From an optimization exercise on the open Yosys and OpenROAD flow, aimed at small area, a short achievable clock period and few clock cycles per item; shortcuts taken in it are not production practice. RTL that was checked went through simulation tests only; none was proved equivalent to the original. Some runs may be left out. An edit can pass the tests and still lose a function that they never use. No functional check of the RTL was part of runs 2 to 11.

## flow/design.v

```verilog
module cordic(
    input wire [31:0]   angle,    
    input wire [1:0]    opt,      
    input wire          enable, 
    input wire          reset, 
    input wire          clk,
    output reg signed [31:0] sin_out,   
    output reg signed [31:0] cos_out,   
    output reg               done 
);
    parameter ITER = 16;
    parameter signed [31:0] K = 32'd39797;  
    reg signed [31:0] x, y, z;
    reg [4:0] i;
    function signed [31:0] atan_table;
        input [3:0] n;
        case (n)
            4'd0:  atan_table = 32'd51472;   
            4'd1:  atan_table = 32'd30385;   
            4'd2:  atan_table = 32'd16055;   
            4'd3:  atan_table = 32'd8145;    
            4'd4:  atan_table = 32'd4090;    
            4'd5:  atan_table = 32'd2045;
            4'd6:  atan_table = 32'd1023;
            4'd7:  atan_table = 32'd512;
            4'd8:  atan_table = 32'd256;
            4'd9:  atan_table = 32'd128;
            4'd10: atan_table = 32'd64;
            4'd11: atan_table = 32'd32;
            4'd12: atan_table = 32'd16;
            4'd13: atan_table = 32'd8;
            4'd14: atan_table = 32'd4;
            default: atan_table = 32'd2;
        endcase
    endfunction
    always @(posedge clk or posedge reset) begin
        if (reset) begin
            x <= 0;
            y <= 0;
            z <= 0;
            i <= 0;
            done <= 0;
            sin_out <= 0;
            cos_out <= 0;
        end else if (enable) begin
            if (i == 0) begin
                x <= K;      
                y <= 0;
                z <= angle;
                done <= 0;
                sin_out <= 0;
                cos_out <= 0;
                i <= i + 1;
            end else if (i <= ITER) begin
                if (z[31] == 0) begin  
                    x <= x - (y >>> (i-1));
                    y <= y + (x >>> (i-1));
                    z <= z - atan_table(i-1);
                end else begin
                    x <= x + (y >>> (i-1));
                    y <= y - (x >>> (i-1));
                    z <= z + atan_table(i-1);
                end
                i <= i + 1;
            end else begin
                done <= 1'b1;
                case (opt)
                    2'b00: begin
                        sin_out <= y;   
                        cos_out <= x;
                    end
                    2'b01: begin
                        cos_out <= x;   
                        sin_out <= 0;
                    end
                    2'b10: begin
                        cos_out <= x;   
                        sin_out <= y;
                    end
                    default: begin
                        cos_out <= 0;
                        sin_out <= 0;
                    end
                endcase
            end
        end else begin
            done <= 1'b0;
        end
    end
endmodule
```

## flow/run.sh

```bash
#!/bin/bash
# synth_recipe.tcl (not shown) runs the flow's synth.tcl, then flattens the netlist and writes it again
# the make line also repeats each setting of config.mk as NAME=value (left out here)
make -C /OpenROAD-flow-scripts/flow DESIGN_CONFIG=/design/flow/config.mk WORK_HOME=/design/flow/orfs CLKGATE_MAP_FILE= SYNTH_SCRIPT=/design/flow/synth_recipe.tcl finish
```

## flow/config.mk

```make
export PLATFORM = sky130hd
export DESIGN_NAME = cordic
export DESIGN_NICKNAME = cordic
export VERILOG_FILES = /design/flow/design.v
export SDC_FILE = /design/flow/constraint.sdc
export NUM_CORES = 4
export LEC_CHECK = 0
export CAP_MARGIN = 20
export CORE_MARGIN = 2
export CORE_UTILIZATION = 40
export SLEW_MARGIN = 20
```

## flow/constraint.sdc

```tcl
create_clock -name core_clock -period 7.0 [get_ports {clk}]
set_input_delay 1.4000 -clock core_clock [delete_from_list [all_inputs] [get_ports {clk}]]
set_output_delay 1.4000 -clock core_clock [all_outputs]
set_load 0.01 [all_outputs]
```

Fig. 1: run 1, M2 wires
(1.5 px per um)
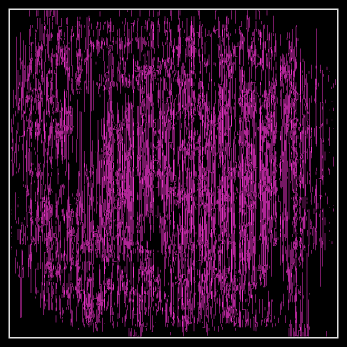
wire length on this layer	34.4 mm
longest straight run	96.2 um
nets with wire on the layer	2122
Detailed Route WL: 76300 um
GR Util met2: 49.5%
vias: 19151

Fig. 2: run 1, congestion heat map
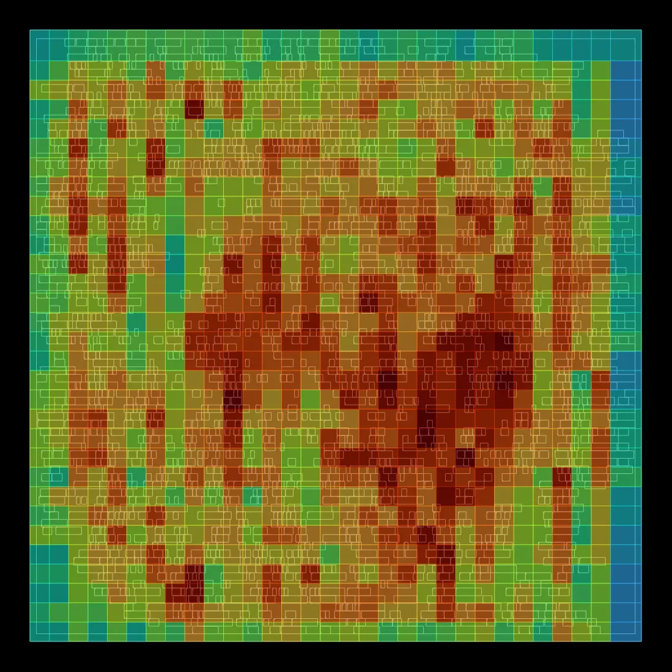
grt met3 use: 6.25%
All-Layer GR Usage: 31.9%
Most Crowded Layer GR: met2

==> results.tsv, run 1 <==
metric	value	unit
critical path fanouts, max	23	
crit path buf inv count	5	
WS Path Type	flop to flop	
R2R Setup Slk	260	ps
synth unique cells	100	
number of port buffers	101	
number of synthesized flops with an enable pin	0	
HPWL Detailed	57900	um
Final GP Congestion	1.05	
most common cell after layout, fill and taps aside	nand2_1	
sequential share of the synthesized area	22.7	%
number of remaining DRC errors	0	
WL/cell	25.7	um
Longest Clk Path Bufs	2	
Core Util, Final	47.4	%
CP startpoint kind	flop	
dpl ws	91.5	ps
Area Overhead vs Synth	17.1	%
cell row count	78	
TritonCTS clock tree	yes	
Num CTS Buffers	17	
first-pass GRT wire length	114000	um
outcome	timing/DRC/antenna clean	
final number of setup-violating endpoints	0	
Die ar.	47500	um2
Max-slew headroom	28.0	%
cell seen most often among critical-path stages	a21oi_1	
worst-margin pin slew	1070	ps
Max Slew Vio Count	0	
Synth Warn #	1	
Worst R2R Start	i[0]	
fin crit period	6740	ps
Reg area	4160	um2
Achievable Freq	148	MHz
worst setup margin	261	ps
final period utilization	96.3	%
Fin Hold WS	494	ps
required time worst endpoint	7350	ps
root buf cell	clkbuf_16	
largest net degree at the start of global routing	87	
FFs w/ async S/R, synth	100	%
crit-path leading delay family	compound AO/OA/AOI/OAI gates	
Initial Util	40.5	%
Critical-path top delay cell	or4_4	
final hold vios	0	
RR Endpoint	y[31]	
total gr overflow	0	
# Max-Cap Violations	0	
H-tree levels	4	
Die Height	218	um
Synth area leaders	dfrtp_1, ha_1, o21ai_0	
nets	2503	
1st-iter DRT viols	1652	
post-DR vias/cell	6.45	
post-synthesis register bit count	166	
# diodes	0	
initial antenna violation count	1	
Post-Syn Area	18300	um2
Crit path arrival time	7090	ps
vias in the first global route	18495	
Post-DP Area	20600	um2
core footprint	45300	um2
syn_nets	2385	
critical hold path startpoint	z[14]	
Die W	218	um
Syn Inst Count	2236	
TritonRoute pass-1 iters	6	
CP max stage delay	600	ps
share of layout cells above drive strength 1	13.5	%
area leader, netlist	dfrtp_1	
clk sinks	166	
Synth top area share	22.7	%
Multi-input gate area	13400	um2
Setup crit end kind	flop	
Post-DRT Antenna Nets	0	
boundary pin count	102	
Fill cells	4423	
Clock transition at path regs	70	ps
Syn Area/Cell	8.19	um2
most frequent cells in the layout	nand2_1, nor2_1, o21ai_0	
main flop type after synthesis	dfrtp_1	
Hold EP	z[14]	
Min-Delay Path Depth	2	
post-route cell area	21400	um2
hold crit path type	flop to flop	
reg2reg path depth	32	
Testbench counts for the RTL of run 1, summed over its fixed seeds: cycles 48,000, items 2,400.
Fig. 3: run 1, clock distribution
(1.5 px per um)
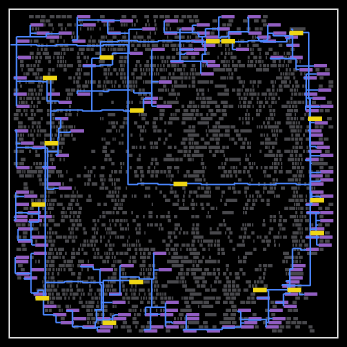
[purple] flip-flops | count: 166
[blue] clock wires | length: 2830 um
[yellow] clock-net drivers | count: 17
routed clock nets	18
clk_skew: 38.3 ps
worst skew pair latency: 520 ps

[run 1: registers in the layout, summed over array words and instances (netlist names)]
signal	cells
x	32
done	1
y	32
cos_out	32
i	5
sin_out	32
z	32
[run 1: worst max path at each step]
| stage | startpoint | endpoint | slack [ps] | cells after the start |
|---|---|---|---|---|
| finish | i[0] | y[31] | 260 | 32 |
| global route | i[0] | x[31] | -30 | 26 |
| CTS | i[0] | y[31] | 50 | 25 |
| detailed placement | i[0] | y[31] | 90 | 28 |
| global placement | i[0] | y[31] | 200 | 28 |
| floorplan | i[0] | y[31] | 8 | 34 |
[run 1: area by class of cell]
cell class	instances	area share, %
well taps	600	3.50
flip-flops and latches	166	19.4
clock inverters	11	0.899
clock buffers	21	2.19
repair buffers	248	10.4
multi-input cells	1866	62.6
inverters	55	0.986
[run 1: per-layer routing]
metal / track usage [%] / vias up / share of wire (%)
met5: 0 / - / 0
met4: 15.6 / 0 / 4.6
met3: 6.25 / 177 / 6.8
met2: 49.5 / 789 / 45
met1: 42.5 / 9503 / 43
li1: - / 8682 / -
[run 1: kinds of logic (layout without fill, tap and decap cells)]
logic type	Yosys count	after routing	share of synthesized area (%)
AND/OR/NAND/NOR	682	682	18.0
adder cells (fa/ha/maj)	112	112	7.77
AO/OA/AOI/OAI	789	789	29.1
buffers and inverters	204	335	4.92
XOR/XNOR	129	129	6.24
flip-flops	166	166	22.7
multiplexers	154	154	11.3
[run 1: worst min-delay path, stage by stage (launching register included)]
cell and delay, ps:
dfrtp_1 350, nand2_1 40, o21ai_0 60
[run 1: repair_timing]
action / CTS / global route
hold buffers: 0 / 0
endpoints found under the setup margin: 0 / 12
resized for setup: 0 / 23
buffers inserted: 0 / 6
[run 1: cells in the mapped netlist, drive strengths merged (9+ instances only)]
cell type,number
inv,54
buf,62
a211oi,27
nor2,183
mux4,39
nor3,52
o21ai,184
mux2i,87
a211o,10
nand2,210
o21bai,12
nand3,55
mux2,28
and3,23
nand2b,31
a22oi,31
nor3b,9
or3,21
xor2,55
a21o,34
o31ai,17
o21a,18
o211ai,17
dfrtp,166
o22ai,28
and2,15
ha,109
nand4,21
clkbuf,87
xnor2,73
nor2b,25
a22o,71
a31oi,52
a21oi,164
[run 1: through the flow]
step,TNS (ps),cells
3_5_place_dp,0,2929
4_1_cts,0,2961
6_report,0,2967
5_1_grt,-44.1,2967
3_3_place_gp,0,2929
2_1_floorplan,0,2236
Fig. 4: run 1, signal wires on met3
(1.5 px per um) Cells faint in the background.
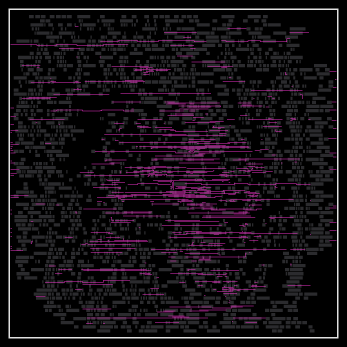

==> run 1 -> run 2 <==
==> flow/design.v (replaced) <==
module cordic(
    input wire [31:0]   angle,
    input wire [1:0]    opt,
    input wire          enable,
    input wire          reset,
    input wire          clk,
    output wire signed [31:0] sin_out,
    output wire signed [31:0] cos_out,
    output wire               done
);
    localparam signed [17:0] K = 18'sd39797;
    function [17:0] atan_table;
        input [3:0] n;
        case (n)
            4'd0:  atan_table = 18'd51472;
            4'd1:  atan_table = 18'd30385;
            4'd2:  atan_table = 18'd16055;
            4'd3:  atan_table = 18'd8145;
            4'd4:  atan_table = 18'd4090;
            4'd5:  atan_table = 18'd2045;
            4'd6:  atan_table = 18'd1023;
            4'd7:  atan_table = 18'd512;
            4'd8:  atan_table = 18'd256;
            4'd9:  atan_table = 18'd128;
            4'd10: atan_table = 18'd64;
            4'd11: atan_table = 18'd32;
            4'd12: atan_table = 18'd16;
            4'd13: atan_table = 18'd8;
            4'd14: atan_table = 18'd4;
            default: atan_table = 18'd2;
        endcase
    endfunction
    reg signed [17:0] x, y, z;
    reg [3:0] n;
    reg       done_r;
    reg       sat_r, neg_r;      
    reg       sin_en, cos_en;    
    wire run   = enable & ~done_r;
    wire first = (n == 4'd0);
    wire d = sat_r ? ~neg_r : ~z[17];
    wire signed [17:0] ys = y >>> n;
    wire signed [17:0] xs = x >>> n;
    wire signed [17:0] x_nx = d ? x - ys : x + ys;
    wire signed [17:0] y_nx = d ? y + xs : y - xs;
    wire signed [17:0] z_in  = first ? angle[17:0] : z;
    wire               z_d   = first ? ~angle[31] : d;
    wire [17:0]        at    = atan_table(n);
    wire signed [17:0] z_nx  = z_d ? z_in - at : z_in + at;
    wire angle_sat = ~((&angle[31:17]) | ~(|angle[31:17]));
    always @(posedge clk) begin
        sat_r  <= angle_sat;
        neg_r  <= angle[31];
        sin_en <= ~opt[0];
        cos_en <= ~(opt[1] & opt[0]);
    end
    always @(posedge clk or posedge reset) begin
        if (reset) begin
            x <= K;
            y <= 18'sd0;
            n <= 4'd0;
            done_r <= 1'b0;
        end else if (run) begin
            x <= x_nx;
            y <= first ? (angle[31] ? -K : K) : y_nx;
            n <= n + 4'd1;
            if (n == 4'd15) done_r <= 1'b1;
        end
    end
    always @(posedge clk) begin
        if (run) z <= z_nx;
    end
    assign done    = done_r;
    assign sin_out = {{14{y[17]}}, y} & {32{sin_en}};
    assign cos_out = {{14{x[17]}}, x} & {32{cos_en}};
endmodule
Fig. 5: run 2, signal wires on met3
(2 px per um) Cells faint in the background.
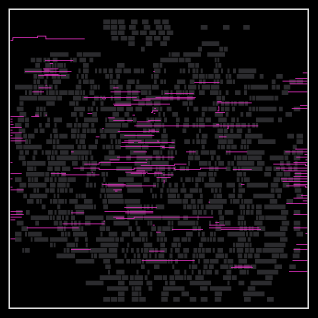
main direction	horizontal
share of all routed wire	6.2%
longest straight run	61.6 um
nets with wire on the layer	117
Detailed Route WL: 23200 um
vias: 7544

Fig. 6: run 2, critical path on the layout
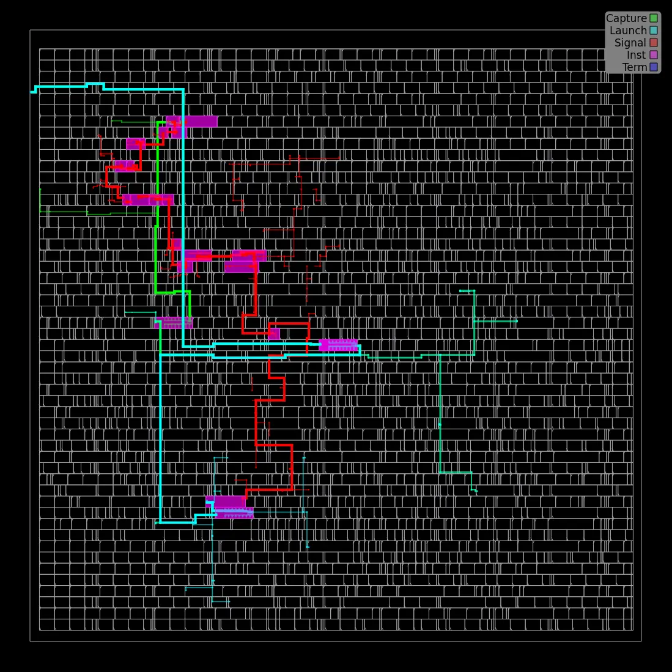
fin crit period: 5530 ps
Non-Filler Instances: 1316

==> run 2 against run 1 <==
Against the previous run: critical path depth is 15 lower; cell count decreased by 56%; synthesized cell count decreased by 55%; largest cell class unchanged; register-to-register slack improved by 1200 ps; die area decreased by 53%; still clean on timing, DRC and antenna; critical endpoint is now x[17].
==> results.tsv, run 2 <==
metric	value	unit
outcome	timing/DRC/antenna clean	
Synth top area share	9.26	%
RR Endpoint	x[17]	
number of synthesized flops with an enable pin	18	
Fill cells	2070	
top flop regs	x (18), y (18), z (18)	
largest net degree at the start of global routing	42	
nets	1143	
most frequent cells in the layout	clkdlybuf4s50_1, nand2_1, o21ai_0	
# diodes	0	
sequential share of the synthesized area	19.8	%
Area Overhead vs Synth	15.1	%
crit-path leading delay family	compound AO/OA/AOI/OAI gates	
share of layout cells above drive strength 1	10.0	%
1st-iter DRT viols	378	
Multi-input gate area	6100	um2
core footprint	20400	um2
final hold vios	0	
final period utilization	79.0	%
post-DR vias/cell	5.73	
Synth area leaders	dfrtp_1, ha_1, mux4_2	
WS Path Type	flop to flop	
WL/cell	17.7	um
HPWL Detailed	17600	um
total gr overflow	0	
PostCTS Resize Cnt	0	
post-synthesis register bit count	63	
dpl ws	1540	ps
Die Height	149	um
Setup Buffers After CTS	0	
most instantiated cells after synthesis	nand2_1, o21ai_0, a21oi_1, nor2_1, ha_1	
Syn Area/Cell	8.38	um2
R2R Setup Slk	1470	ps
Crit path arrival time	5730	ps
synth unique cells	76	
Hold EP	done_r	
cell row count	52	
Initial Util	41.0	%
Achievable Freq	181	MHz
worst setup margin	1470	ps
worst skew pair latency	350	ps
Setup crit end kind	flop	
Post-Syn Area	8380	um2
Post-DP Area	9360	um2
most frequent cell after synthesis	nand2_1	
TritonCTS clock tree	yes	
Synth Warn #	1	
CP max stage delay	780	ps
CTS Hold Bufs	0	
Max-slew headroom	45.0	%
most common cell after layout, fill and taps aside	clkdlybuf4s50_1	
Die ar.	22100	um2
Num CTS Buffers	9	
number of port buffers	101	
reg2reg path depth	17	
Clock transition at path regs	50	ps
vias in the first global route	7125	
initial antenna violation count	0	
Reg area	1660	um2
TritonRoute pass-1 iters	5	
area leader, netlist	dfrtp_1	
required time worst endpoint	7200	ps
worst-margin pin slew	823	ps
first-pass GRT wire length	37600	um
CP startpoint kind	flop	
hold crit path type	flop to flop	
post-route cell area	9640	um2
Min-Delay Path Depth	1	
critical path fanouts, max	25	
Worst R2R Start	n[0]	
Core Util, Final	47.2	%
critical hold path startpoint	done_r	
unrepaired setup endpoints after global routing	no	
Syn Inst Count	1000	
Final GP Congestion	0.899	
H-tree levels	3	
clk sinks	63	
Fin Hold WS	505	ps
FFs w/ async S/R, synth	65.1	%
final number of setup-violating endpoints	0	
Post-DRT Antenna Nets	0	
Die W	149	um
crit path buf inv count	2	
root buf cell	clkbuf_16	
TNS Setup	0	ps
Critical-path top delay cell	dfrtp_2	
Longest Clk Path Bufs	2	
syn_nets	1102	
placed insts	1300	
Max Slew Vio Count	0	
worst path cell trace	buf_4 > mux4_2 > mux4_2 > a211oi_4 > nand3_2 > or3_1 > o31ai_1 > xnor2_1 > ha_1 > a21oi_1 > o21bai_1 > a21oi_1 > inv_1 > a221oi_1 > and2_1 > mux2i_1 > xnor2_1	
main flop type after synthesis	dfrtp_1	
All-Layer GR Usage	21.2	%
boundary pin count	102	
number of remaining DRC errors	0	
# Max-Cap Violations	0	
Fig. 7: run 2, clock distribution
(2 px per um)
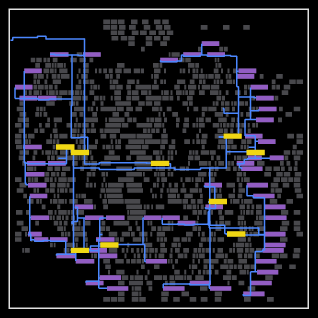
[purple] flip-flops | count: 63
[blue] clock wires | length: 1210 um
[yellow] clock-net drivers | count: 9
flops lie	spread over the die
routed clock nets	10
clk_skew: 10.8 ps

## run 2: cell count changes after synthesis, moves of 36 or more
cell and change:
ha_1 -47, a21oi_1 -94, nor3_1 -36, o21ai_0 -102
dfrtp_1 -135, a22o_1 -70, nand2_1 -111, a31oi_1 -39
mux2i_1 -55, nand3_1 -39, nor2_1 -113, clkbuf_1 -51
## run 2: cell type report
| class | count | area share [%] |
|---|---|---|
| Tap cell | 270 | 3.50 |
| Clock buffer | 12 | 2.45 |
| Inverter | 40 | 1.56 |
| Sequential cell | 63 | 17.3 |
| Clock inverter | 4 | 0.480 |
| Timing Repair Buffer | 114 | 11.5 |
| Multi-Input combinational cell | 813 | 63.3 |
## run 2: metal layers
metal  up-vias  wire length [um]  GRT usage, %
met1      3553             10800          29.3
met4         0               499          6.19
met2       248             10500          34.2
met3        34              1440          3.73
li1       3709                 -             -
met5         -                 0             0
## run 2: worst register-to-register path, cell delays in order (launching register included)
cell	delay (ps)
dfrtp_2	780
buf_4	440
mux4_2	570
mux4_2	550
a211oi_4	280
nand3_2	140
or3_1	420
o31ai_1	260
xnor2_1	160
ha_1	300
a21oi_1	290
o21bai_1	100
a21oi_1	300
inv_1	70
a221oi_1	350
and2_1	170
mux2i_1	80
xnor2_1	130
## run 2: logic make-up after synthesis
kind of cell / synth area share, %
simple gates: 18.2
compound gates: 20.6
buf+inv: 7.45
mux: 15.2
xor+xnor: 8.67
fa+ha+maj: 9.97
flops: 19.8
## run 2: how the worst max path moves through the flow
stage                     slack, ps    end  from  cells past startpoint
after floorplan                2400  x[14]  n[3]                     20
after global placement         1620  x[17]  n[0]                     17
after detailed placement       1540  x[17]  n[0]                     17
after CTS                      1480  y[16]  n[1]                     17
after global routing            870  y[16]  n[1]                     18
final                          1470  x[17]  n[0]                     17
Fig. 8: run 2, M2 wires
(2 px per um)
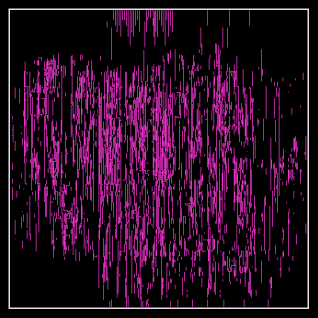

==> run 2 -> run 3 <==
--- a/flow/design.v
+++ b/flow/design.v
@@ -40,12 +40,20 @@
     wire d = sat_r ? ~neg_r : ~z[17];
     wire signed [17:0] ys = y >>> n;
     wire signed [17:0] xs = x >>> n;
-    wire signed [17:0] x_nx = d ? x - ys : x + ys;
-    wire signed [17:0] y_nx = d ? y + xs : y - xs;
-    wire signed [17:0] z_in  = first ? angle[17:0] : z;
-    wire               z_d   = first ? ~angle[31] : d;
-    wire [17:0]        at    = atan_table(n);
-    wire signed [17:0] z_nx  = z_d ? z_in - at : z_in + at;
+    function [17:0] addsub;
+        input [17:0] a, b;
+        input        m;      
+        reg [18:0] s;
+        begin
+            s = {a, 1'b1} + {b ^ {18{m}}, m};
+            addsub = s[18:1];
+        end
+    endfunction
+    wire [17:0] x_nx = addsub(x, ys, d);
+    wire [17:0] y_nx = addsub(y, xs, ~d);
+    wire [17:0] z_in = first ? angle[17:0] : z;
+    wire        z_d  = first ? ~angle[31] : d;
+    wire [17:0] z_nx = addsub(z_in, atan_table(n), z_d);
     wire angle_sat = ~((&angle[31:17]) | ~(|angle[31:17]));
     always @(posedge clk) begin
         sat_r  <= angle_sat;
@@ -67,7 +75,11 @@
         end
     end
     always @(posedge clk) begin
-        if (run) z <= z_nx;
+        if (run) z[16:0] <= z_nx[16:0];
+    end
+    always @(posedge clk or posedge reset) begin
+        if (reset) z[17] <= 1'b0;
+        else if (run) z[17] <= z_nx[17];
     end
     assign done    = done_r;
     assign sin_out = {{14{y[17]}}, y} & {32{sin_en}};
Fig. 9: run 3, M2 wires
(2 px per um)
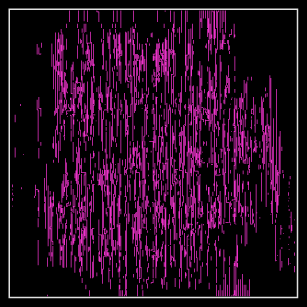
share of all routed wire	44%
longest straight run	65.8 um
wire length on this layer	9470 um
main direction	vertical
nets with wire on the layer	855
Detailed Route WL: 21700 um
GR Util met2: 32.9%

Fig. 10: run 3, clock distribution
(2 px per um)
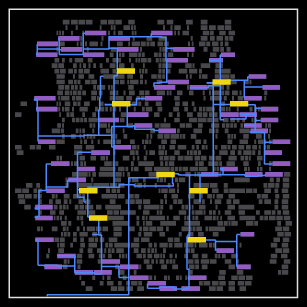
[yellow] clock-net drivers | count: 9
[purple] flip-flops | count: 63
[blue] clock wires | length: 1220 um
routed clock nets	10
flops lie	spread over the die
worst skew pair latency: 350 ps
clk_skew: 11.4 ps

==> run 3 against run 2 <==
Against the previous run: still clean; die area is 7.0% lower; flip-flop and latch count unchanged; cell count shrank 3.7%; clock skew up 0.61 ps; critical path type is now input port to flop.
==> results.tsv, run 3 <==
metric	value	unit
most common cell after layout, fill and taps aside	nand2_1	
cell row count	50	
number of port buffers	101	
Clock transition at path regs	70	ps
initial antenna violation count	0	
share of layout cells above drive strength 1	9.24	%
final hold vios	0	
Syn Area/Cell	8.11	um2
Synth top area share	10.3	%
sequential share of the synthesized area	21.3	%
largest net degree at the start of global routing	63	
Crit path arrival time	5580	ps
PostCTS Resize Cnt	0	
outcome	timing/DRC/antenna clean	
synth unique cells	63	
Post-DRT Antenna Nets	0	
fin crit period	5470	ps
TritonCTS clock tree	yes	
total gr overflow	0	
Final GP Congestion	0.865	
Critical-path top delay cell	nor4b_1	
TNS Setup	0	ps
# Max-Cap Violations	0	
Min-Delay Path Depth	1	
vias in the first global route	6536	
H-tree levels	3	
nets	1098	
syn_nets	1055	
Initial Util	41.2	%
CP startpoint kind	input port	
Syn Inst Count	959	
most frequent cells in the layout	nand2_1, clkdlybuf4s50_1, xnor2_1	
final period utilization	78.1	%
Hold EP	done_r	
Achievable Freq	183	MHz
unrepaired setup endpoints after global routing	no	
Synth area leaders	dfrtp_1, ha_1, xnor2_1	
Post-DP Area	8800	um2
Setup crit end kind	flop	
critical path fanouts, max	12	
top flop regs	x (18), y (18), z (18)	
area leader, netlist	dfrtp_1	
Fig. 11: run 3, congestion heat map
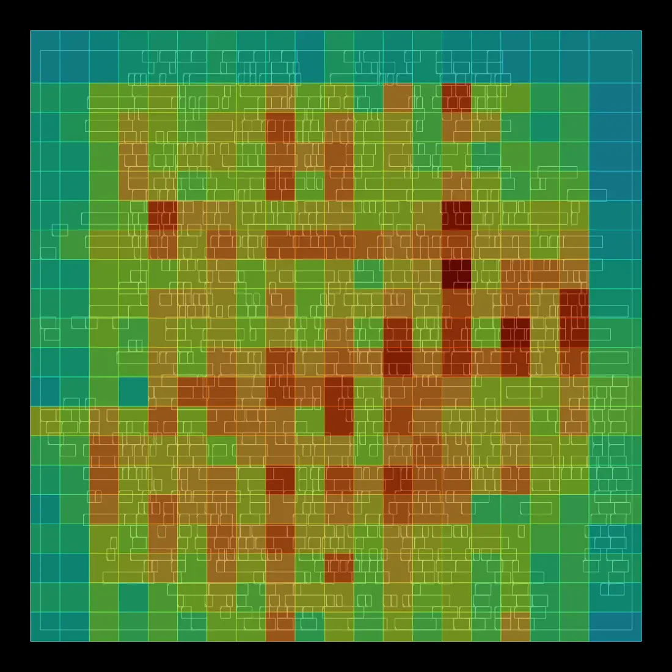
Core Util, Final: 48.2%
WL/cell: 17.1 um

run 3: changes by cell type in the layout (fill, tap and decap cells not counted), sizes merged, moves of 5 or more:
cell	before	now
a21boi	7	2
a21o	15	31
a21oi	70	81
inv	39	20
mux2	21	14
mux4	32	23
nand2	97	139
nand3	17	12
nor2	69	56
o31ai	13	5
or3	7	2
xnor2	59	82
xor2	24	19
run 3: worst max-delay path by stage:
stage | start | cells past startpoint | endpoint
after floorplan | n[1] | 20 | z[17]
after global placement | angle[31] | 15 | z[16]
after detailed placement | angle[31] | 15 | z[16]
after CTS | angle[31] | 15 | z[16]
after global routing | angle[31] | 15 | z[16]
final | angle[31] | 15 | z[16]
run 3: layout make-up:
cell class / instances / area, um2
flip-flops and latches: 63 / 1660
inverters: 20 / 76.3
fillers: 1926 / 9790
repair buffers: 112 / 1090
clock inverters: 7 / 82.6
well taps: 260 / 325
clock buffers: 9 / 225
multi-input cells: 796 / 5650
run 3: layer usage:
metal / GRT usage (%) / vias up / wire (um)
li1: - / 3494 / -
met1: 32.0 / 3292 / 10900
met2: 32.9 / 183 / 9470
met3: 2.40 / 22 / 1020
met4: 5.83 / 0 / 337
met5: 0 / - / 0
run 3: cells by family after synthesis:
group	synth area share, %
compound gates	20.5
flops	21.3
simple gates	18.1
xor+xnor	11.4
mux	13.0
fa+ha+maj	9.49
buf+inv	6.28
run 3: worst reg2reg max path, cell delays in order (launching register included):
cell and delay, ps:
dfrtp_1 360, buf_4 250, inv_1 120, ha_1 300
or3b_2 500, a21oi_2 670, inv_2 290, a21oi_1 200
a31oi_1 70, ha_1 390, a21o_1 210, nor3_1 80
a22o_1 250, o311ai_1 530, o21ai_0 260, o21ai_0 210
a21oi_1 100, xnor2_1 130
run 3: stage by stage:
stage	hold slack, ps	setup slack [ps]	cells
2_1_floorplan	483	2110	959
3_3_place_gp	484	1440	1251
3_5_place_dp	485	1270	1251
4_1_cts	512	1630	1267
5_1_grt	544	1170	1267
6_report	511	1530	1267
Fig. 12: run 3, a small window of the routed layout
Window x 59 to 84, y 59 to 84 um. Cells in gray, sequential cells in the stronger gray; small squares are vias.
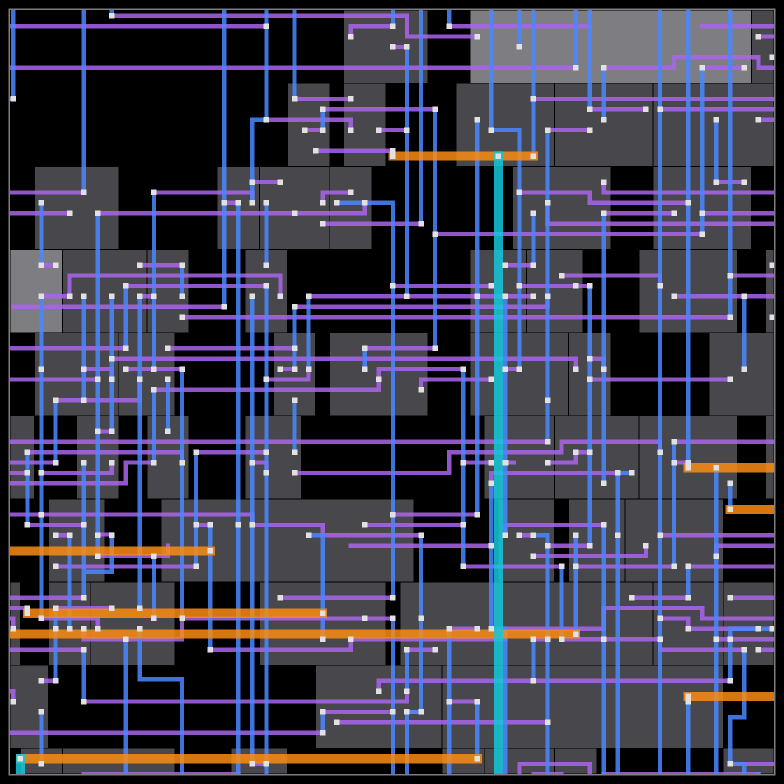

==> run 3 -> run 4 <==
--- a/flow/design.v
+++ b/flow/design.v
@@ -8,7 +8,8 @@
     output wire signed [31:0] cos_out,
     output wire               done
 );
-    localparam signed [17:0] K = 18'sd39797;
+    localparam [17:0] K  = 18'd39797;
+    localparam [17:0] NK = -18'd39797;
     function [17:0] atan_table;
         input [3:0] n;
         case (n)
@@ -30,16 +31,6 @@
             default: atan_table = 18'd2;
         endcase
     endfunction
-    reg signed [17:0] x, y, z;
-    reg [3:0] n;
-    reg       done_r;
-    reg       sat_r, neg_r;      
-    reg       sin_en, cos_en;    
-    wire run   = enable & ~done_r;
-    wire first = (n == 4'd0);
-    wire d = sat_r ? ~neg_r : ~z[17];
-    wire signed [17:0] ys = y >>> n;
-    wire signed [17:0] xs = x >>> n;
     function [17:0] addsub;
         input [17:0] a, b;
         input        m;      
@@ -49,6 +40,19 @@
             addsub = s[18:1];
         end
     endfunction
+    reg signed [17:0] x, y;
+    reg [17:0] z;
+    reg [3:0] n;
+    reg       done_r;
+    reg       sat_r, neg_r;      
+    reg       sin_en, cos_en;    
+    wire run   = enable & ~done_r;
+    wire first = (n == 4'd0);
+    wire run0  = run & first;
+    wire runk  = run & ~first;
+    wire d = sat_r ? ~neg_r : ~z[17];
+    wire [17:0] ys = y >>> n;
+    wire [17:0] xs = x >>> n;
     wire [17:0] x_nx = addsub(x, ys, d);
     wire [17:0] y_nx = addsub(y, xs, ~d);
     wire [17:0] z_in = first ? angle[17:0] : z;
@@ -60,26 +64,20 @@
         neg_r  <= angle[31];
         sin_en <= ~opt[0];
         cos_en <= ~(opt[1] & opt[0]);
+        if (run) z <= z_nx;
     end
     always @(posedge clk or posedge reset) begin
         if (reset) begin
             x <= K;
-            y <= 18'sd0;
+            y <= 18'd0;
             n <= 4'd0;
             done_r <= 1'b0;
-        end else if (run) begin
-            x <= x_nx;
-            y <= first ? (angle[31] ? -K : K) : y_nx;
-            n <= n + 4'd1;
-            if (n == 4'd15) done_r <= 1'b1;
+        end else begin
+            if (runk) x <= x_nx;
+            if (run)  y <= first ? (angle[31] ? NK : K) : y_nx;
+            if (run)  n <= n + 4'd1;
+            if (run && n == 4'd15) done_r <= 1'b1;
         end
-    end
-    always @(posedge clk) begin
-        if (run) z[16:0] <= z_nx[16:0];
-    end
-    always @(posedge clk or posedge reset) begin
-        if (reset) z[17] <= 1'b0;
-        else if (run) z[17] <= z_nx[17];
     end
     assign done    = done_r;
     assign sin_out = {{14{y[17]}}, y} & {32{sin_en}};
--- a/flow/config.mk
+++ b/flow/config.mk
@@ -8,4 +8,5 @@
 export CAP_MARGIN = 20
 export CORE_MARGIN = 2
 export CORE_UTILIZATION = 40
+export SETUP_SLACK_MARGIN = 2
 export SLEW_MARGIN = 20
Fig. 13: run 4, a small window of the routed layout
Window x 59 to 84, y 59 to 84 um. Cells in gray, sequential cells in the stronger gray; small squares are vias.
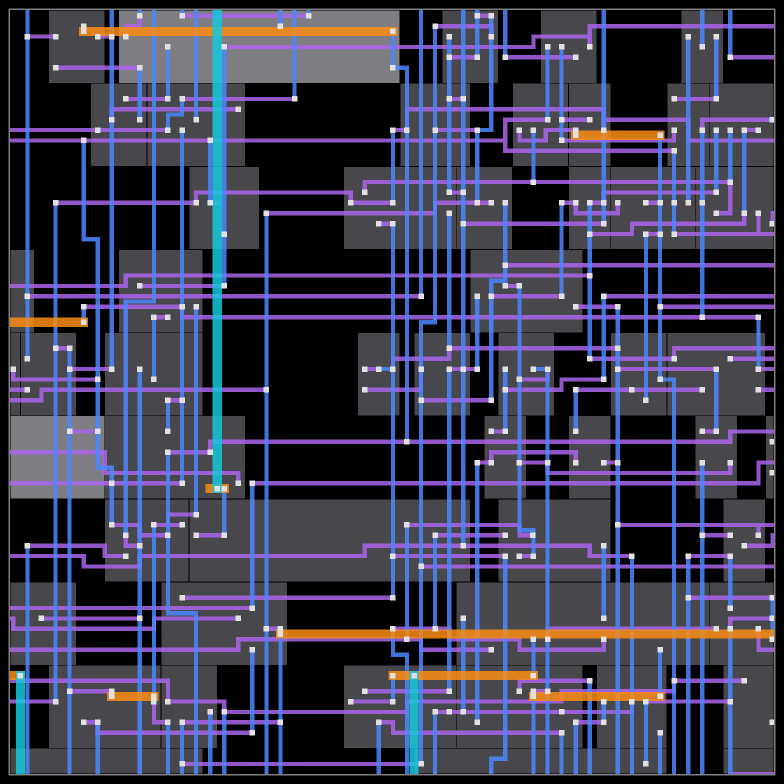
color	layer
cyan	M4
purple	M1
blue	M2
orange	M3
sequential cells in the window	1
cells with their middle in the window	45
netlist names of flops here include	`y` (1)
most frequent	nor2_1 (7), a21oi_1 (6), mux2i_1 (5)

Fig. 14: run 4, critical path on the layout
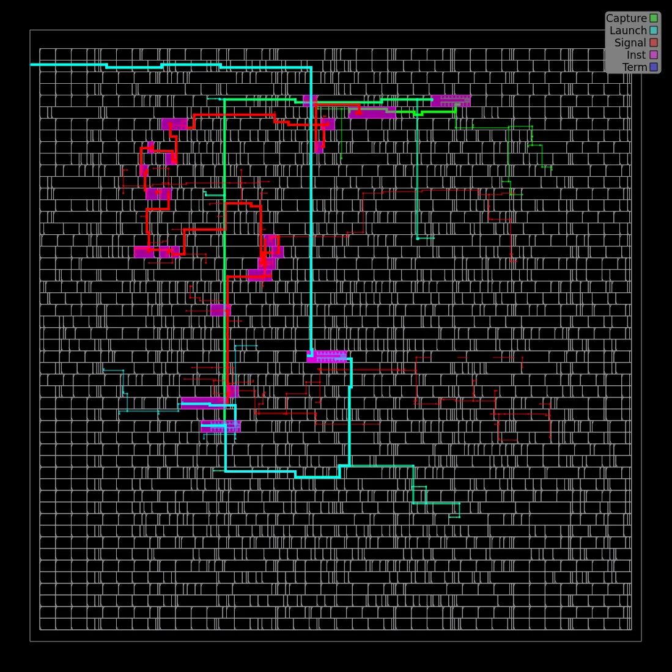
Non-Filler Instances: 1251
fin crit period: 4600 ps
Core Util, Final: 48.0%

==> run 4 against run 3 <==
Against the previous run: via count is 1.3% lower; routed wire length fell by 0.16%; sequential share of layout area increased by 0.21 points; area after synthesis is 0.48% lower; setup slack better by 870 ps; clock skew shrank 1.4 ps; non-clock buffer count stayed put; count of clock-buffer cells in the layout grew 2; cell count fell by 1.3%; critical endpoint unchanged; highest routed layer unchanged.
==> results.tsv, run 4 <==
metric	value	unit
unrepaired setup endpoints after global routing	no	
number of remaining DRC errors	0	
FFs w/ async S/R, synth	65.1	%
number of port buffers	101	
final number of setup-violating endpoints	0	
top flop regs	x (18), y (18), z (18)	
placed insts	1235	
required time worst endpoint	7100	ps
Synth top area share	10.0	%
worst-margin pin slew	984	ps
worst path cell trace	clkinvlp_4 > ha_1 > nor4b_2 > buf_4 > a21o_1 > buf_6 > a21oi_1 > a31oi_1 > ha_1 > a21o_1 > a21o_1 > a21oi_1 > nand2_1 > a31oi_1 > o311ai_2 > a211o_1 > a21oi_1 > xnor2_1	
Post-DP Area	8750	um2
worst setup margin	2400	ps
Setup Buffers After CTS	0	
syn_nets	1038	
All-Layer GR Usage	21.8	%
final period utilization	65.7	%
TritonCTS clock tree	yes	
Post-DRT Antenna Nets	0	
CP max stage delay	720	ps
sequential share of the synthesized area	21.4	%
most instantiated cells after synthesis	nand2_1, a21oi_1, xnor2_1, o21ai_0	
grt met3 use	3.99	%
nets	1082	
largest net degree at the start of global routing	53	
Area Overhead vs Synth	16.8	%
crit path buf inv count	3	
clk sinks	63	
post-route cell area	9040	um2
Die ar.	20500	um2
1st-iter DRT viols	477	
number of synthesized flops with an enable pin	18	
most frequent cells in the layout	nand2_1, clkdlybuf4s50_1, a21oi_1	
Fin Hold WS	508	ps
root buf cell	clkbuf_16	
Clock transition at path regs	60	ps
TritonRoute pass-1 iters	5	
total gr overflow	0	
dpl ws	1580	ps
hold crit path type	flop to flop	
Multi-input gate area	5600	um2
post-DR vias/cell	5.51	
Crit path arrival time	4700	ps
Num CTS Buffers	9	
HPWL Detailed	15900	um
Syn Area/Cell	8.21	um2
Critical-path top delay cell	dfrtp_4	
TNS Setup	0	ps
area leader, netlist	dfrtp_1	
GR Util met2	34.2	%
vias in the first global route	6469	
Die W	143	um
cell row count	50	
crit-path leading delay family	compound AO/OA/AOI/OAI gates	
Initial Util	41.1	%
# diodes	0	
synth unique cells	64	
vias	6897	
Die Height	143	um
core footprint	18800	um2
most frequent cell after synthesis	nand2_1	
Fill cells	1866	
critical path fanouts, max	32	
post-synthesis register bit count	63	
outcome	timing/DRC/antenna clean	
initial antenna violation count	0	
Detailed Route WL	21700	um
boundary pin count	102	
Post-Syn Area	7740	um2
Most Crowded Layer GR	met2	
share of layout cells above drive strength 1	8.98	%
Max-slew headroom	33.0	%
WL/cell	17.3	um
Reg area	1660	um2
H-tree levels	3	
GR Layer Usage met1	30.9	%
Setup crit end kind	flop	
Final GP Congestion	0.881	
Syn Inst Count	942	
main flop type after synthesis	dfrtp_1	
most common cell after layout, fill and taps aside	nand2_1	
Synth area leaders	dfrtp_1, ha_1, xnor2_1	
Achievable Freq	218	MHz
WS Path Type	flop to flop	
CP startpoint kind	flop	
# Max-Cap Violations	0	
first-pass GRT wire length	34900	um
Longest Clk Path Bufs	2	
final hold vios	0	
Max Slew Vio Count	0	
Synth Warn #	1	
Fig. 15: run 4, clock distribution
(2 px per um)
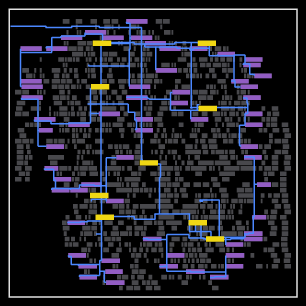
[purple] flip-flops | count: 63
[blue] clock wires | length: 1340 um
[yellow] clock-net drivers | count: 9
flops lie	spread over the die
routed clock nets	10
clk_skew: 9.95 ps
worst skew pair latency: 360 ps

## run 4: kinds of logic (layout without fill, tap and decap cells)
group	count (synthesis)	count (layout)	synth area share, %
AOI/OAI and AO/OA	247	247	19.5
adders and majority gates	59	59	9.54
xor gates and xnor gates	99	99	11.2
and+or+nand+nor	302	302	18.1
DFF	63	63	21.4
buffers and inverters	99	148	6.39
muxes	73	73	13.8
## run 4: final timing paths
check | start | to | slack [ps] | depth (start not counted)
max reg2reg | n[0] | z[16] | 2400 | 18
min reg2reg | done_r | done_r | 510 | 1
max | n[0] | z[16] | 2400 | 18
min in group asynchronous | reset | x[3] | 1590 | 2
min | done_r | done_r | 510 | 1
max in group asynchronous | reset | n[0] | 4710 | 2
## run 4: routing by layer
layer / vias up / wire length, um
met4: 0 / 324
met2: 233 / 9680
met1: 3204 / 10300
met5: - / 0
met3: 19 / 1370
li1: 3441 / -
## run 4: area by class of cell
type                            instances  area share [%]
Sequential cell                        63            18.4
Clock buffer                           11            2.69
Tap cell                              260            3.60
Clock inverter                          5           0.277
Timing Repair Buffer                  112            12.2
Multi-Input combinational cell        780            62.0
Inverter                               20           0.872
## run 4: what timing repair did
action,CTS,global route
setup endpoints to repair,1,8
gates cloned,0,0
resized for setup,2,3
hold buffers,0,0
Fig. 16: run 4, M2 wires
(2 px per um)
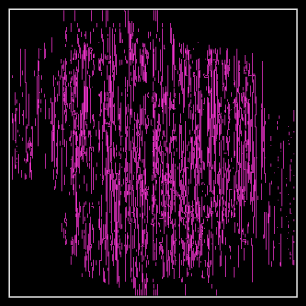

==> run 4 -> run 5 <==
--- a/flow/config.mk
+++ b/flow/config.mk
@@ -8,5 +8,5 @@
 export CAP_MARGIN = 20
 export CORE_MARGIN = 2
 export CORE_UTILIZATION = 40
-export SETUP_SLACK_MARGIN = 2
+export SETUP_SLACK_MARGIN = 3.5
 export SLEW_MARGIN = 20
Fig. 17: run 5, M2 wires
(2 px per um)
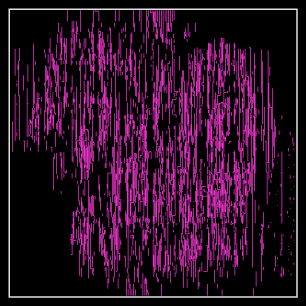
wire length on this layer	10800 um
longest straight run	56.1 um
main direction	vertical
vias: 7411
Detailed Route WL: 23300 um

Fig. 18: run 5, a small window of the routed layout
Window x 59 to 84, y 59 to 84 um. Cells in gray, sequential cells in the stronger gray; small squares are vias.
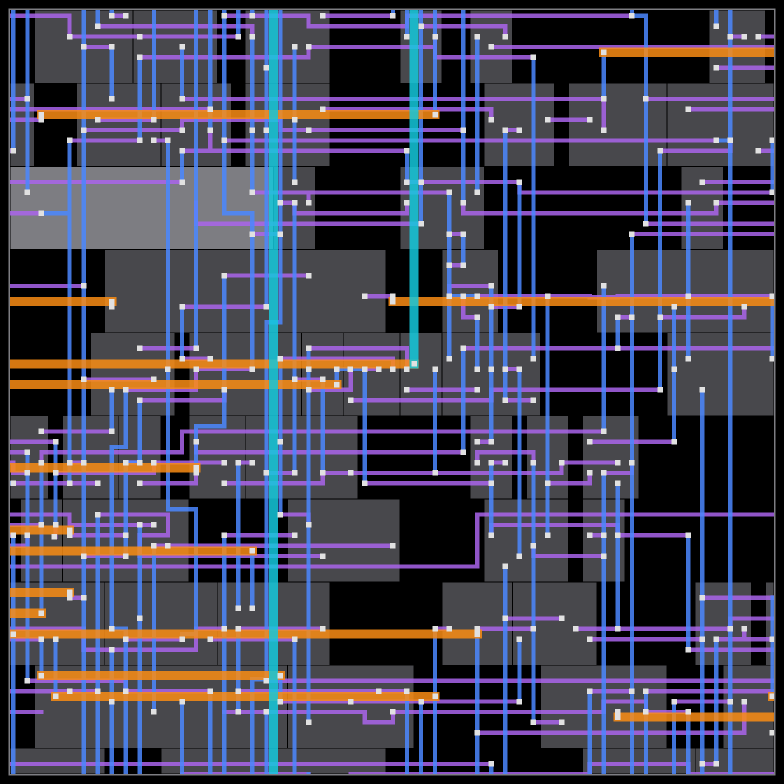
color	layer
cyan	M4
purple	M1
orange	M3
blue	M2
sequential cells in the window	1
cells with their middle in the window	48
netlist names of flops here include	`y` (1)
most frequent	nor2_1 (8), mux2i_1 (6), a21oi_1 (5)

Fig. 19: run 5, congestion heat map
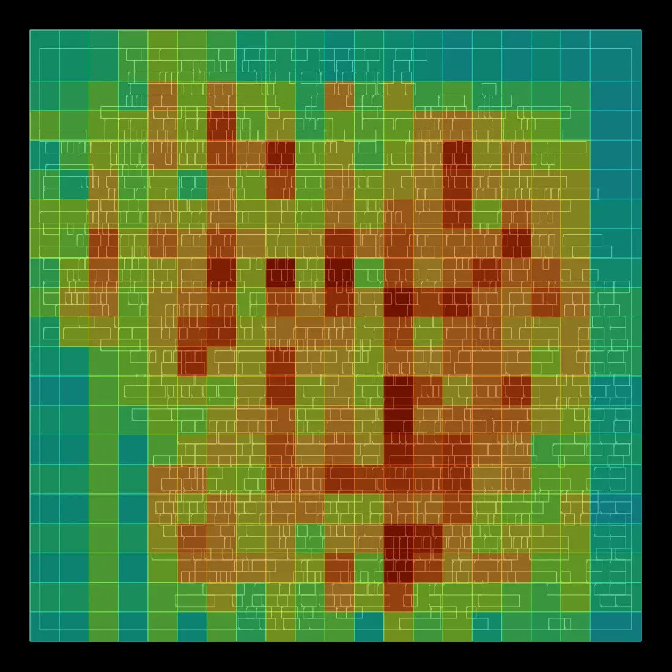
GR Layer Usage met1: 31.1%
GR Util met2: 36.2%
Core Util, Final: 55.4%
All-Layer GR Usage: 22.8%
grt met3 use: 3.35%

==> run 5 against run 4 <==
Against the previous run: flip-flop and latch count stayed put.
==> results.tsv, run 5 <==
metric	value	unit
outcome	timing/DRC/antenna clean	
final hold vios	0	
main flop type after synthesis	dfrtp_1	
initial antenna violation count	1	
post-synthesis xor/xnor area fraction	11.2	%
synth unique cells	64	
number of port buffers	101	
final period utilization	59.8	%
Max Slew Vio Count	0	
Post-DRT Antenna Nets	0	
Metal-1 WL	10400	um
nets	1161	
total gr overflow	0	
TNS Setup	0	ps
Synth area leaders	dfrtp_1, ha_1, xnor2_1	
number of synthesized flops with an enable pin	18	
Non-Filler Instances	1331	
Max-slew headroom	61.3	%
TritonRoute pass-1 iters	5	
Critical Path Start	n[0]	
top flop regs	x (18), y (18), z (18)	
unrepaired setup endpoints after global routing	yes	
CP Capture Point	x[14]	
Setup crit end kind	flop	
WL/cell	17.5	um
placed insts	1235	
critical hold path startpoint	done_r	
cell row count	50	
reg2reg path depth	19	
Final GP Congestion	0.886	
Longest Clk Path Bufs	2	
worst skew pair latency	360	ps
WS Path Type	flop to flop	
HPWL Detailed	15700	um
post-synthesis register bit count	63	
hold crit path type	flop to flop	
sequential share of the synthesized area	21.4	%
CTS Hold Bufs	0	
met3 wire len	1470	um
length of routed met2 wiring	10800	um
Post-Syn Area	7740	um2
Synth Warn #	1	
Initial Util	41.1	%
Die Height	143	um
Die ar.	20500	um2
Fill cells	1715	
Num CTS Buffers	9	
Post-Synth Simple-Gate Area	18.1	%
number of remaining DRC errors	0	
first-pass GRT wire length	36600	um
H-tree levels	3	
Post-DP Area	8880	um2
Syn Inst Count	942	
worst-margin pin slew	575	ps
Synth top area share	10.0	%
post-route cell area	10400	um2
Area Overhead vs Synth	34.7	%
Crit path arrival time	4460	ps
most frequent cells in the layout	nand2_1, clkdlybuf4s50_1, buf_4	
Synth Area in Compound Gates	19.5	%
most frequent cell after synthesis	nand2_1	
1st-iter DRT viols	403	
most common cell after layout, fill and taps aside	nand2_1	
# Max-Cap Violations	0	
TritonCTS clock tree	yes	
clk sinks	63	
share of layout cells above drive strength 1	24.2	%
largest net degree at the start of global routing	55	
critical path fanouts, max	6	
FFs w/ async S/R, synth	65.1	%
final number of setup-violating endpoints	0	
Die W	143	um
vias in the first global route	6918	
proportion of synthesized area in mux cells	13.8	%
Syn Area/Cell	8.21	um2
most instantiated cells after synthesis	nand2_1, a21oi_1, xnor2_1, o21ai_0	
CP startpoint kind	flop	
fin crit period	4180	ps
core footprint	18800	um2
largest family of logic cells by synthesized area	compound AO/OA/AOI/OAI gates	
Clock transition at path regs	50	ps
post-DR vias/cell	5.57	
RR Endpoint	x[14]	
root buf cell	clkbuf_16	
area leader, netlist	dfrtp_1	
boundary pin count	102	
Worst R2R Start	n[0]	
Achievable Freq	239	MHz
[run 5: cell counts after synthesis]
Identical to the previous run, type by type.
[run 5: worst min path at each step]
stage,end,cells past startpoint
2_1_floorplan,x[15],2
3_3_place_gp,done_r,1
3_5_place_dp,done_r,1
4_1_cts,done_r,1
5_1_grt,done_r,1
6_report,done_r,1
[run 5: metal layers]
| metal | vias to the layer above | track usage (%) |
|---|---|---|
| met5 | - | 0 |
| met4 | 0 | 9.54 |
| met3 | 44 | 3.35 |
| met2 | 280 | 36.2 |
| met1 | 3469 | 31.1 |
| li1 | 3618 | - |
[run 5: cells by family (layout without fill, tap and decap cells)]
kind of cell | after synthesis | after routing
other | 0 | 1
multiplexers | 73 | 73
buffers and inverters | 99 | 227
AND/OR/NAND/NOR | 302 | 302
XOR/XNOR | 99 | 99
AO/OA/AOI/OAI | 247 | 247
flip-flops | 63 | 63
adder cells (fa/ha/maj) | 59 | 59
[run 5: what timing repair did]
item / 4_1_cts / 5_1_grt
endpoints found under the setup margin: 77 / 65
pin swaps: 51 / 33
gates resized for setup: 91 / 56
buffers inserted: 58 / 16
gates cloned: 4 / 0
[run 5: cell type report]
type                    count  area (um2)  share of cell area, %
multi-input cells         780        6140                   58.9
repair inverters            1        5.00                 0.0480
clock buffers              10         229                   2.20
inverters                  20        92.6                  0.888
diodes                      1        2.50                 0.0240
well taps                 260         325                   3.12
clock inverters             6        61.3                  0.588
flip-flops and latches     63        1670                   16.0
repair buffers            190        1900                   18.2
[run 5: metrics by stage]
stage / worst slack [ps] / util [%] / hold slack, ps
detailed placement: 1710 / 47.2 / 477
finish: 2820 / 55.4 / 506
CTS: 2920 / 53.4 / 504
floorplan: 2880 / - / 476
global route: 2620 / 55.3 / 536
global placement: 1800 / 47.2 / 492
[run 5: critical path, stage by stage, from the launching register on]
cell and delay [ps]:
dfrtp_4 510, buf_12 150, buf_16 130, buf_6 120, mux2i_4 180, mux2i_2 200, nand2_1 90, o21ai_2 110
o21a_1 190, xnor2_2 120, ha_1 260, a21o_1 160, a21o_1 180, a21oi_2 130, o211ai_1 150, a2111oi_2 370
nor3_2 110, a221o_1 350, or4_1 530, nand3_1 80
Fig. 20: run 5, critical path on the layout
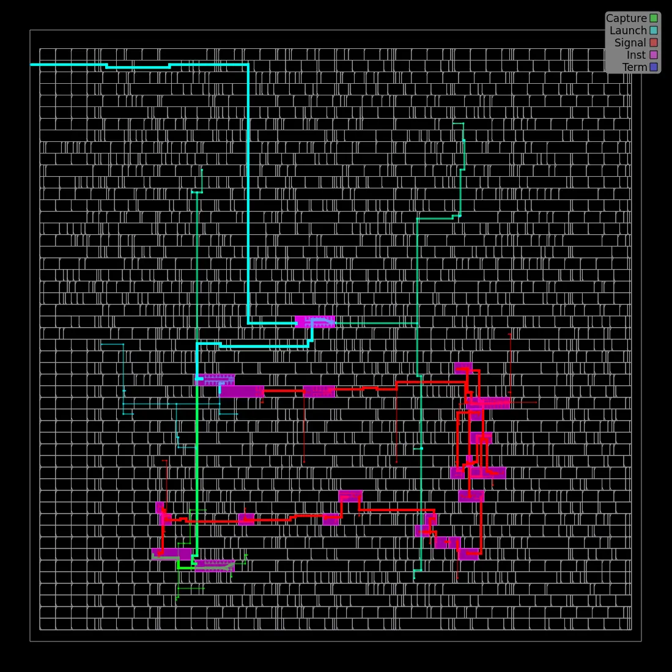

==> run 5 -> run 6 <==
==> flow/flow/run.sh (new file) <==
#!/bin/bash
# The standard layout (standard.sh), with the port buffers made from
# sky130_fd_sc_hd__buf_1 instead of the default delay buffer.
set -euo pipefail
bash standard.sh 'BUFFER_PORTS_ARGS=-buffer_cell sky130_fd_sc_hd__buf_1' finish > make.log 2>&1
==> flow/standard.sh (new file) <==
#!/bin/bash
# synth_recipe.tcl (not shown) runs the flow's synth.tcl, then flattens the netlist and writes it again
# the make line also repeats each setting of config.mk as NAME=value (left out here)
make -C /OpenROAD-flow-scripts/flow DESIGN_CONFIG=/design/flow/config.mk WORK_HOME=/design/flow/orfs CLKGATE_MAP_FILE= SYNTH_SCRIPT=/design/flow/synth_recipe.tcl "${@:-finish}"
--- a/flow/config.mk
+++ b/flow/config.mk
@@ -8,5 +8,5 @@
 export CAP_MARGIN = 20
 export CORE_MARGIN = 2
 export CORE_UTILIZATION = 40
-export SETUP_SLACK_MARGIN = 3.5
+export SETUP_SLACK_MARGIN = 2
 export SLEW_MARGIN = 20
removed: flow/run.sh
Fig. 21: run 6, critical path on the layout
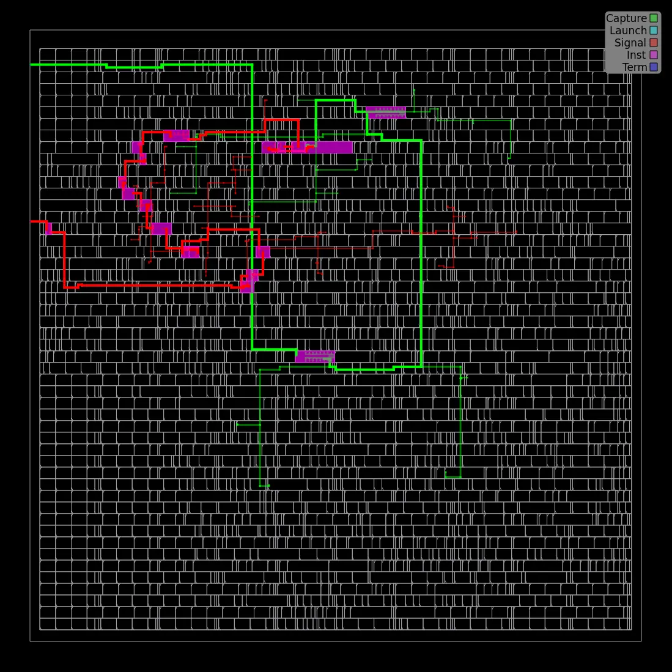
fin crit period: 4690 ps
worst setup margin: 2310 ps
Core Util, Final: 44.7%

Fig. 22: run 6, M2 wires
(2 px per um)
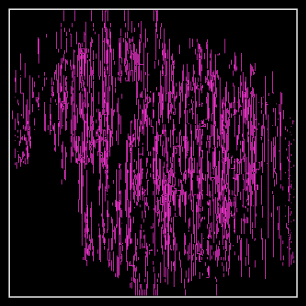
longest straight run	61.7 um
main direction	vertical
wire length on this layer	9360 um
vias: 6983
GR Util met2: 33.5%
Detailed Route WL: 21200 um

Fig. 23: run 6, signal wires on met3
(2 px per um) Cells faint in the background.
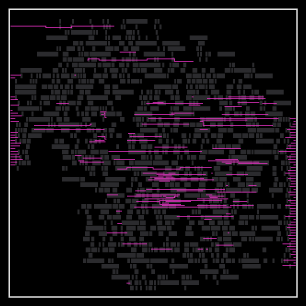
main direction	horizontal
wire length on this layer	1580 um
share of all routed wire	7.4%
grt met3 use: 4.29%

==> run 6 against run 5 <==
Against the previous run: critical path depth shrank 3; flip-flop and latch count unchanged; register-to-register slack got worse by 450 ps; clock skew about the same; global-route usage shrank 1.4 points; critical path type is now input port to flop; highest routed layer unchanged.
==> results.tsv, run 6 <==
metric	value	unit
Max Slew Vio Count	0	
Achievable Freq	213	MHz
root buf cell	clkbuf_16	
crit path buf inv count	2	
Worst R2R Start	n[0]	
number of remaining DRC errors	0	
Longest Clk Path Bufs	2	
synth unique cells	64	
Final GP Congestion	0.870	
boundary pin count	102	
critical hold path startpoint	done_r	
Max-slew headroom	38.4	%
Syn Area/Cell	8.21	um2
# diodes	0	
clk sinks	63	
# Max-Cap Violations	0	
Critical-path top delay cell	a21o_2	
worst path cell trace	buf_1 > nor4b_1 > buf_4 > a21o_2 > a21oi_1 > a31oi_1 > ha_1 > a21o_1 > a21o_1 > a21oi_1 > nand2_1 > a31oi_1 > o311ai_2 > a211o_1 > a21oi_1 > xnor2_1	
hold crit path type	flop to flop	
syn_nets	1038	
Hold EP	done_r	
Crit path arrival time	4780	ps
CTS Hold Bufs	0	
TritonCTS clock tree	yes	
CP max stage delay	430	ps
Setup Buffers After CTS	0	
Initial Util	41.1	%
R2R Setup Slk	2370	ps
unrepaired setup endpoints after global routing	no	
largest net degree at the start of global routing	53	
post-synthesis register bit count	63	
HPWL Detailed	15600	um
final hold vios	0	
cell seen most often among critical-path stages	a21oi_1	
post-DR vias/cell	5.58	
All-Layer GR Usage	21.5	%
outcome	timing/DRC/antenna clean	
Post-Syn Area	7740	um2
Die W	143	um
Synth top area share	10.0	%
core footprint	18800	um2
vias in the first global route	6359	
Setup crit end kind	flop	
placed insts	1235	
RR Endpoint	z[16]	
1st-iter DRT viols	551	
cell row count	50	
H-tree levels	3	
required time worst endpoint	7100	ps
Die Height	143	um
final number of setup-violating endpoints	0	
most frequent cell after synthesis	nand2_1	
Post-DRT Antenna Nets	0	
CP startpoint kind	input port	
share of layout cells above drive strength 1	9.18	%
-- run 6: final cells by class --
cell class	count	area, um2
clock buffer	13	260
clock inverter	3	20.0
fill	1914	10400
inverter	20	78.8
multi-input combinational	780	5600
sequential	63	1660
tap	260	325
timing repair buffer	112	462
-- run 6: kinds of logic after synthesis --
family / after synthesis / synth area share, %
AOI/OAI and AO/OA: 247 / 19.5
xor gates and xnor gates: 99 / 11.2
adders and majority gates: 59 / 9.54
buffers and inverters: 99 / 6.39
DFF: 63 / 21.4
muxes: 73 / 13.8
and+or+nand+nor: 302 / 18.1
-- run 6: worst max path at each step --
stage	from	to	slack, ps
6_report	angle[31]	z[16]	2310
5_1_grt	n[0]	z[16]	2010
4_1_cts	angle[31]	z[16]	2110
3_5_place_dp	angle[31]	z[16]	1760
3_3_place_gp	angle[31]	z[16]	1800
2_1_floorplan	angle[31]	z[17]	2080
-- run 6: through the flow --
stage / instance area, um2 / hold WS [ps]
2_1_floorplan: 7740 / 476
3_3_place_gp: 8120 / 512
4_1_cts: 8400 / 531
5_1_grt: 8410 / 545
6_report: 8410 / 537
3_5_place_dp: 8120 / 512
-- run 6: metal layers --
layer / vias to the layer above / share of wire [%] / global-route usage (%)
li1: 3447 / - / -
met1: 3247 / 47 / 30.2
met2: 263 / 44 / 33.5
met3: 26 / 7.4 / 4.29
met4: 0 / 1.6 / 5.78
met5: - / 0 / 0
-- run 6: worst register-to-register path: cells and delay by family (launching register included) --
kind / cells / cell delay [ps]
adder cells (fa/ha/maj): 2 / 750
AO/OA/AOI/OAI: 10 / 2030
AND/OR/NAND/NOR: 2 / 240
flip-flops: 1 / 720
buffers and inverters: 2 / 560
XOR/XNOR: 1 / 90
-- run 6: repair_timing --
item,CTS,global route
gates cloned,0,0
resized for setup,1,3
setup endpoints to repair,4,12
Fig. 24: run 6, clock distribution
(2 px per um)
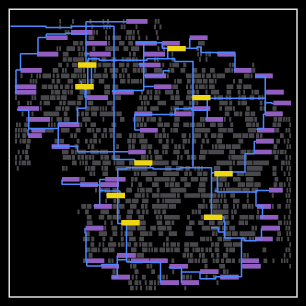

==> run 6 -> run 7 <==
--- a/flow/design.v
+++ b/flow/design.v
@@ -53,18 +53,19 @@
     wire d = sat_r ? ~neg_r : ~z[17];
     wire [17:0] ys = y >>> n;
     wire [17:0] xs = x >>> n;
-    wire [17:0] x_nx = addsub(x, ys, d);
-    wire [17:0] y_nx = addsub(y, xs, ~d);
-    wire [17:0] z_in = first ? angle[17:0] : z;
+    wire [17:0] x_nx = addsub(x, ys & {18{runk}}, d & runk);
+    wire [17:0] y_nx = addsub(y, xs & {18{runk}}, ~d & runk)
+                     | ({18{run0}} & (angle[31] ? NK : K));
+    wire [17:0] z_in = run0 ? angle[17:0] : z;
     wire        z_d  = first ? ~angle[31] : d;
-    wire [17:0] z_nx = addsub(z_in, atan_table(n), z_d);
+    wire [17:0] z_nx = addsub(z_in, atan_table(n) & {18{run}}, z_d & run);
     wire angle_sat = ~((&angle[31:17]) | ~(|angle[31:17]));
     always @(posedge clk) begin
         sat_r  <= angle_sat;
         neg_r  <= angle[31];
         sin_en <= ~opt[0];
         cos_en <= ~(opt[1] & opt[0]);
-        if (run) z <= z_nx;
+        z      <= z_nx;
     end
     always @(posedge clk or posedge reset) begin
         if (reset) begin
@@ -73,9 +74,9 @@
             n <= 4'd0;
             done_r <= 1'b0;
         end else begin
-            if (runk) x <= x_nx;
-            if (run)  y <= first ? (angle[31] ? NK : K) : y_nx;
-            if (run)  n <= n + 4'd1;
+            x <= x_nx;
+            y <= y_nx;
+            n <= n + {3'd0, run};
             if (run && n == 4'd15) done_r <= 1'b1;
         end
     end
==> flow/run.sh (new file) <==
#!/bin/bash
# synth_recipe.tcl (not shown) runs the flow's synth.tcl, then flattens the netlist and writes it again
# the make line also repeats each setting of config.mk as NAME=value (left out here)
make -C /OpenROAD-flow-scripts/flow DESIGN_CONFIG=/design/flow/config.mk WORK_HOME=/design/flow/orfs CLKGATE_MAP_FILE= SYNTH_SCRIPT=/design/flow/synth_recipe.tcl finish
--- a/flow/config.mk
+++ b/flow/config.mk
@@ -8,5 +8,4 @@
 export CAP_MARGIN = 20
 export CORE_MARGIN = 2
 export CORE_UTILIZATION = 40
-export SETUP_SLACK_MARGIN = 2
 export SLEW_MARGIN = 20
removed: flow/flow/run.sh
removed: flow/standard.sh
Fig. 25: run 7, clock distribution
(3 px per um)
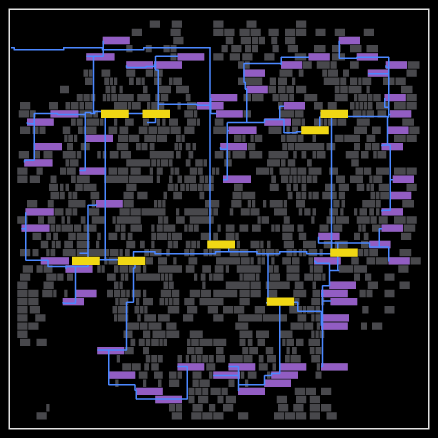
[blue] clock wires | length: 1150 um
[purple] flip-flops | count: 63
[yellow] clock-net drivers | count: 9
flops lie	spread over the die
routed clock nets	10
worst skew pair latency: 340 ps
clk_skew: 4.94 ps

Fig. 26: run 7, M2 wires
(3 px per um)
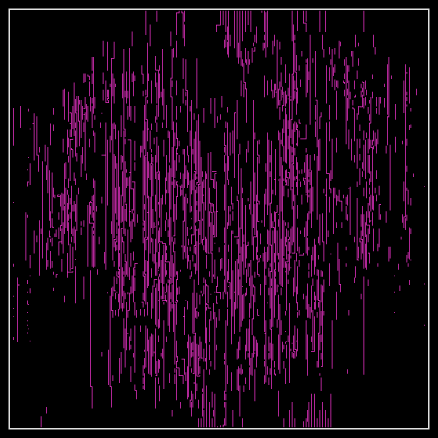
share of all routed wire	46%
longest straight run	50.8 um
nets with wire on the layer	831
wire length on this layer	8790 um
main direction	vertical
Detailed Route WL: 19000 um
GR Util met2: 31.5%
vias: 6330

Fig. 27: run 7, critical path on the layout
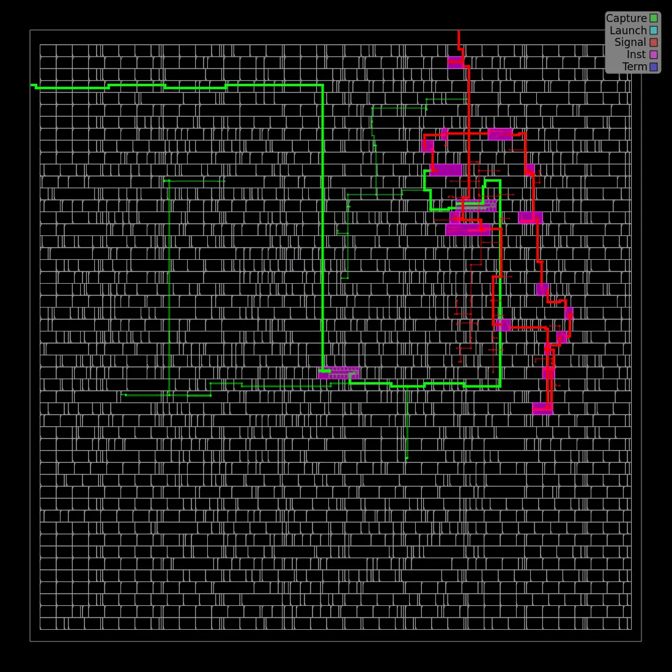
fin crit period: 5410 ps
worst setup margin: 1590 ps

==> run 7 against run 6 <==
Against the previous run: setup slack lost 720 ps; worst hold slack gained 15 ps; area after synthesis shrank 5.3%; via count shrank 9.4%; global-route usage shrank 1.9 points; first-iteration DRC count shrank 16%; cell area grew 2.6%; maximum frequency shrank 13%; critical path depth shrank 1; non-clock buffer count shrank 4; critical path type unchanged.
==> results.tsv, run 7 <==
metric	value	unit
most common cell after layout, fill and taps aside	clkdlybuf4s50_1	
most instantiated cells after synthesis	nor2_1, xnor2_1, nand2_1, ha_1, a21oi_1	
Setup crit end kind	flop	
TNS Setup	0	ps
length of routed met2 wiring	8790	um
top flop regs	x (18), y (18), z (18)	
WP depth	15	
post-DR vias/cell	5.50	
Area Overhead vs Synth	17.7	%
final hold vios	0	
main flop type after synthesis	dfrtp_1	
vias in the first global route	6018	
Clock transition at path regs	60	ps
WS Path Type	input port to flop	
HPWL Detailed	14400	um
Final GP Congestion	0.893	
# diodes	0	
Non-Filler Instances	1151	
synth unique cells	74	
number of port buffers	101	
outcome	timing/DRC/antenna clean	
nets	1013	
sequential share of the synthesized area	20.2	%
unrepaired setup endpoints after global routing	no	
R2R Setup Slk	2180	ps
1st-iter DRT viols	461	
root buf cell	clkbuf_16	
largest net degree at the start of global routing	45	
TritonCTS clock tree	yes	
CP max stage delay	950	ps
critical path fanouts, max	20	
most frequent cells in the layout	clkdlybuf4s50_1, nor2_1, xnor2_1	
final number of setup-violating endpoints	0	
WL/cell	16.5	um
share of layout cells above drive strength 1	11.5	%
Metal-1 WL	9110	um
Critical-path top delay cell	o32ai_4	
number of remaining DRC errors	0	
-- run 7: kinds of logic (layout without fill, tap and decap cells) --
family	count (synthesis)	count (layout)	share of synthesized area, %
AO/OA/AOI/OAI	195	195	17.5
XOR/XNOR	103	103	12.3
adder cells (fa/ha/maj)	59	59	10.1
buffers and inverters	85	141	6.25
flip-flops	63	63	20.2
multiplexers	91	91	16.0
AND/OR/NAND/NOR	270	270	17.7
-- run 7: layer usage --
| layer | vias to the layer above | GRT usage (%) |
|---|---|---|
| li1 | 3164 | - |
| met1 | 2986 | 27.0 |
| met2 | 158 | 31.5 |
| met3 | 22 | 3.20 |
| met4 | 0 | 5.74 |
| met5 | - | 0 |
-- run 7: stage by stage --
| stage | util, % | hold slack (ps) | cell area [um2] |
|---|---|---|---|
| 5_1_grt | 48.0 | 580 | 8630 |
| 3_5_place_dp | 46.3 | 542 | 8320 |
| 2_1_floorplan | - | 536 | 7330 |
| 4_1_cts | 48.0 | 556 | 8630 |
| 6_report | 48.0 | 552 | 8630 |
| 3_3_place_gp | 46.3 | 533 | 8320 |
-- run 7: cell type report --
type                    count  area, um2
clock buffers              11        253
clock inverters             5       55.1
fillers                  1799       9340
inverters                  17       63.8
multi-input cells         718       5420
flip-flops and latches     63       1480
well taps                 229        287
repair buffers            108       1060
-- run 7: worst register-to-register path: stages (launching register included) --
cell and delay (ps):
dfrtp_1 350, buf_4 290, inv_1 790, mux4_2 500, nand2_1 90, o21ai_0 160, xnor2_1 190, nor2_1 70
ha_1 310, nand2_1 80, or4_1 130, a21boi_1 80, o31a_1 280, o41a_1 350, a41oi_1 300, a21oi_1 150
o41ai_1 310, xor2_1 190, nand2_1 70
-- run 7: worst min-delay path by stage --
stage          depth (start not counted)  endpoint   start
2_1_floorplan                          1    done_r  done_r
3_3_place_gp                           1    done_r  done_r
3_5_place_dp                           1    done_r  done_r
4_1_cts                                1    done_r  done_r
5_1_grt                                1    done_r  done_r
6_report                               1    done_r  done_r
Fig. 28: run 7, signal wires on met3
(3 px per um) Cells faint in the background.
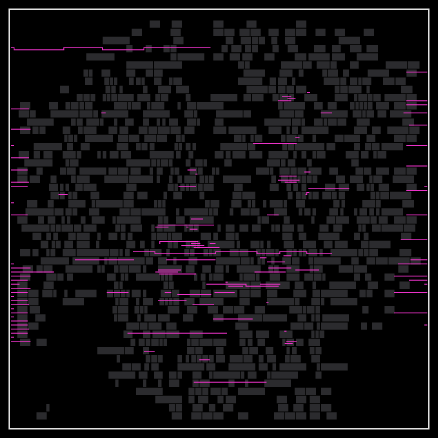

==> run 7 -> run 8 <==
--- a/flow/design.v
+++ b/flow/design.v
@@ -42,45 +42,43 @@
     endfunction
     reg signed [17:0] x, y;
     reg [17:0] z;
-    reg [3:0] n;
-    reg       done_r;
+    reg [4:0] n;                 
     reg       sat_r, neg_r;      
     reg       sin_en, cos_en;    
+    wire done_r = n[4];
     wire run   = enable & ~done_r;
-    wire first = (n == 4'd0);
-    wire run0  = run & first;
+    wire first = (n[3:0] == 4'd0);
+    wire last  = (n[3:0] == 4'd15);
     wire runk  = run & ~first;
     wire d = sat_r ? ~neg_r : ~z[17];
-    wire [17:0] ys = y >>> n;
-    wire [17:0] xs = x >>> n;
-    wire [17:0] x_nx = addsub(x, ys & {18{runk}}, d & runk);
-    wire [17:0] y_nx = addsub(y, xs & {18{runk}}, ~d & runk)
-                     | ({18{run0}} & (angle[31] ? NK : K));
-    wire [17:0] z_in = run0 ? angle[17:0] : z;
+    wire [17:0] ys = y >>> n[3:0];
+    wire [17:0] xs = x >>> n[3:0];
+    wire [17:0] x_nx = addsub(x, ys, d);
+    wire [17:0] y_nx = addsub(y, xs, ~d);
+    wire [17:0] z_in = first ? angle[17:0] : z;
     wire        z_d  = first ? ~angle[31] : d;
-    wire [17:0] z_nx = addsub(z_in, atan_table(n) & {18{run}}, z_d & run);
+    wire [17:0] z_nx = addsub(z_in, atan_table(n[3:0]), z_d);
     wire angle_sat = ~((&angle[31:17]) | ~(|angle[31:17]));
     always @(posedge clk) begin
         sat_r  <= angle_sat;
         neg_r  <= angle[31];
         sin_en <= ~opt[0];
         cos_en <= ~(opt[1] & opt[0]);
-        z      <= z_nx;
+        if (run) z <= z_nx;
     end
     always @(posedge clk or posedge reset) begin
         if (reset) begin
             x <= K;
             y <= 18'd0;
-            n <= 4'd0;
-            done_r <= 1'b0;
+            n <= 5'd0;
         end else begin
-            x <= x_nx;
-            y <= y_nx;
-            n <= n + {3'd0, run};
-            if (run && n == 4'd15) done_r <= 1'b1;
+            if (runk) x <= (last & ~cos_en) ? 18'd0 : x_nx;
+            if (run)  y <= first ? (angle[31] ? NK : K) :
+                           (last & ~sin_en) ? 18'd0 : y_nx;
+            if (run)  n <= n + 5'd1;
         end
     end
     assign done    = done_r;
-    assign sin_out = {{14{y[17]}}, y} & {32{sin_en}};
-    assign cos_out = {{14{x[17]}}, x} & {32{cos_en}};
+    assign sin_out = {{14{y[17]}}, y};
+    assign cos_out = {{14{x[17]}}, x};
 endmodule
--- a/flow/config.mk
+++ b/flow/config.mk
@@ -8,4 +8,5 @@
 export CAP_MARGIN = 20
 export CORE_MARGIN = 2
 export CORE_UTILIZATION = 40
+export SETUP_SLACK_MARGIN = 2
 export SLEW_MARGIN = 20
Fig. 29: run 8, signal wires on met3
(3 px per um) Cells faint in the background.
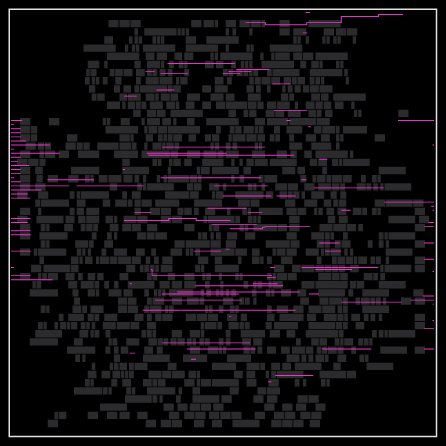
wire length on this layer	1100 um
share of all routed wire	5.3%
grt met3 use: 3.58%
Detailed Route WL: 20800 um
vias: 6787

Fig. 30: run 8, a small window of the routed layout
Window x 58 to 83, y 58 to 83 um. Cells in gray, sequential cells in the stronger gray; small squares are vias.
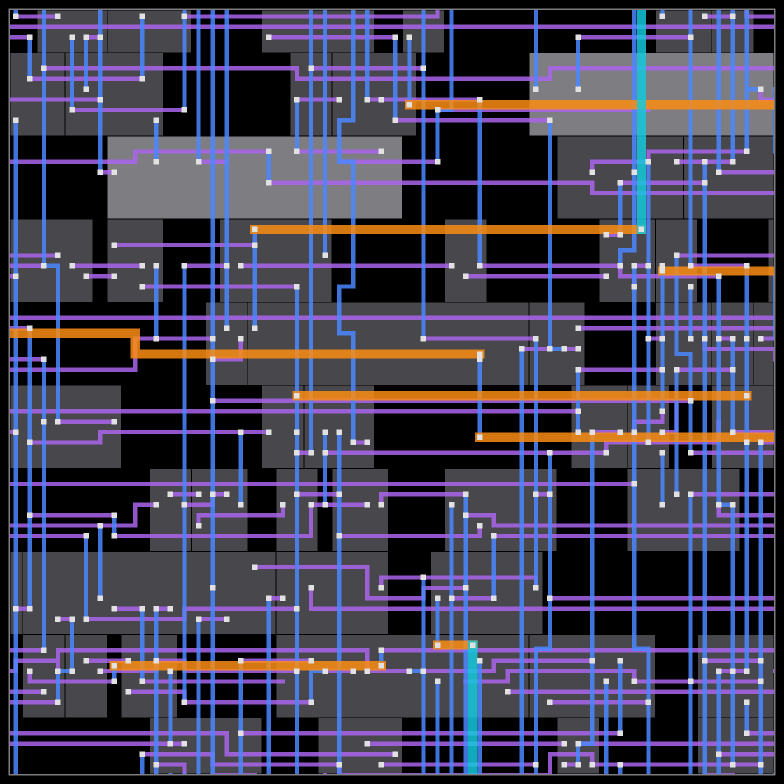
color	layer
cyan	M4
blue	M2
orange	M3
purple	M1
most frequent	nand2_1 (7), a21oi_1 (7)
netlist names of flops here include	`n` (2)
cells with their middle in the window	48
sequential cells in the window	2

==> run 8 against run 7 <==
Against the previous run: global-route usage increased by 1.4 points; maximum frequency increased by 16%; register-to-register slack gained 280 ps; critical path depth fell by 2; routed wire length increased by 9.0%; still clean; via count up 7.2%; worst hold slack worse by 37 ps; critical endpoint is now z[12]; synthesized cell count grew 7.3%; first-iteration DRC count decreased by 5.4%; cell count is 6.5% higher.
==> results.tsv, run 8 <==
metric	value	unit
outcome	timing/DRC/antenna clean	
nets	1084	
most common cell after layout, fill and taps aside	nand2_1	
post-route cell area	9030	um2
WS Path Type	input port to flop	
GR Layer Usage met1	31.3	%
TritonRoute pass-1 iters	5	
initial antenna violation count	0	
boundary pin count	102	
Die W	142	um
dpl ws	1750	ps
Die ar.	20100	um2
most instantiated cells after synthesis	nand2_1, o21ai_0, a21oi_1, xnor2_1, ha_1	
Max Slew Vio Count	0	
Initial Util	40.7	%
cell row count	50	
Setup crit end kind	flop	
Most Crowded Layer GR	met1	
Worst R2R Start	n[1]	
worst skew pair latency	350	ps
Fin Hold WS	515	ps
CP startpoint kind	input port	
fin crit period	4650	ps
FFs w/ async S/R, synth	65.1	%
root buf cell	clkbuf_16	
PostCTS Resize Cnt	0	
final hold vios	0	
Area Overhead vs Synth	18.6	%
H-tree levels	3	
post-DR vias/cell	5.54	
area leader, netlist	dfrtp_1	
Syn Inst Count	929	
clk_skew	12.2	ps
All-Layer GR Usage	20.9	%
Num CTS Buffers	9	
top flop regs	x (18), y (18), z (18)	
syn_nets	1026	
final period utilization	66.5	%
largest net degree at the start of global routing	54	
share of layout cells above drive strength 1	9.58	%
Post-DP Area	8590	um2
Fig. 31: run 8, critical path on the layout
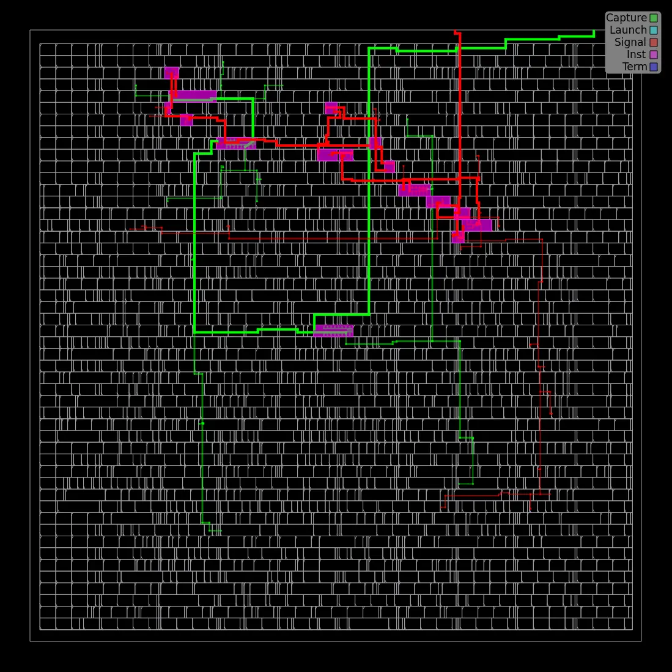
Core Util, Final: 48.3%
TNS Setup: 0 ps

run 8: changes by cell type in the layout (fill, tap and decap cells not counted), sizes merged, moves of 23 or more:
cell | before | now
a21oi | 60 | 83
and2 | 40 | 1
o21ai | 50 | 89
nor2 | 84 | 44
nand2 | 75 | 143
run 8: layout make-up:
type	count	area [um2]
Clock inverter	6	83.8
Inverter	15	56.3
Sequential cell	63	1660
Fill cell	1864	9680
Tap cell	234	293
Multi-Input combinational cell	773	5480
Clock buffer	10	239
Timing Repair Buffer	125	1220
run 8: worst paths after layout:
check                        end  slack (ps)  cells past startpoint
setup / recovery           z[12]        2350                     13
hold / removal             x[11]         520                      2
setup reg to reg           y[16]        2460                     16
hold reg to reg            x[11]         520                      2
max in group asynchronous   n[2]        5090                      3
min in group asynchronous  x[14]        1490                      3
run 8: routing by layer:
layer  part of all wire, %  routed length (um)
met1                    51               10500
met2                    42                8740
met3                   5.3                1100
met4                   1.9                 400
met5                     0                   0
run 8: logic make-up after synthesis:
kind of cell / count (synthesis) / synth area share (%)
AOI/OAI and AO/OA: 258 / 20.3
adders and majority gates: 60 / 9.87
DFF: 63 / 21.8
and+or+nand+nor: 272 / 16.3
xor gates and xnor gates: 103 / 11.9
muxes: 80 / 13.4
buffers and inverters: 93 / 6.54
run 8: what timing repair did:
action / CTS / global route
endpoints found under the hold margin: 0 / 0
setup endpoints to repair: 0 / 1
buffers inserted: 0 / 11
run 8: critical path: stages:
cell and delay (ps):
clkdlybuf4s50_1 590, nor4b_2 300, buf_4 230, o21bai_4 220, buf_12 160, xor2_1 140, ha_1 300, a21o_1 220
or3_1 360, o21a_1 230, a21boi_0 320, nand2_1 120, xor2_1 150
Fig. 32: run 8, M2 wires
(3 px per um)
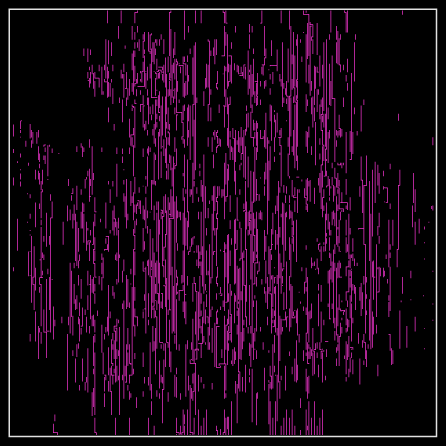

==> run 8 -> run 9 <==
--- a/flow/config.mk
+++ b/flow/config.mk
@@ -5,6 +5,7 @@
 export SDC_FILE = /design/flow/constraint.sdc
 export NUM_CORES = 4
 export LEC_CHECK = 0
+export ABC_AREA = 1
 export CAP_MARGIN = 20
 export CORE_MARGIN = 2
 export CORE_UTILIZATION = 40
Fig. 33: run 9, M2 wires
(3 px per um)
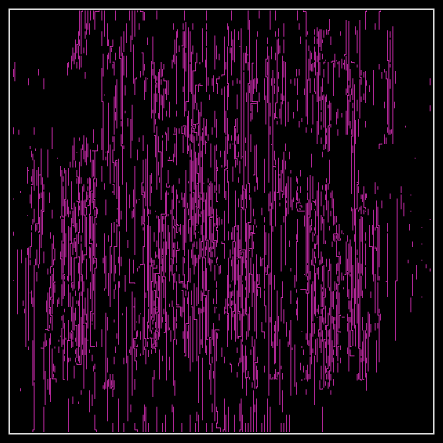
main direction	vertical
nets with wire on the layer	996
share of all routed wire	44%
longest straight run	47.6 um
wire length on this layer	10000 um
Detailed Route WL: 22700 um
GR Util met2: 35.9%
vias: 7595

Fig. 34: run 9, signal wires on met3
(3 px per um) Cells faint in the background.
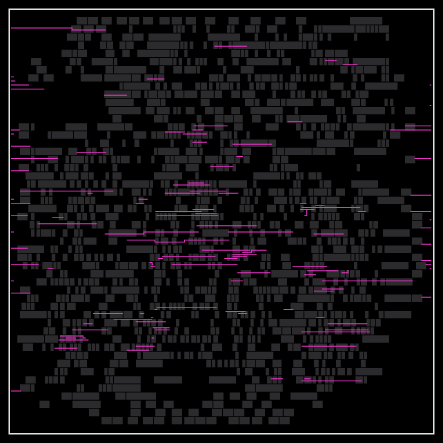
share of all routed wire	4.3%
wire length on this layer	981 um
longest straight run	30.8 um
nets with wire on the layer	101
main direction	horizontal
grt met3 use: 2.51%

==> run 9 against run 8 <==
Against the previous run: still clean on timing, DRC and antenna; clock skew shrank 2.1 ps; synthesized cell count grew 22%; maximum frequency grew 1.2%; via count grew 12%; flip-flop and latch count is the same; global-route usage grew 1.9 points; cell count grew 16%; critical path type is now flop to flop.
==> results.tsv, run 9 <==
metric	value	unit
core footprint	18600	um2
worst path cell trace	buf_4 > inv_2 > ha_1 > nand2_4 > inv_2 > nand2_1 > nand2_2 > xor2_1 > ha_1 > a21oi_1 > o21a_1 > o21ai_1 > a21boi_1 > o21ai_2 > a21oi_1 > o21ai_1 > xor2_1	
nets	1283	
CP max stage delay	430	ps
Setup crit end kind	flop	
top flop regs	x (18), y (18), z (18)	
# diodes	0	
All-Layer GR Usage	22.9	%
Die Height	141	um
1st-iter DRT viols	514	
hold crit path type	flop to flop	
reg2reg path depth	17	
Worst R2R Start	n[0]	
most instantiated cells after synthesis	nand2_1, o21ai_0, inv_1, a21oi_1	
HPWL Detailed	17400	um
Die W	141	um
Num CTS Buffers	9	
Clock transition at path regs	60	ps
Final GP Congestion	0.893	
Synth Warn #	1	
Crit path arrival time	4700	ps
Max-slew headroom	58.2	%
required time worst endpoint	7100	ps
worst-margin pin slew	627	ps
# Max-Cap Violations	0	
Synth top area share	17.3	%
FFs w/ async S/R, synth	65.1	%
Critical Path Start	n[0]	
Multi-input gate area	5090	um2
Max Slew Vio Count	0	
clk sinks	63	
Critical-path top delay cell	buf_4	
fin crit period	4600	ps
Initial Util	40.4	%
most common cell after layout, fill and taps aside	nand2_1	
Core Util, Final	47.1	%
Setup Buffers After CTS	0	
cell row count	50	
number of remaining DRC errors	0	
sequential share of the synthesized area	22.1	%
CP Capture Point	z[16]	
WS Path Type	flop to flop	
number of port buffers	101	
post-route cell area	8750	um2
final period utilization	65.7	%
main flop type after synthesis	dfrtp_1	
TritonRoute pass-1 iters	5	
Longest Clk Path Bufs	2	
area leader, netlist	nand2_1	
TNS Setup	0	ps
most frequent cells in the layout	nand2_1, clkdlybuf4s50_1, o21ai_0	
total gr overflow	0	
most frequent cell after synthesis	nand2_1	
TritonCTS clock tree	yes	
vias in the first global route	6887	
Achievable Freq	218	MHz
outcome	timing/DRC/antenna clean	
initial antenna violation count	0	
share of layout cells above drive strength 1	5.29	%
post-DR vias/cell	5.33	
Post-Syn Area	7500	um2
Fill cells	1927	
RR Endpoint	z[16]	
boundary pin count	102	
synth unique cells	54	
Reg area	1660	um2
Post-DRT Antenna Nets	0	
post-synthesis register bit count	63	
H-tree levels	3	
Die ar.	19900	um2
WL/cell	15.9	um
placed insts	1408	
Post-DP Area	8440	um2
first-pass GRT wire length	36300	um
R2R Setup Slk	2400	ps
Area Overhead vs Synth	16.6	%
Syn Inst Count	1134	
Syn Area/Cell	6.62	um2
root buf cell	clkbuf_16	
final hold vios	0	
final number of setup-violating endpoints	0	
largest net degree at the start of global routing	54	
Non-Filler Instances	1425	
Synth area leaders	nand2_1, dfrtp_1, ha_1	
CP startpoint kind	flop	
unrepaired setup endpoints after global routing	no	
syn_nets	1231	
critical path fanouts, max	53	
number of synthesized flops with an enable pin	18	
Fig. 35: run 9, clock distribution
(3 px per um)
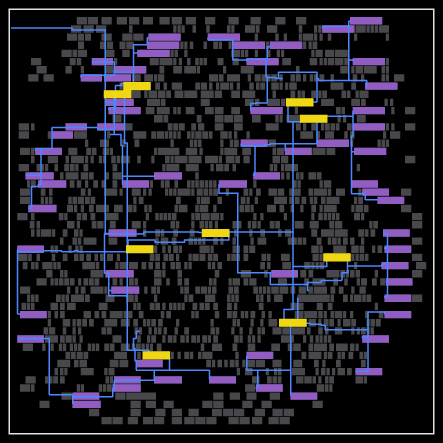
[blue] clock wires | length: 1300 um
[yellow] clock-net drivers | count: 9
[purple] flip-flops | count: 63
routed clock nets	10
flops lie	spread over the die
worst skew pair latency: 350 ps
clk_skew: 10.0 ps

run 9: worst min-delay path by stage:
stage / start / endpoint / cells after the start
finish: x[5] / x[5] / 2
global route: x[5] / x[5] / 2
CTS: x[5] / x[5] / 2
detailed placement: x[5] / x[5] / 2
global placement: x[5] / x[5] / 2
floorplan: x[15] / x[15] / 2
run 9: cell families (layout without fill, tap and decap cells):
| kind of cell | Yosys count | in the layout | synth area share, % |
|---|---|---|---|
| AND/OR/NAND/NOR | 520 | 520 | 29.2 |
| AO/OA/AOI/OAI | 258 | 258 | 19.7 |
| buffers and inverters | 158 | 215 | 10.1 |
| XOR/XNOR | 71 | 71 | 8.29 |
| flip-flops | 63 | 63 | 22.1 |
| adder cells (fa/ha/maj) | 60 | 60 | 10.0 |
| multiplexers | 4 | 4 | 0.534 |
run 9: cell type report:
class	count	area share, %
timing repair buffer	107	12.3
tap	234	3.35
inverter	92	3.95
clock inverter	4	0.529
clock buffer	12	2.70
multi-input combinational	913	58.2
sequential	63	19.0
run 9: worst max-delay path: cells and delay by family, from the launching register on:
family	cells	cell delay [ps]
compound gates	7	1140
fa+ha+maj	2	720
xor+xnor	2	420
flops	1	320
simple gates	3	740
buf+inv	3	980
run 9: metrics by stage:
| stage | worst slack (ps) | hold WS [ps] |
|---|---|---|
| 3_3_place_gp | 2230 | 504 |
| 6_report | 2400 | 525 |
| 4_1_cts | 2100 | 522 |
| 3_5_place_dp | 2110 | 512 |
| 5_1_grt | 2010 | 535 |
| 2_1_floorplan | 3240 | 493 |
run 9: what timing repair did:
item / in CTS / in global routing
hold buffers: 0 / 0
endpoints found under the setup margin: 0 / 5
resized for setup: 0 / 2
run 9: routing by layer:
metal  global-route usage [%]  vias to the layer above  wire [um]
met1                     33.5                     3455      11300
met5                        0                        -          0
li1                         -                     3915          -
met3                     2.51                       19        980
met4                     6.05                        0        317
met2                     35.9                      206      10000
Fig. 36: run 9, critical path on the layout
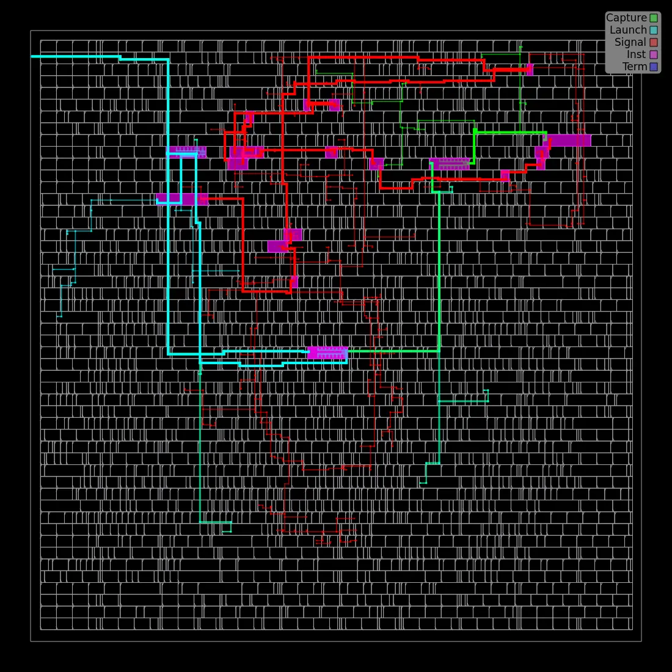

==> run 9 -> run 10 <==
--- a/flow/config.mk
+++ b/flow/config.mk
@@ -9,5 +9,5 @@
 export CAP_MARGIN = 20
 export CORE_MARGIN = 2
 export CORE_UTILIZATION = 40
-export SETUP_SLACK_MARGIN = 2
+export SETUP_SLACK_MARGIN = 2.5
 export SLEW_MARGIN = 20
Fig. 37: run 10, critical path on the layout
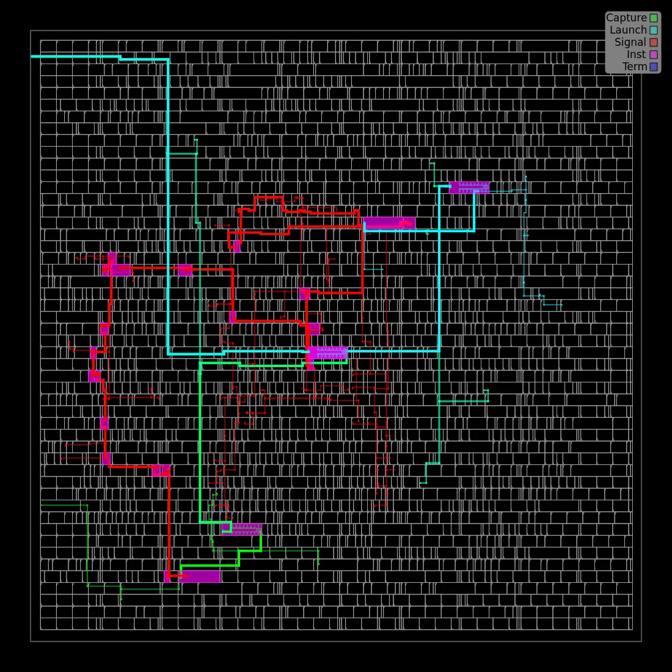
fin crit period: 4180 ps
Non-Filler Instances: 1425

Fig. 38: run 10, M2 wires
(3 px per um)
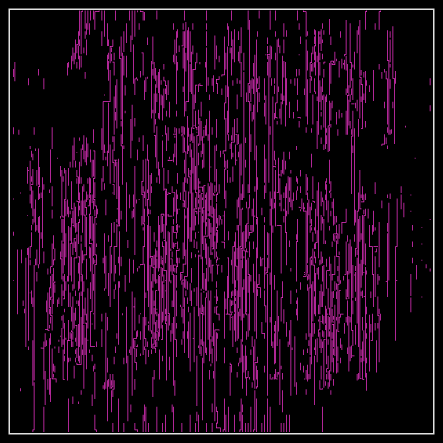
longest straight run	49.0 um
share of all routed wire	44%
main direction	vertical
nets with wire on the layer	1002
GR Util met2: 36.0%
vias: 7572

Fig. 39: run 10, signal wires on met3
(3 px per um) Cells faint in the background.
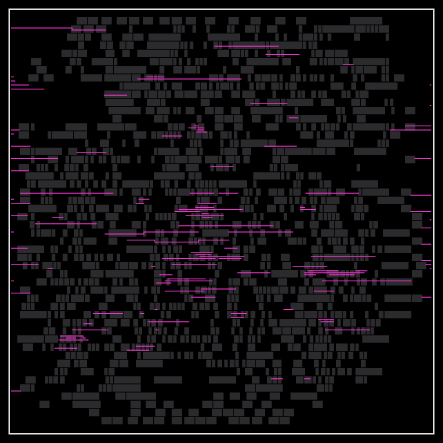
share of all routed wire	4.4%
longest straight run	34.5 um
Detailed Route WL: 22600 um

==> run 10 against run 9 <==
Against the previous run: clock skew about the same; synthesized cell count did not move; critical path type unchanged; setup slack better by 420 ps; register-to-register slack better by 420 ps; cell area is 0.21% higher.
==> results.tsv, run 10 <==
metric	value	unit
critical path fanouts, max	32	
Setup crit end kind	flop	
post-DR vias/cell	5.31	
core footprint	18600	um2
final hold vios	0	
WS Path Type	flop to flop	
nets	1283	
crit path buf inv count	4	
hold crit path type	flop to flop	
adder-cell area share of the yosys netlist	10.0	%
worst-margin pin slew	627	ps
Die W	141	um
most common cell after layout, fill and taps aside	nand2_1	
top flop regs	x (18), y (18), z (18)	
crit-path leading delay family	compound AO/OA/AOI/OAI gates	
H-tree levels	3	
CTS Hold Bufs	0	
Fin Hold WS	527	ps
Crit path arrival time	4450	ps
number of synthesized flops with an enable pin	18	
post-synthesis xor/xnor area fraction	8.29	%
Max Slew Vio Count	0	
Max-slew headroom	58.2	%
Clock transition at path regs	60	ps
outcome	timing/DRC/antenna clean	
TNS Setup	0	ps
main flop type after synthesis	dfrtp_1	
All-Layer GR Usage	22.9	%
final number of setup-violating endpoints	0	
Syn Area/Cell	6.62	um2
total gr overflow	0	
Initial Util	40.4	%
1st-iter DRT viols	555	
number of remaining DRC errors	0	
number of port buffers	101	
HPWL Detailed	17400	um
sequential share of the synthesized area	22.1	%
area leader, netlist	nand2_1	
Post-Synth Simple-Gate Area	29.2	%
Syn Inst Count	1134	
CP max stage delay	410	ps
cell seen most often among critical-path stages	nand2_1	
Area Overhead vs Synth	16.9	%
Synth top area share	17.3	%
Post-DRT Antenna Nets	0	
first-pass GRT wire length	36300	um
cell row count	50	
==> run 10: cell counts after synthesis <==
Identical to the previous run, type by type.
==> run 10: tightest hold or removal path: stages (launching register included) <==
cell and delay (ps):
dfstp_2 400, nand2_1 70, o21ai_1 50
==> run 10: path summary, 6_finish.rpt <==
path                       cells after the start   from  endpoint  slack [ps]
max reg2reg                                   19   n[3]     x[12]        2820
min reg2reg                                    2   x[5]      x[5]         530
min in group asynchronous                      2  reset     x[16]        1440
max in group asynchronous                      3  reset     x[11]        4960
min                                            2   x[5]      x[5]         530
max                                           19   n[3]     x[12]        2820
==> run 10: per-stage QoR <==
step	worst slack, ps	util (%)	std cells	instance area [um2]
after floorplan	3240	-	1134	7500
after global placement	2230	45.4	1408	8440
after detailed placement	2110	45.4	1408	8440
after CTS	2540	47.0	1424	8730
after global routing	2460	47.2	1425	8770
final	2820	47.2	1425	8770
==> run 10: kinds of logic after synthesis <==
logic type,Yosys count
and+or+nand+nor,520
AOI/OAI and AO/OA,258
buffers and inverters,158
xor gates and xnor gates,71
DFF,63
adders and majority gates,60
muxes,4
==> run 10: repair_timing <==
| action | in CTS | in global routing |
|---|---|---|
| buffers inserted | 0 | 0 |
| endpoints found under the setup margin | 8 | 16 |
| cloned | 0 | 0 |
| gates resized for setup | 3 | 7 |
==> run 10: layout make-up <==
cell class | count | area [um2]
Clock inverter | 4 | 46.3
Fill cell | 1925 | 9810
Timing Repair Buffer | 107 | 1080
Inverter | 92 | 353
Multi-Input combinational cell | 913 | 5100
Clock buffer | 12 | 236
Sequential cell | 63 | 1660
Tap cell | 234 | 293
==> run 10: metal layers <==
layer / track usage [%] / part of all wire, %
met4: 6.05 / 1.4
met2: 36.0 / 44
met3: 2.51 / 4.3
met1: 33.5 / 50
met5: 0 / 0
Fig. 40: run 10, congestion heat map
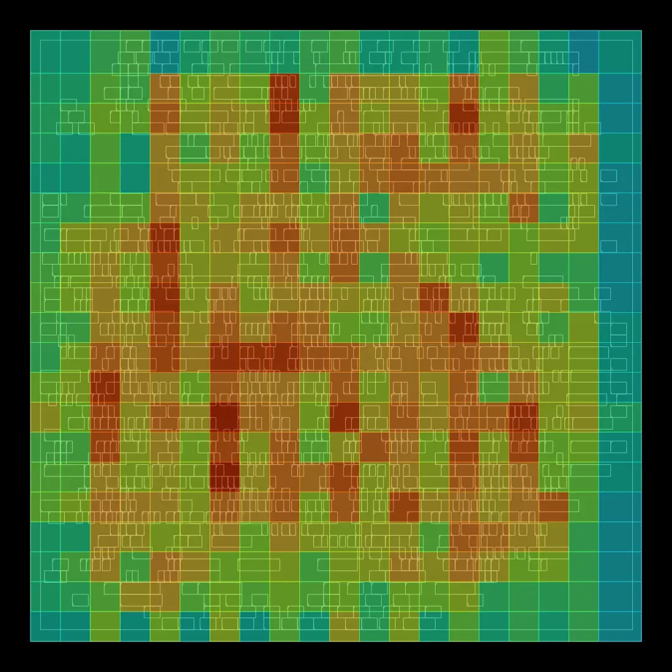

==> run 10 -> run 11 <==
--- a/flow/design.v
+++ b/flow/design.v
@@ -31,33 +31,49 @@
             default: atan_table = 18'd2;
         endcase
     endfunction
-    function [17:0] addsub;
-        input [17:0] a, b;
-        input        m;      
-        reg [18:0] s;
-        begin
-            s = {a, 1'b1} + {b ^ {18{m}}, m};
-            addsub = s[18:1];
-        end
-    endfunction
     reg signed [17:0] x, y;
     reg [17:0] z;
-    reg [4:0] n;                 
+    reg [3:0] n;
+    reg       done_r;
     reg       sat_r, neg_r;      
     reg       sin_en, cos_en;    
-    wire done_r = n[4];
     wire run   = enable & ~done_r;
-    wire first = (n[3:0] == 4'd0);
-    wire last  = (n[3:0] == 4'd15);
+    wire first = (n == 4'd0);
+    wire run0  = run & first;
     wire runk  = run & ~first;
     wire d = sat_r ? ~neg_r : ~z[17];
-    wire [17:0] ys = y >>> n[3:0];
-    wire [17:0] xs = x >>> n[3:0];
-    wire [17:0] x_nx = addsub(x, ys, d);
-    wire [17:0] y_nx = addsub(y, xs, ~d);
+    wire [17:0] ys = y >>> n;
+    wire [17:0] xs = x >>> n;
+    wire [3*18-1:0] ad_a, ad_b, ad_s;
+    wire [2:0]      ad_m;
+    genvar gi;
+    generate
+        for (gi = 0; gi < 3; gi = gi + 1) begin : ad
+            wire [17:0] a  = ad_a[18*gi +: 18];
+            wire        m  = ad_m[gi];
+            wire [17:0] bb = ad_b[18*gi +: 18] ^ {18{m}};
+            wire [17:0] p0 = a ^ bb;
+            wire [17:0] g0 = (a & bb) | {17'd0, p0[0] & m};
+            wire [17:0] g1 = g0 | (p0 & {g0[16:0], 1'b0});
+            wire [17:0] p1 = p0 & {p0[16:0], 1'b1};
+            wire [17:0] g2 = g1 | (p1 & {g1[15:0], 2'b0});
+            wire [17:0] p2 = p1 & {p1[15:0], 2'b11};
+            wire [17:0] g3 = g2 | (p2 & {g2[13:0], 4'b0});
+            wire [17:0] p3 = p2 & {p2[13:0], 4'hf};
+            wire [17:0] g4 = g3 | (p3 & {g3[9:0], 8'b0});
+            wire [17:0] p4 = p3 & {p3[9:0], 8'hff};
+            wire [17:0] g5 = g4 | (p4 & {g4[1:0], 16'b0});
+            assign ad_s[18*gi +: 18] = p0 ^ {g5[16:0], m};
+        end
+    endgenerate
     wire [17:0] z_in = first ? angle[17:0] : z;
     wire        z_d  = first ? ~angle[31] : d;
-    wire [17:0] z_nx = addsub(z_in, atan_table(n[3:0]), z_d);
+    assign ad_a = {z_in, y, x};
+    assign ad_b = {atan_table(n), xs, ys};
+    assign ad_m = {z_d, ~d, d};
+    wire [17:0] x_nx = ad_s[17:0];
+    wire [17:0] y_nx = ad_s[35:18];
+    wire [17:0] z_nx = ad_s[53:36];
     wire angle_sat = ~((&angle[31:17]) | ~(|angle[31:17]));
     always @(posedge clk) begin
         sat_r  <= angle_sat;
@@ -70,15 +86,16 @@
         if (reset) begin
             x <= K;
             y <= 18'd0;
-            n <= 5'd0;
+            n <= 4'd0;
+            done_r <= 1'b0;
         end else begin
-            if (runk) x <= (last & ~cos_en) ? 18'd0 : x_nx;
-            if (run)  y <= first ? (angle[31] ? NK : K) :
-                           (last & ~sin_en) ? 18'd0 : y_nx;
-            if (run)  n <= n + 5'd1;
+            if (runk) x <= x_nx;
+            if (run)  y <= first ? (angle[31] ? NK : K) : y_nx;
+            if (run)  n <= n + 4'd1;
+            if (run && n == 4'd15) done_r <= 1'b1;
         end
     end
     assign done    = done_r;
-    assign sin_out = {{14{y[17]}}, y};
-    assign cos_out = {{14{x[17]}}, x};
+    assign sin_out = {{14{y[17]}}, y} & {32{sin_en}};
+    assign cos_out = {{14{x[17]}}, x} & {32{cos_en}};
 endmodule
--- a/flow/config.mk
+++ b/flow/config.mk
@@ -5,9 +5,8 @@
 export SDC_FILE = /design/flow/constraint.sdc
 export NUM_CORES = 4
 export LEC_CHECK = 0
-export ABC_AREA = 1
 export CAP_MARGIN = 20
 export CORE_MARGIN = 2
 export CORE_UTILIZATION = 40
-export SETUP_SLACK_MARGIN = 2.5
+export SETUP_SLACK_MARGIN = 2
 export SLEW_MARGIN = 20
Fig. 41: run 11, congestion heat map
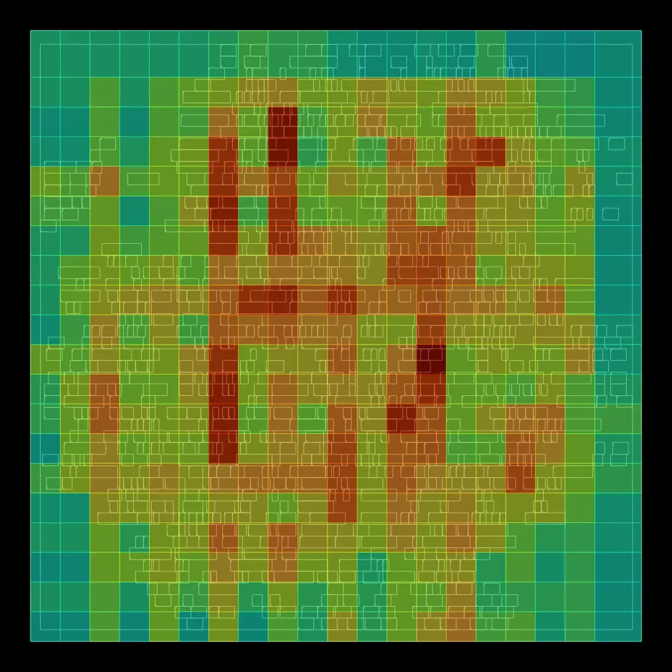
GR Layer Usage met1: 29.4%
grt met3 use: 1.92%
Core Util, Final: 48.2%
WL/cell: 16.6 um
All-Layer GR Usage: 20.1%

Fig. 42: run 11, M2 wires
(3 px per um)
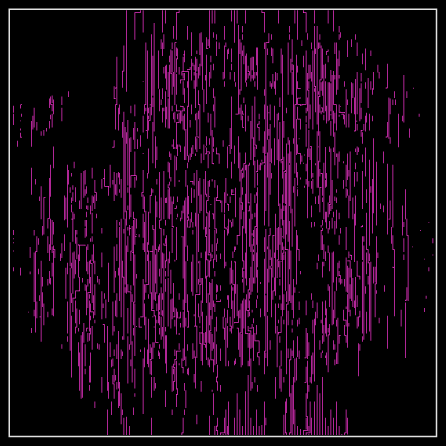
longest straight run	53.0 um
share of all routed wire	45%
wire length on this layer	9030 um
nets with wire on the layer	839
main direction	vertical
vias: 6622
Detailed Route WL: 20200 um
GR Util met2: 31.7%

==> run 11 against run 10 <==
Against the previous run: maximum frequency is 13% lower; first-iteration DRC count is 37% lower; critical endpoint is now z[16]; synthesized cell count is 18% lower; count of clock-buffer cells in the layout fell by 1; global-route usage fell by 2.8 points; via count down 13%.
==> results.tsv, run 11 <==
metric	value	unit
outcome	timing/DRC/antenna clean	
Die Height	142	um
final hold vios	0	
Die W	142	um
Reg area	1670	um2
number of synthesized flops with an enable pin	18	
fin crit period	4820	ps
post-route cell area	9010	um2
Die ar.	20100	um2
Num CTS Buffers	9	
met3 wire len	766	um
post-synthesis xor/xnor area fraction	10.5	%
syn_nets	1030	
placed insts	1199	
Synth Warn #	1	
Post-DRT Antenna Nets	0	
proportion of synthesized area in mux cells	13.6	%
most common cell after layout, fill and taps aside	nand2_1	
worst skew pair latency	340	ps
Synth Area in Compound Gates	16.6	%
FFs w/ async S/R, synth	65.1	%
Crit path arrival time	4920	ps
core footprint	18700	um2
TNS Setup	0	ps
crit-path leading delay family	compound AO/OA/AOI/OAI gates	
boundary pin count	102	
vias in the first global route	6042	
clk_skew	8.40	ps
sequential share of the synthesized area	21.8	%
main flop type after synthesis	dfrtp_1	
TritonCTS clock tree	yes	
post-DR vias/cell	5.44	
share of layout cells above drive strength 1	10.7	%
worst path cell trace	clkdlybuf4s15_2 > or4bb_1 > o21ai_4 > inv_2 > xnor2_1 > ha_1 > o21ai_1 > a21boi_0 > o21a_1 > o21ai_0 > nand2b_1 > a41o_1 > o41ai_4 > o2111ai_1 > a21oi_1 > xnor2_1	
Fill cells	1871	
Syn Area/Cell	8.15	um2
CTS Hold Bufs	0	
Post-DP Area	8570	um2
total gr overflow	0	
area leader, netlist	dfrtp_1	
Synth area leaders	dfrtp_1, ha_1, xnor2_1	
final number of setup-violating endpoints	0	
Non-Filler Instances	1217	
nets	1074	
top sig layer	met4	
# Max-Cap Violations	0	
Post-Syn Area	7610	um2
Initial Util	40.7	%
hold crit path type	flop to flop	
Critical-path top delay cell	or4bb_1	
Setup crit end kind	flop	
Clock transition at path regs	60	ps
adder-cell area share of the yosys netlist	10.0	%
length of routed met2 wiring	9030	um
Max-slew headroom	36.9	%
critical path fanouts, max	7	
H-tree levels	3	
first-pass GRT wire length	32200	um
number of remaining DRC errors	0	
post-synthesis register bit count	63	
most frequent cell after synthesis	nand2_1	
final period utilization	68.9	%
root buf cell	clkbuf_16	
Max Slew Vio Count	0	
Achievable Freq	207	MHz
most frequent cells in the layout	nand2_1, clkdlybuf4s50_1, o21ai_0	
1st-iter DRT viols	349	
top flop regs	x (18), y (18), z (18)	
unrepaired setup endpoints after global routing	yes	
Worst R2R Start	n[0]	
most instantiated cells after synthesis	nand2_1, o21ai_0, xnor2_1, a21oi_1, ha_1	
HPWL Detailed	14800	um
largest net degree at the start of global routing	49	
WS Path Type	input port to flop	
Post-Synth Simple-Gate Area	20.7	%
Longest Clk Path Bufs	2	
Critical Path Start	angle[31]	
Area Overhead vs Synth	18.4	%
required time worst endpoint	7100	ps
Metal-1 WL	10200	um
number of port buffers	101	
cell seen most often among critical-path stages	xnor2_1	
largest family of logic cells by synthesized area	simple AND/OR/NAND/NOR gates	
cell row count	50	
# diodes	0	
Final GP Congestion	0.834	
TritonRoute pass-1 iters	5	
crit path buf inv count	2	
critical hold path startpoint	x[2]	
Multi-input gate area	5500	um2
clk sinks	63	
CP max stage delay	620	ps
Synth top area share	10.2	%
Fig. 43: run 11, signal wires on met3
(3 px per um) Cells faint in the background.
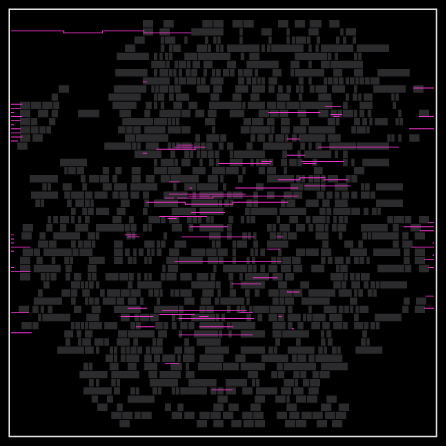
nets with wire on the layer	67
share of all routed wire	3.8%
longest straight run	35.4 um
wire length on this layer	766 um
main direction	horizontal

run 11: cell types whose count changed after synthesis, sizes merged, moves of 27 or more:
cell   before  now
xnor2      11   71
mux2i       4   31
xor2       60   20
inv        89   24
nand3      61   22
nand2     355  155
o21ai     115   87
and2        2   38
run 11: per-stage QoR:
| step | worst slack (ps) | hold WS [ps] |
|---|---|---|
| 2_1_floorplan | 2050 | 476 |
| 3_3_place_gp | 983 | 512 |
| 3_5_place_dp | 859 | 514 |
| 4_1_cts | 2010 | 521 |
| 5_1_grt | 1970 | 560 |
| 6_report | 2180 | 514 |
run 11: worst paths after layout:
kind	to	slack (ps)	cells past startpoint
max	z[16]	2180	16
min	x[2]	510	2
max reg2reg	z[16]	2370	18
min reg2reg	x[2]	510	2
max in group asynchronous	n[2]	4700	2
min in group asynchronous	y[2]	1600	2
run 11: tightest hold or removal path, cell delays in order, from the launching register on:
cell and delay (ps):
dfstp_2 390, nand2_1 50, o21ai_0 60
run 11: repair_timing:
action | 4_1_cts | 5_1_grt
setup buffers | 0 | 1
cloned | 0 | 1
endpoints found under the hold margin | 0 | 0
pin swaps | 0 | 0
gates resized for setup | 7 | 14
endpoints found under the setup margin | 7 | 5
run 11: metal layers:
| layer | vias up | global-route usage [%] |
|---|---|---|
| li1 | 3350 | - |
| met5 | - | 0 |
| met2 | 137 | 31.7 |
| met1 | 3119 | 29.4 |
| met3 | 16 | 1.92 |
| met4 | 0 | 5.74 |
run 11: cell type report:
cell class              instances  area share [%]
multi-input cells             768            61.1
repair inverters                1          0.0556
clock inverters                 5           0.903
flip-flops and latches         63            18.5
inverters                      24            1.04
clock buffers                  11            2.69
well taps                     234            3.25
repair buffers                111            12.5
run 11: cells by family (layout without fill, tap and decap cells):
group / count (synthesis) / count (layout)
AOI/OAI and AO/OA: 211 / 211
xor gates and xnor gates: 91 / 91
adders and majority gates: 59 / 59
buffers and inverters: 103 / 152
and+or+nand+nor: 338 / 338
muxes: 69 / 69
DFF: 63 / 63
Fig. 44: run 11, critical path on the layout
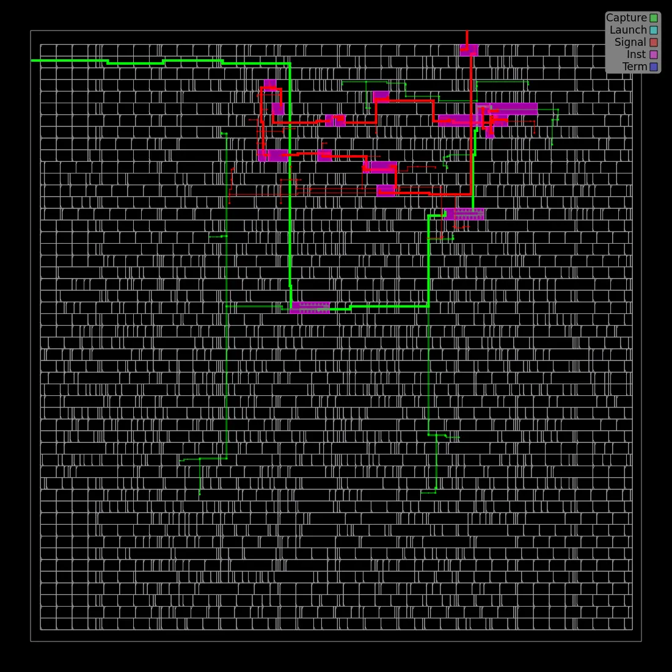

==> run 11 -> run 12 <==
==> flow/design.v (replaced) <==
module cordic(
    input wire [31:0]   angle,
    input wire [1:0]    opt,
    input wire          enable,
    input wire          reset,
    input wire          clk,
    output wire signed [31:0] sin_out,
    output wire signed [31:0] cos_out,
    output wire               done
);
    localparam [17:0] K  = 18'd39797;
    localparam [17:0] NK = -18'd39797;
    function [17:0] atan_table;
        input [3:0] n;
        case (n)
            4'd2:  atan_table = 18'd16055;
            4'd3:  atan_table = 18'd8145;
            4'd4:  atan_table = 18'd4090;
            4'd5:  atan_table = 18'd2045;
            4'd6:  atan_table = 18'd1023;
            4'd7:  atan_table = 18'd512;
            4'd8:  atan_table = 18'd256;
            4'd9:  atan_table = 18'd128;
            4'd10: atan_table = 18'd64;
            4'd11: atan_table = 18'd32;
            4'd12: atan_table = 18'd16;
            4'd13: atan_table = 18'd8;
            4'd14: atan_table = 18'd4;
            default: atan_table = 18'd2;
        endcase
    endfunction
    function [17:0] addsub;
        input [17:0] a, b;
        input        m;      
        reg [18:0] s;
        begin
            s = {a, 1'b1} + {b ^ {18{m}}, m};
            addsub = s[18:1];
        end
    endfunction
    reg signed [17:0] x, y;
    reg [17:0] z;
    reg [4:0]  n;                
    reg [3:0]  sx, sy;           
    reg        dx, dyn, dz;      
    reg        sat_r, neg_r;     
    reg        sin_en, cos_en;   
    wire done_r = n[4];
    wire run    = enable & ~done_r;
    wire first  = (n[3:0] == 4'd0);
    wire st1    = (n[3:0] == 4'd1);
    wire last   = (n[3:0] == 4'd15);
    wire runk   = run & ~first;
    wire [17:0] ys = y >>> sx;
    wire [17:0] xs = x >>> sy;
    wire [17:0] x_nx = addsub(x, ys, dx);
    wire [17:0] y_nx = addsub(y, xs, dyn);
    reg [17:0] zc01;
    always @* begin
        case ({neg_r, dz})
            2'b01:   zc01 = -18'd81857;
            2'b00:   zc01 = -18'd21087;
            2'b11:   zc01 =  18'd21087;
            default: zc01 =  18'd81857;
        endcase
    end
    wire [17:0] z_nx = addsub(z, st1 ? zc01 : atan_table(n[3:0]), dz & ~st1);
    wire signed [17:0] a18 = angle[17:0];
    wire d1 = angle[31] ? (a18 >= -18'sd51472) : (a18 >= 18'sd51472);
    wire angle_sat = ~((&angle[31:17]) | ~(|angle[31:17]));
    wire d_nx = first ? (angle_sat ? ~angle[31] : d1)
                      : (sat_r ? ~neg_r : ~z_nx[17]);
    always @(posedge clk) begin
        sat_r  <= angle_sat;
        neg_r  <= angle[31];
        sin_en <= ~opt[0];
        cos_en <= ~(opt[1] & opt[0]);
        if (run) begin
            z   <= first ? angle[17:0] : z_nx;
            dx  <= d_nx;
            dyn <= ~d_nx;
            dz  <= d_nx;
        end
    end
    always @(posedge clk or posedge reset) begin
        if (reset) begin
            x  <= K;
            y  <= 18'd0;
            n  <= 5'd0;
            sx <= 4'd0;
            sy <= 4'd0;
        end else if (run) begin
            if (!first) x <= (last & ~cos_en) ? 18'd0 : x_nx;
            y  <= first ? (angle[31] ? NK : K) :
                  (last & ~sin_en) ? 18'd0 : y_nx;
            n  <= n + 5'd1;
            sx <= n[3:0] + 4'd1;
            sy <= n[3:0] + 4'd1;
        end
    end
    assign done    = done_r;
    assign sin_out = {{14{y[17]}}, y};
    assign cos_out = {{14{x[17]}}, x};
endmodule
--- a/flow/config.mk
+++ b/flow/config.mk
@@ -5,8 +5,9 @@
 export SDC_FILE = /design/flow/constraint.sdc
 export NUM_CORES = 4
 export LEC_CHECK = 0
+export ABC_AREA = 1
 export CAP_MARGIN = 20
 export CORE_MARGIN = 2
 export CORE_UTILIZATION = 40
-export SETUP_SLACK_MARGIN = 2
+export SETUP_SLACK_MARGIN = 2.5
 export SLEW_MARGIN = 20
Fig. 45: run 12, critical path on the layout
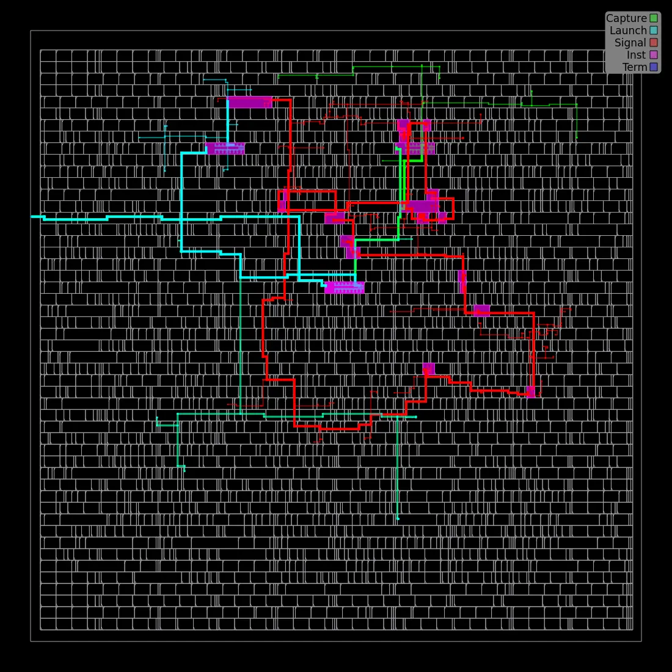
Non-Filler Instances: 1478
Core Util, Final: 48.0%

Fig. 46: run 12, clock distribution
(2 px per um)
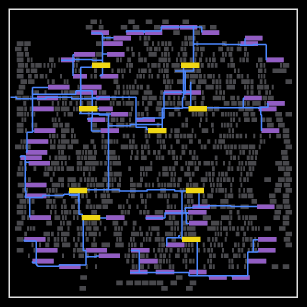
[yellow] clock-net drivers | count: 9
[blue] clock wires | length: 1170 um
[purple] flip-flops | count: 65
routed clock nets	10
flops lie	spread over the die

==> run 12 against run 11 <==
Against the previous run: still clean; critical path depth rose by 1; setup slack better by 720 ps; non-clock buffer count decreased by 2; clock skew is 2.3 ps higher; worst hold slack improved by 12 ps; cell count is 21% higher; critical path type is now flop to flop; synthesized cell count rose by 24%; flip-flop and latch count is 2 higher; die area up 1.9%.
==> results.tsv, run 12 <==
metric	value	unit
outcome	timing/DRC/antenna clean	
first-pass GRT wire length	37100	um
worst-margin pin slew	810	ps
critical path fanouts, max	40	
Synth area leaders	nand2_1, dfrtp_1, ha_1	
sequential share of the synthesized area	22.2	%
core footprint	18900	um2
most frequent cells in the layout	nand2_1, o21ai_0, clkdlybuf4s50_1	
Synth top area share	14.7	%
worst skew pair latency	350	ps
post-DR vias/cell	5.31	
WL/cell	15.4	um
Detailed Route WL	22700	um
required time worst endpoint	7220	ps
post-synthesis register bit count	65	
nets	1311	
Post-DP Area	8740	um2
main flop type after synthesis	dfrtp_1	
Syn Inst Count	1158	
most frequent cell after synthesis	nand2_1	
initial antenna violation count	0	
CP startpoint kind	flop	
fin crit period	4110	ps
vias in the first global route	7336	
number of port buffers	101	
Setup crit end kind	flop	
H-tree levels	3	
# diodes	0	
number of remaining DRC errors	0	
TritonCTS clock tree	yes	
Die ar.	20500	um2
largest net degree at the start of global routing	42	
Longest Clk Path Bufs	2	
Crit path arrival time	4330	ps
Die Height	143	um
clk_skew	10.7	ps
most instantiated cells after synthesis	nand2_1, o21ai_0, a21oi_1, inv_1, nor2_1	
Achievable Freq	243	MHz
synth unique cells	58	
boundary pin count	102	
worst setup margin	2890	ps
Setup Buffers After CTS	0	
clk sinks	65	
Post-Syn Area	7760	um2
Clock transition at path regs	60	ps
Initial Util	41.1	%
Testbench counts for the RTL of run 12, summed over its fixed seeds: cycles 43,200, items 2,400.
Fig. 47: run 12, signal wires on met3
(2 px per um) Cells faint in the background.
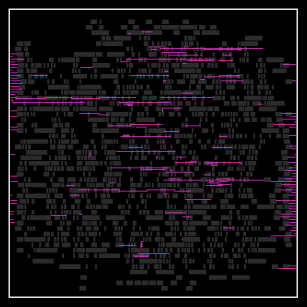
wire length on this layer	1220 um
nets with wire on the layer	131
share of all routed wire	5.4%
vias: 7843
grt met3 use: 3.32%

==> run 12: cell count changes in the layout (fill, tap and decap cells not counted), moves of 21 or more <==
cell and change:
nand2_1 +149, inv_1 +67, xnor2_1 -59, o21ai_0 +43
nand3_1 +41, and2_1 -38, xor2_1 +37, mux4_2 -24
a21oi_1 +22, mux2i_1 -21
==> run 12: kinds of logic after synthesis <==
logic type,share of synthesized area [%]
xor gates and xnor gates,7.79
DFF,22.2
muxes,0.774
AOI/OAI and AO/OA,22.3
buffers and inverters,10.1
and+or+nand+nor,27.0
adders and majority gates,9.84
==> run 12: worst paths after layout <==
kind	start	end	slack, ps	cells after the start
max in group asynchronous	reset	x[0]	5130	3
min in group asynchronous	reset	y[13]	1320	2
min	x[15]	x[15]	530	2
min reg2reg	x[15]	x[15]	530	2
max reg2reg	n[0]	y[10]	2890	17
max	n[0]	y[10]	2890	17
==> run 12: worst max-delay path, stage by stage, from the launching register on <==
cell	delay (ps)
dfrtp_4	660
buf_4	290
o21ai_0	350
mux2i_1	190
nand2_1	90
o21ai_0	130
nand2_1	80
o21ai_0	100
xor2_1	180
ha_1	370
nand2_1	100
nor3_1	420
a21o_1	250
a21oi_1	140
o21ai_0	280
a21boi_0	150
o21ai_0	110
a22oi_1	90
==> run 12: layer usage <==
metal / global-route usage [%] / part of all wire, %
met1: 30.2 / 45
met2: 38.7 / 48
met3: 3.32 / 5.4
met4: 5.16 / 1.6
met5: 0 / 0
==> run 12: cell type report <==
type,count,area [um2]
fillers,2049,9820
multi-input cells,929,5250
flip-flops and latches,65,1730
repair buffers,109,1080
inverters,99,383
well taps,260,325
clock buffers,9,225
clock inverters,7,76.3

==> notes/layouts.md <==
Pictures saved along the way, in no particular order.

Clock distribution.
(a)
(3 px per um)
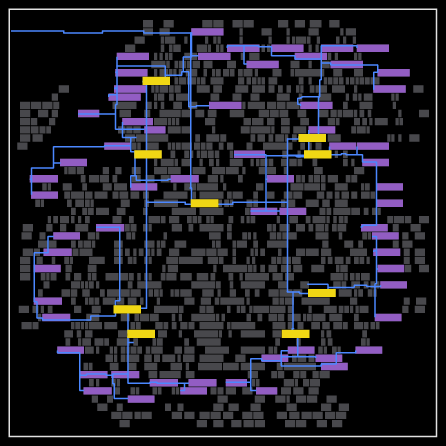
(b)
(3 px per um)
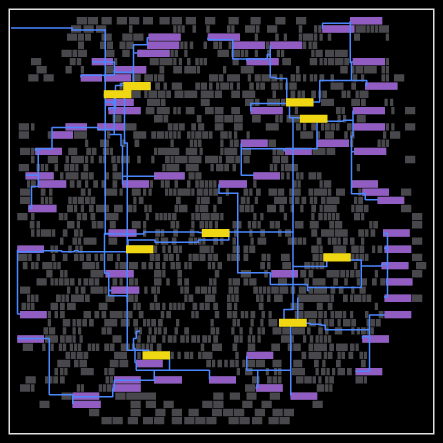
(c)
(3 px per um)
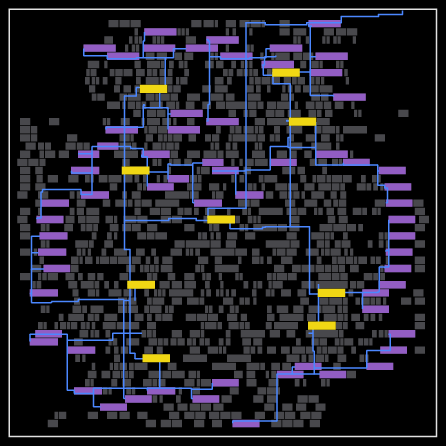
(d)
(2 px per um)
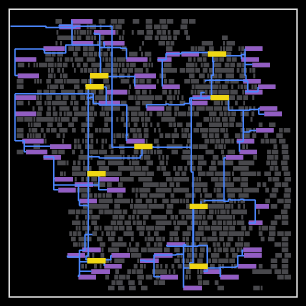
For run 11, see (a).
For run 5, see (d).
For run 10, see (b).
For run 8, see (c).

Key to (d):
[blue] clock wires | length: 1290 um
[purple] flip-flops | count: 63
[yellow] clock-net drivers | count: 9
routed clock nets	10
flops lie	spread over the die

[static timing again, ports no longer ideal]
No port has a modelled driver above. Below, the same layouts with a new extraction and two added sets of constraints.
Step 1 (the two cells are an assumption about what drives the block):
set clk [get_ports {clk}]
set_driving_cell -lib_cell sky130_fd_sc_hd__clkbuf_16 $clk
set_driving_cell -lib_cell sky130_fd_sc_hd__buf_2 [delete_from_list [all_inputs] $clk]
Step 2 also shifts input and output timing later by t, the mid clock arrival at the registers, as if the neighbouring blocks saw the same clock.
Three values: no drivers, after step 1, after step 2; two values: the first two.
run | t (ns) | setup slack, ns | worst slew at a driven data input, ns | cell pins on the clock port's net
run 1 | 0.563 | 0.261 / 0.261 / 0.261 | 0.04 | 1
run 2 | 0.387 | 1.473 / 1.473 / 1.473 | 0.04 | 1
run 3 | 0.389 | 1.533 / 1.548 / 1.160 | 0.04 | 1
run 4 | 0.398 | 2.404 / 2.404 / 2.083 | 0.04 | 1
run 5 | 0.392 | 2.817 / 2.817 / 2.817 | 0.04 | 1
run 6 | 0.383 | 2.315 / 2.338 / 1.955 | 0.03 | 1
run 7 | 0.384 | 1.595 / 1.612 / 1.229 | 0.04 | 1
run 8 | 0.388 | 2.345 / 2.336 / 1.948 | 0.06 | 1
run 9 | 0.389 | 2.403 / 2.403 / 2.368 | 0.04 | 1
run 10 | 0.388 | 2.818 / 2.818 / 2.489 | 0.04 | 1
run 11 | 0.382 | 2.176 / 2.194 / 1.812 | 0.06 | 1
run 12 | 0.387 | 2.893 / 2.893 / 2.688 | 0.05 | 1
After both steps every run listed still meets setup and hold. The setup slack of run 8, which loses most, moves by -0.009 ns with the drivers and by -0.397 ns with both steps.
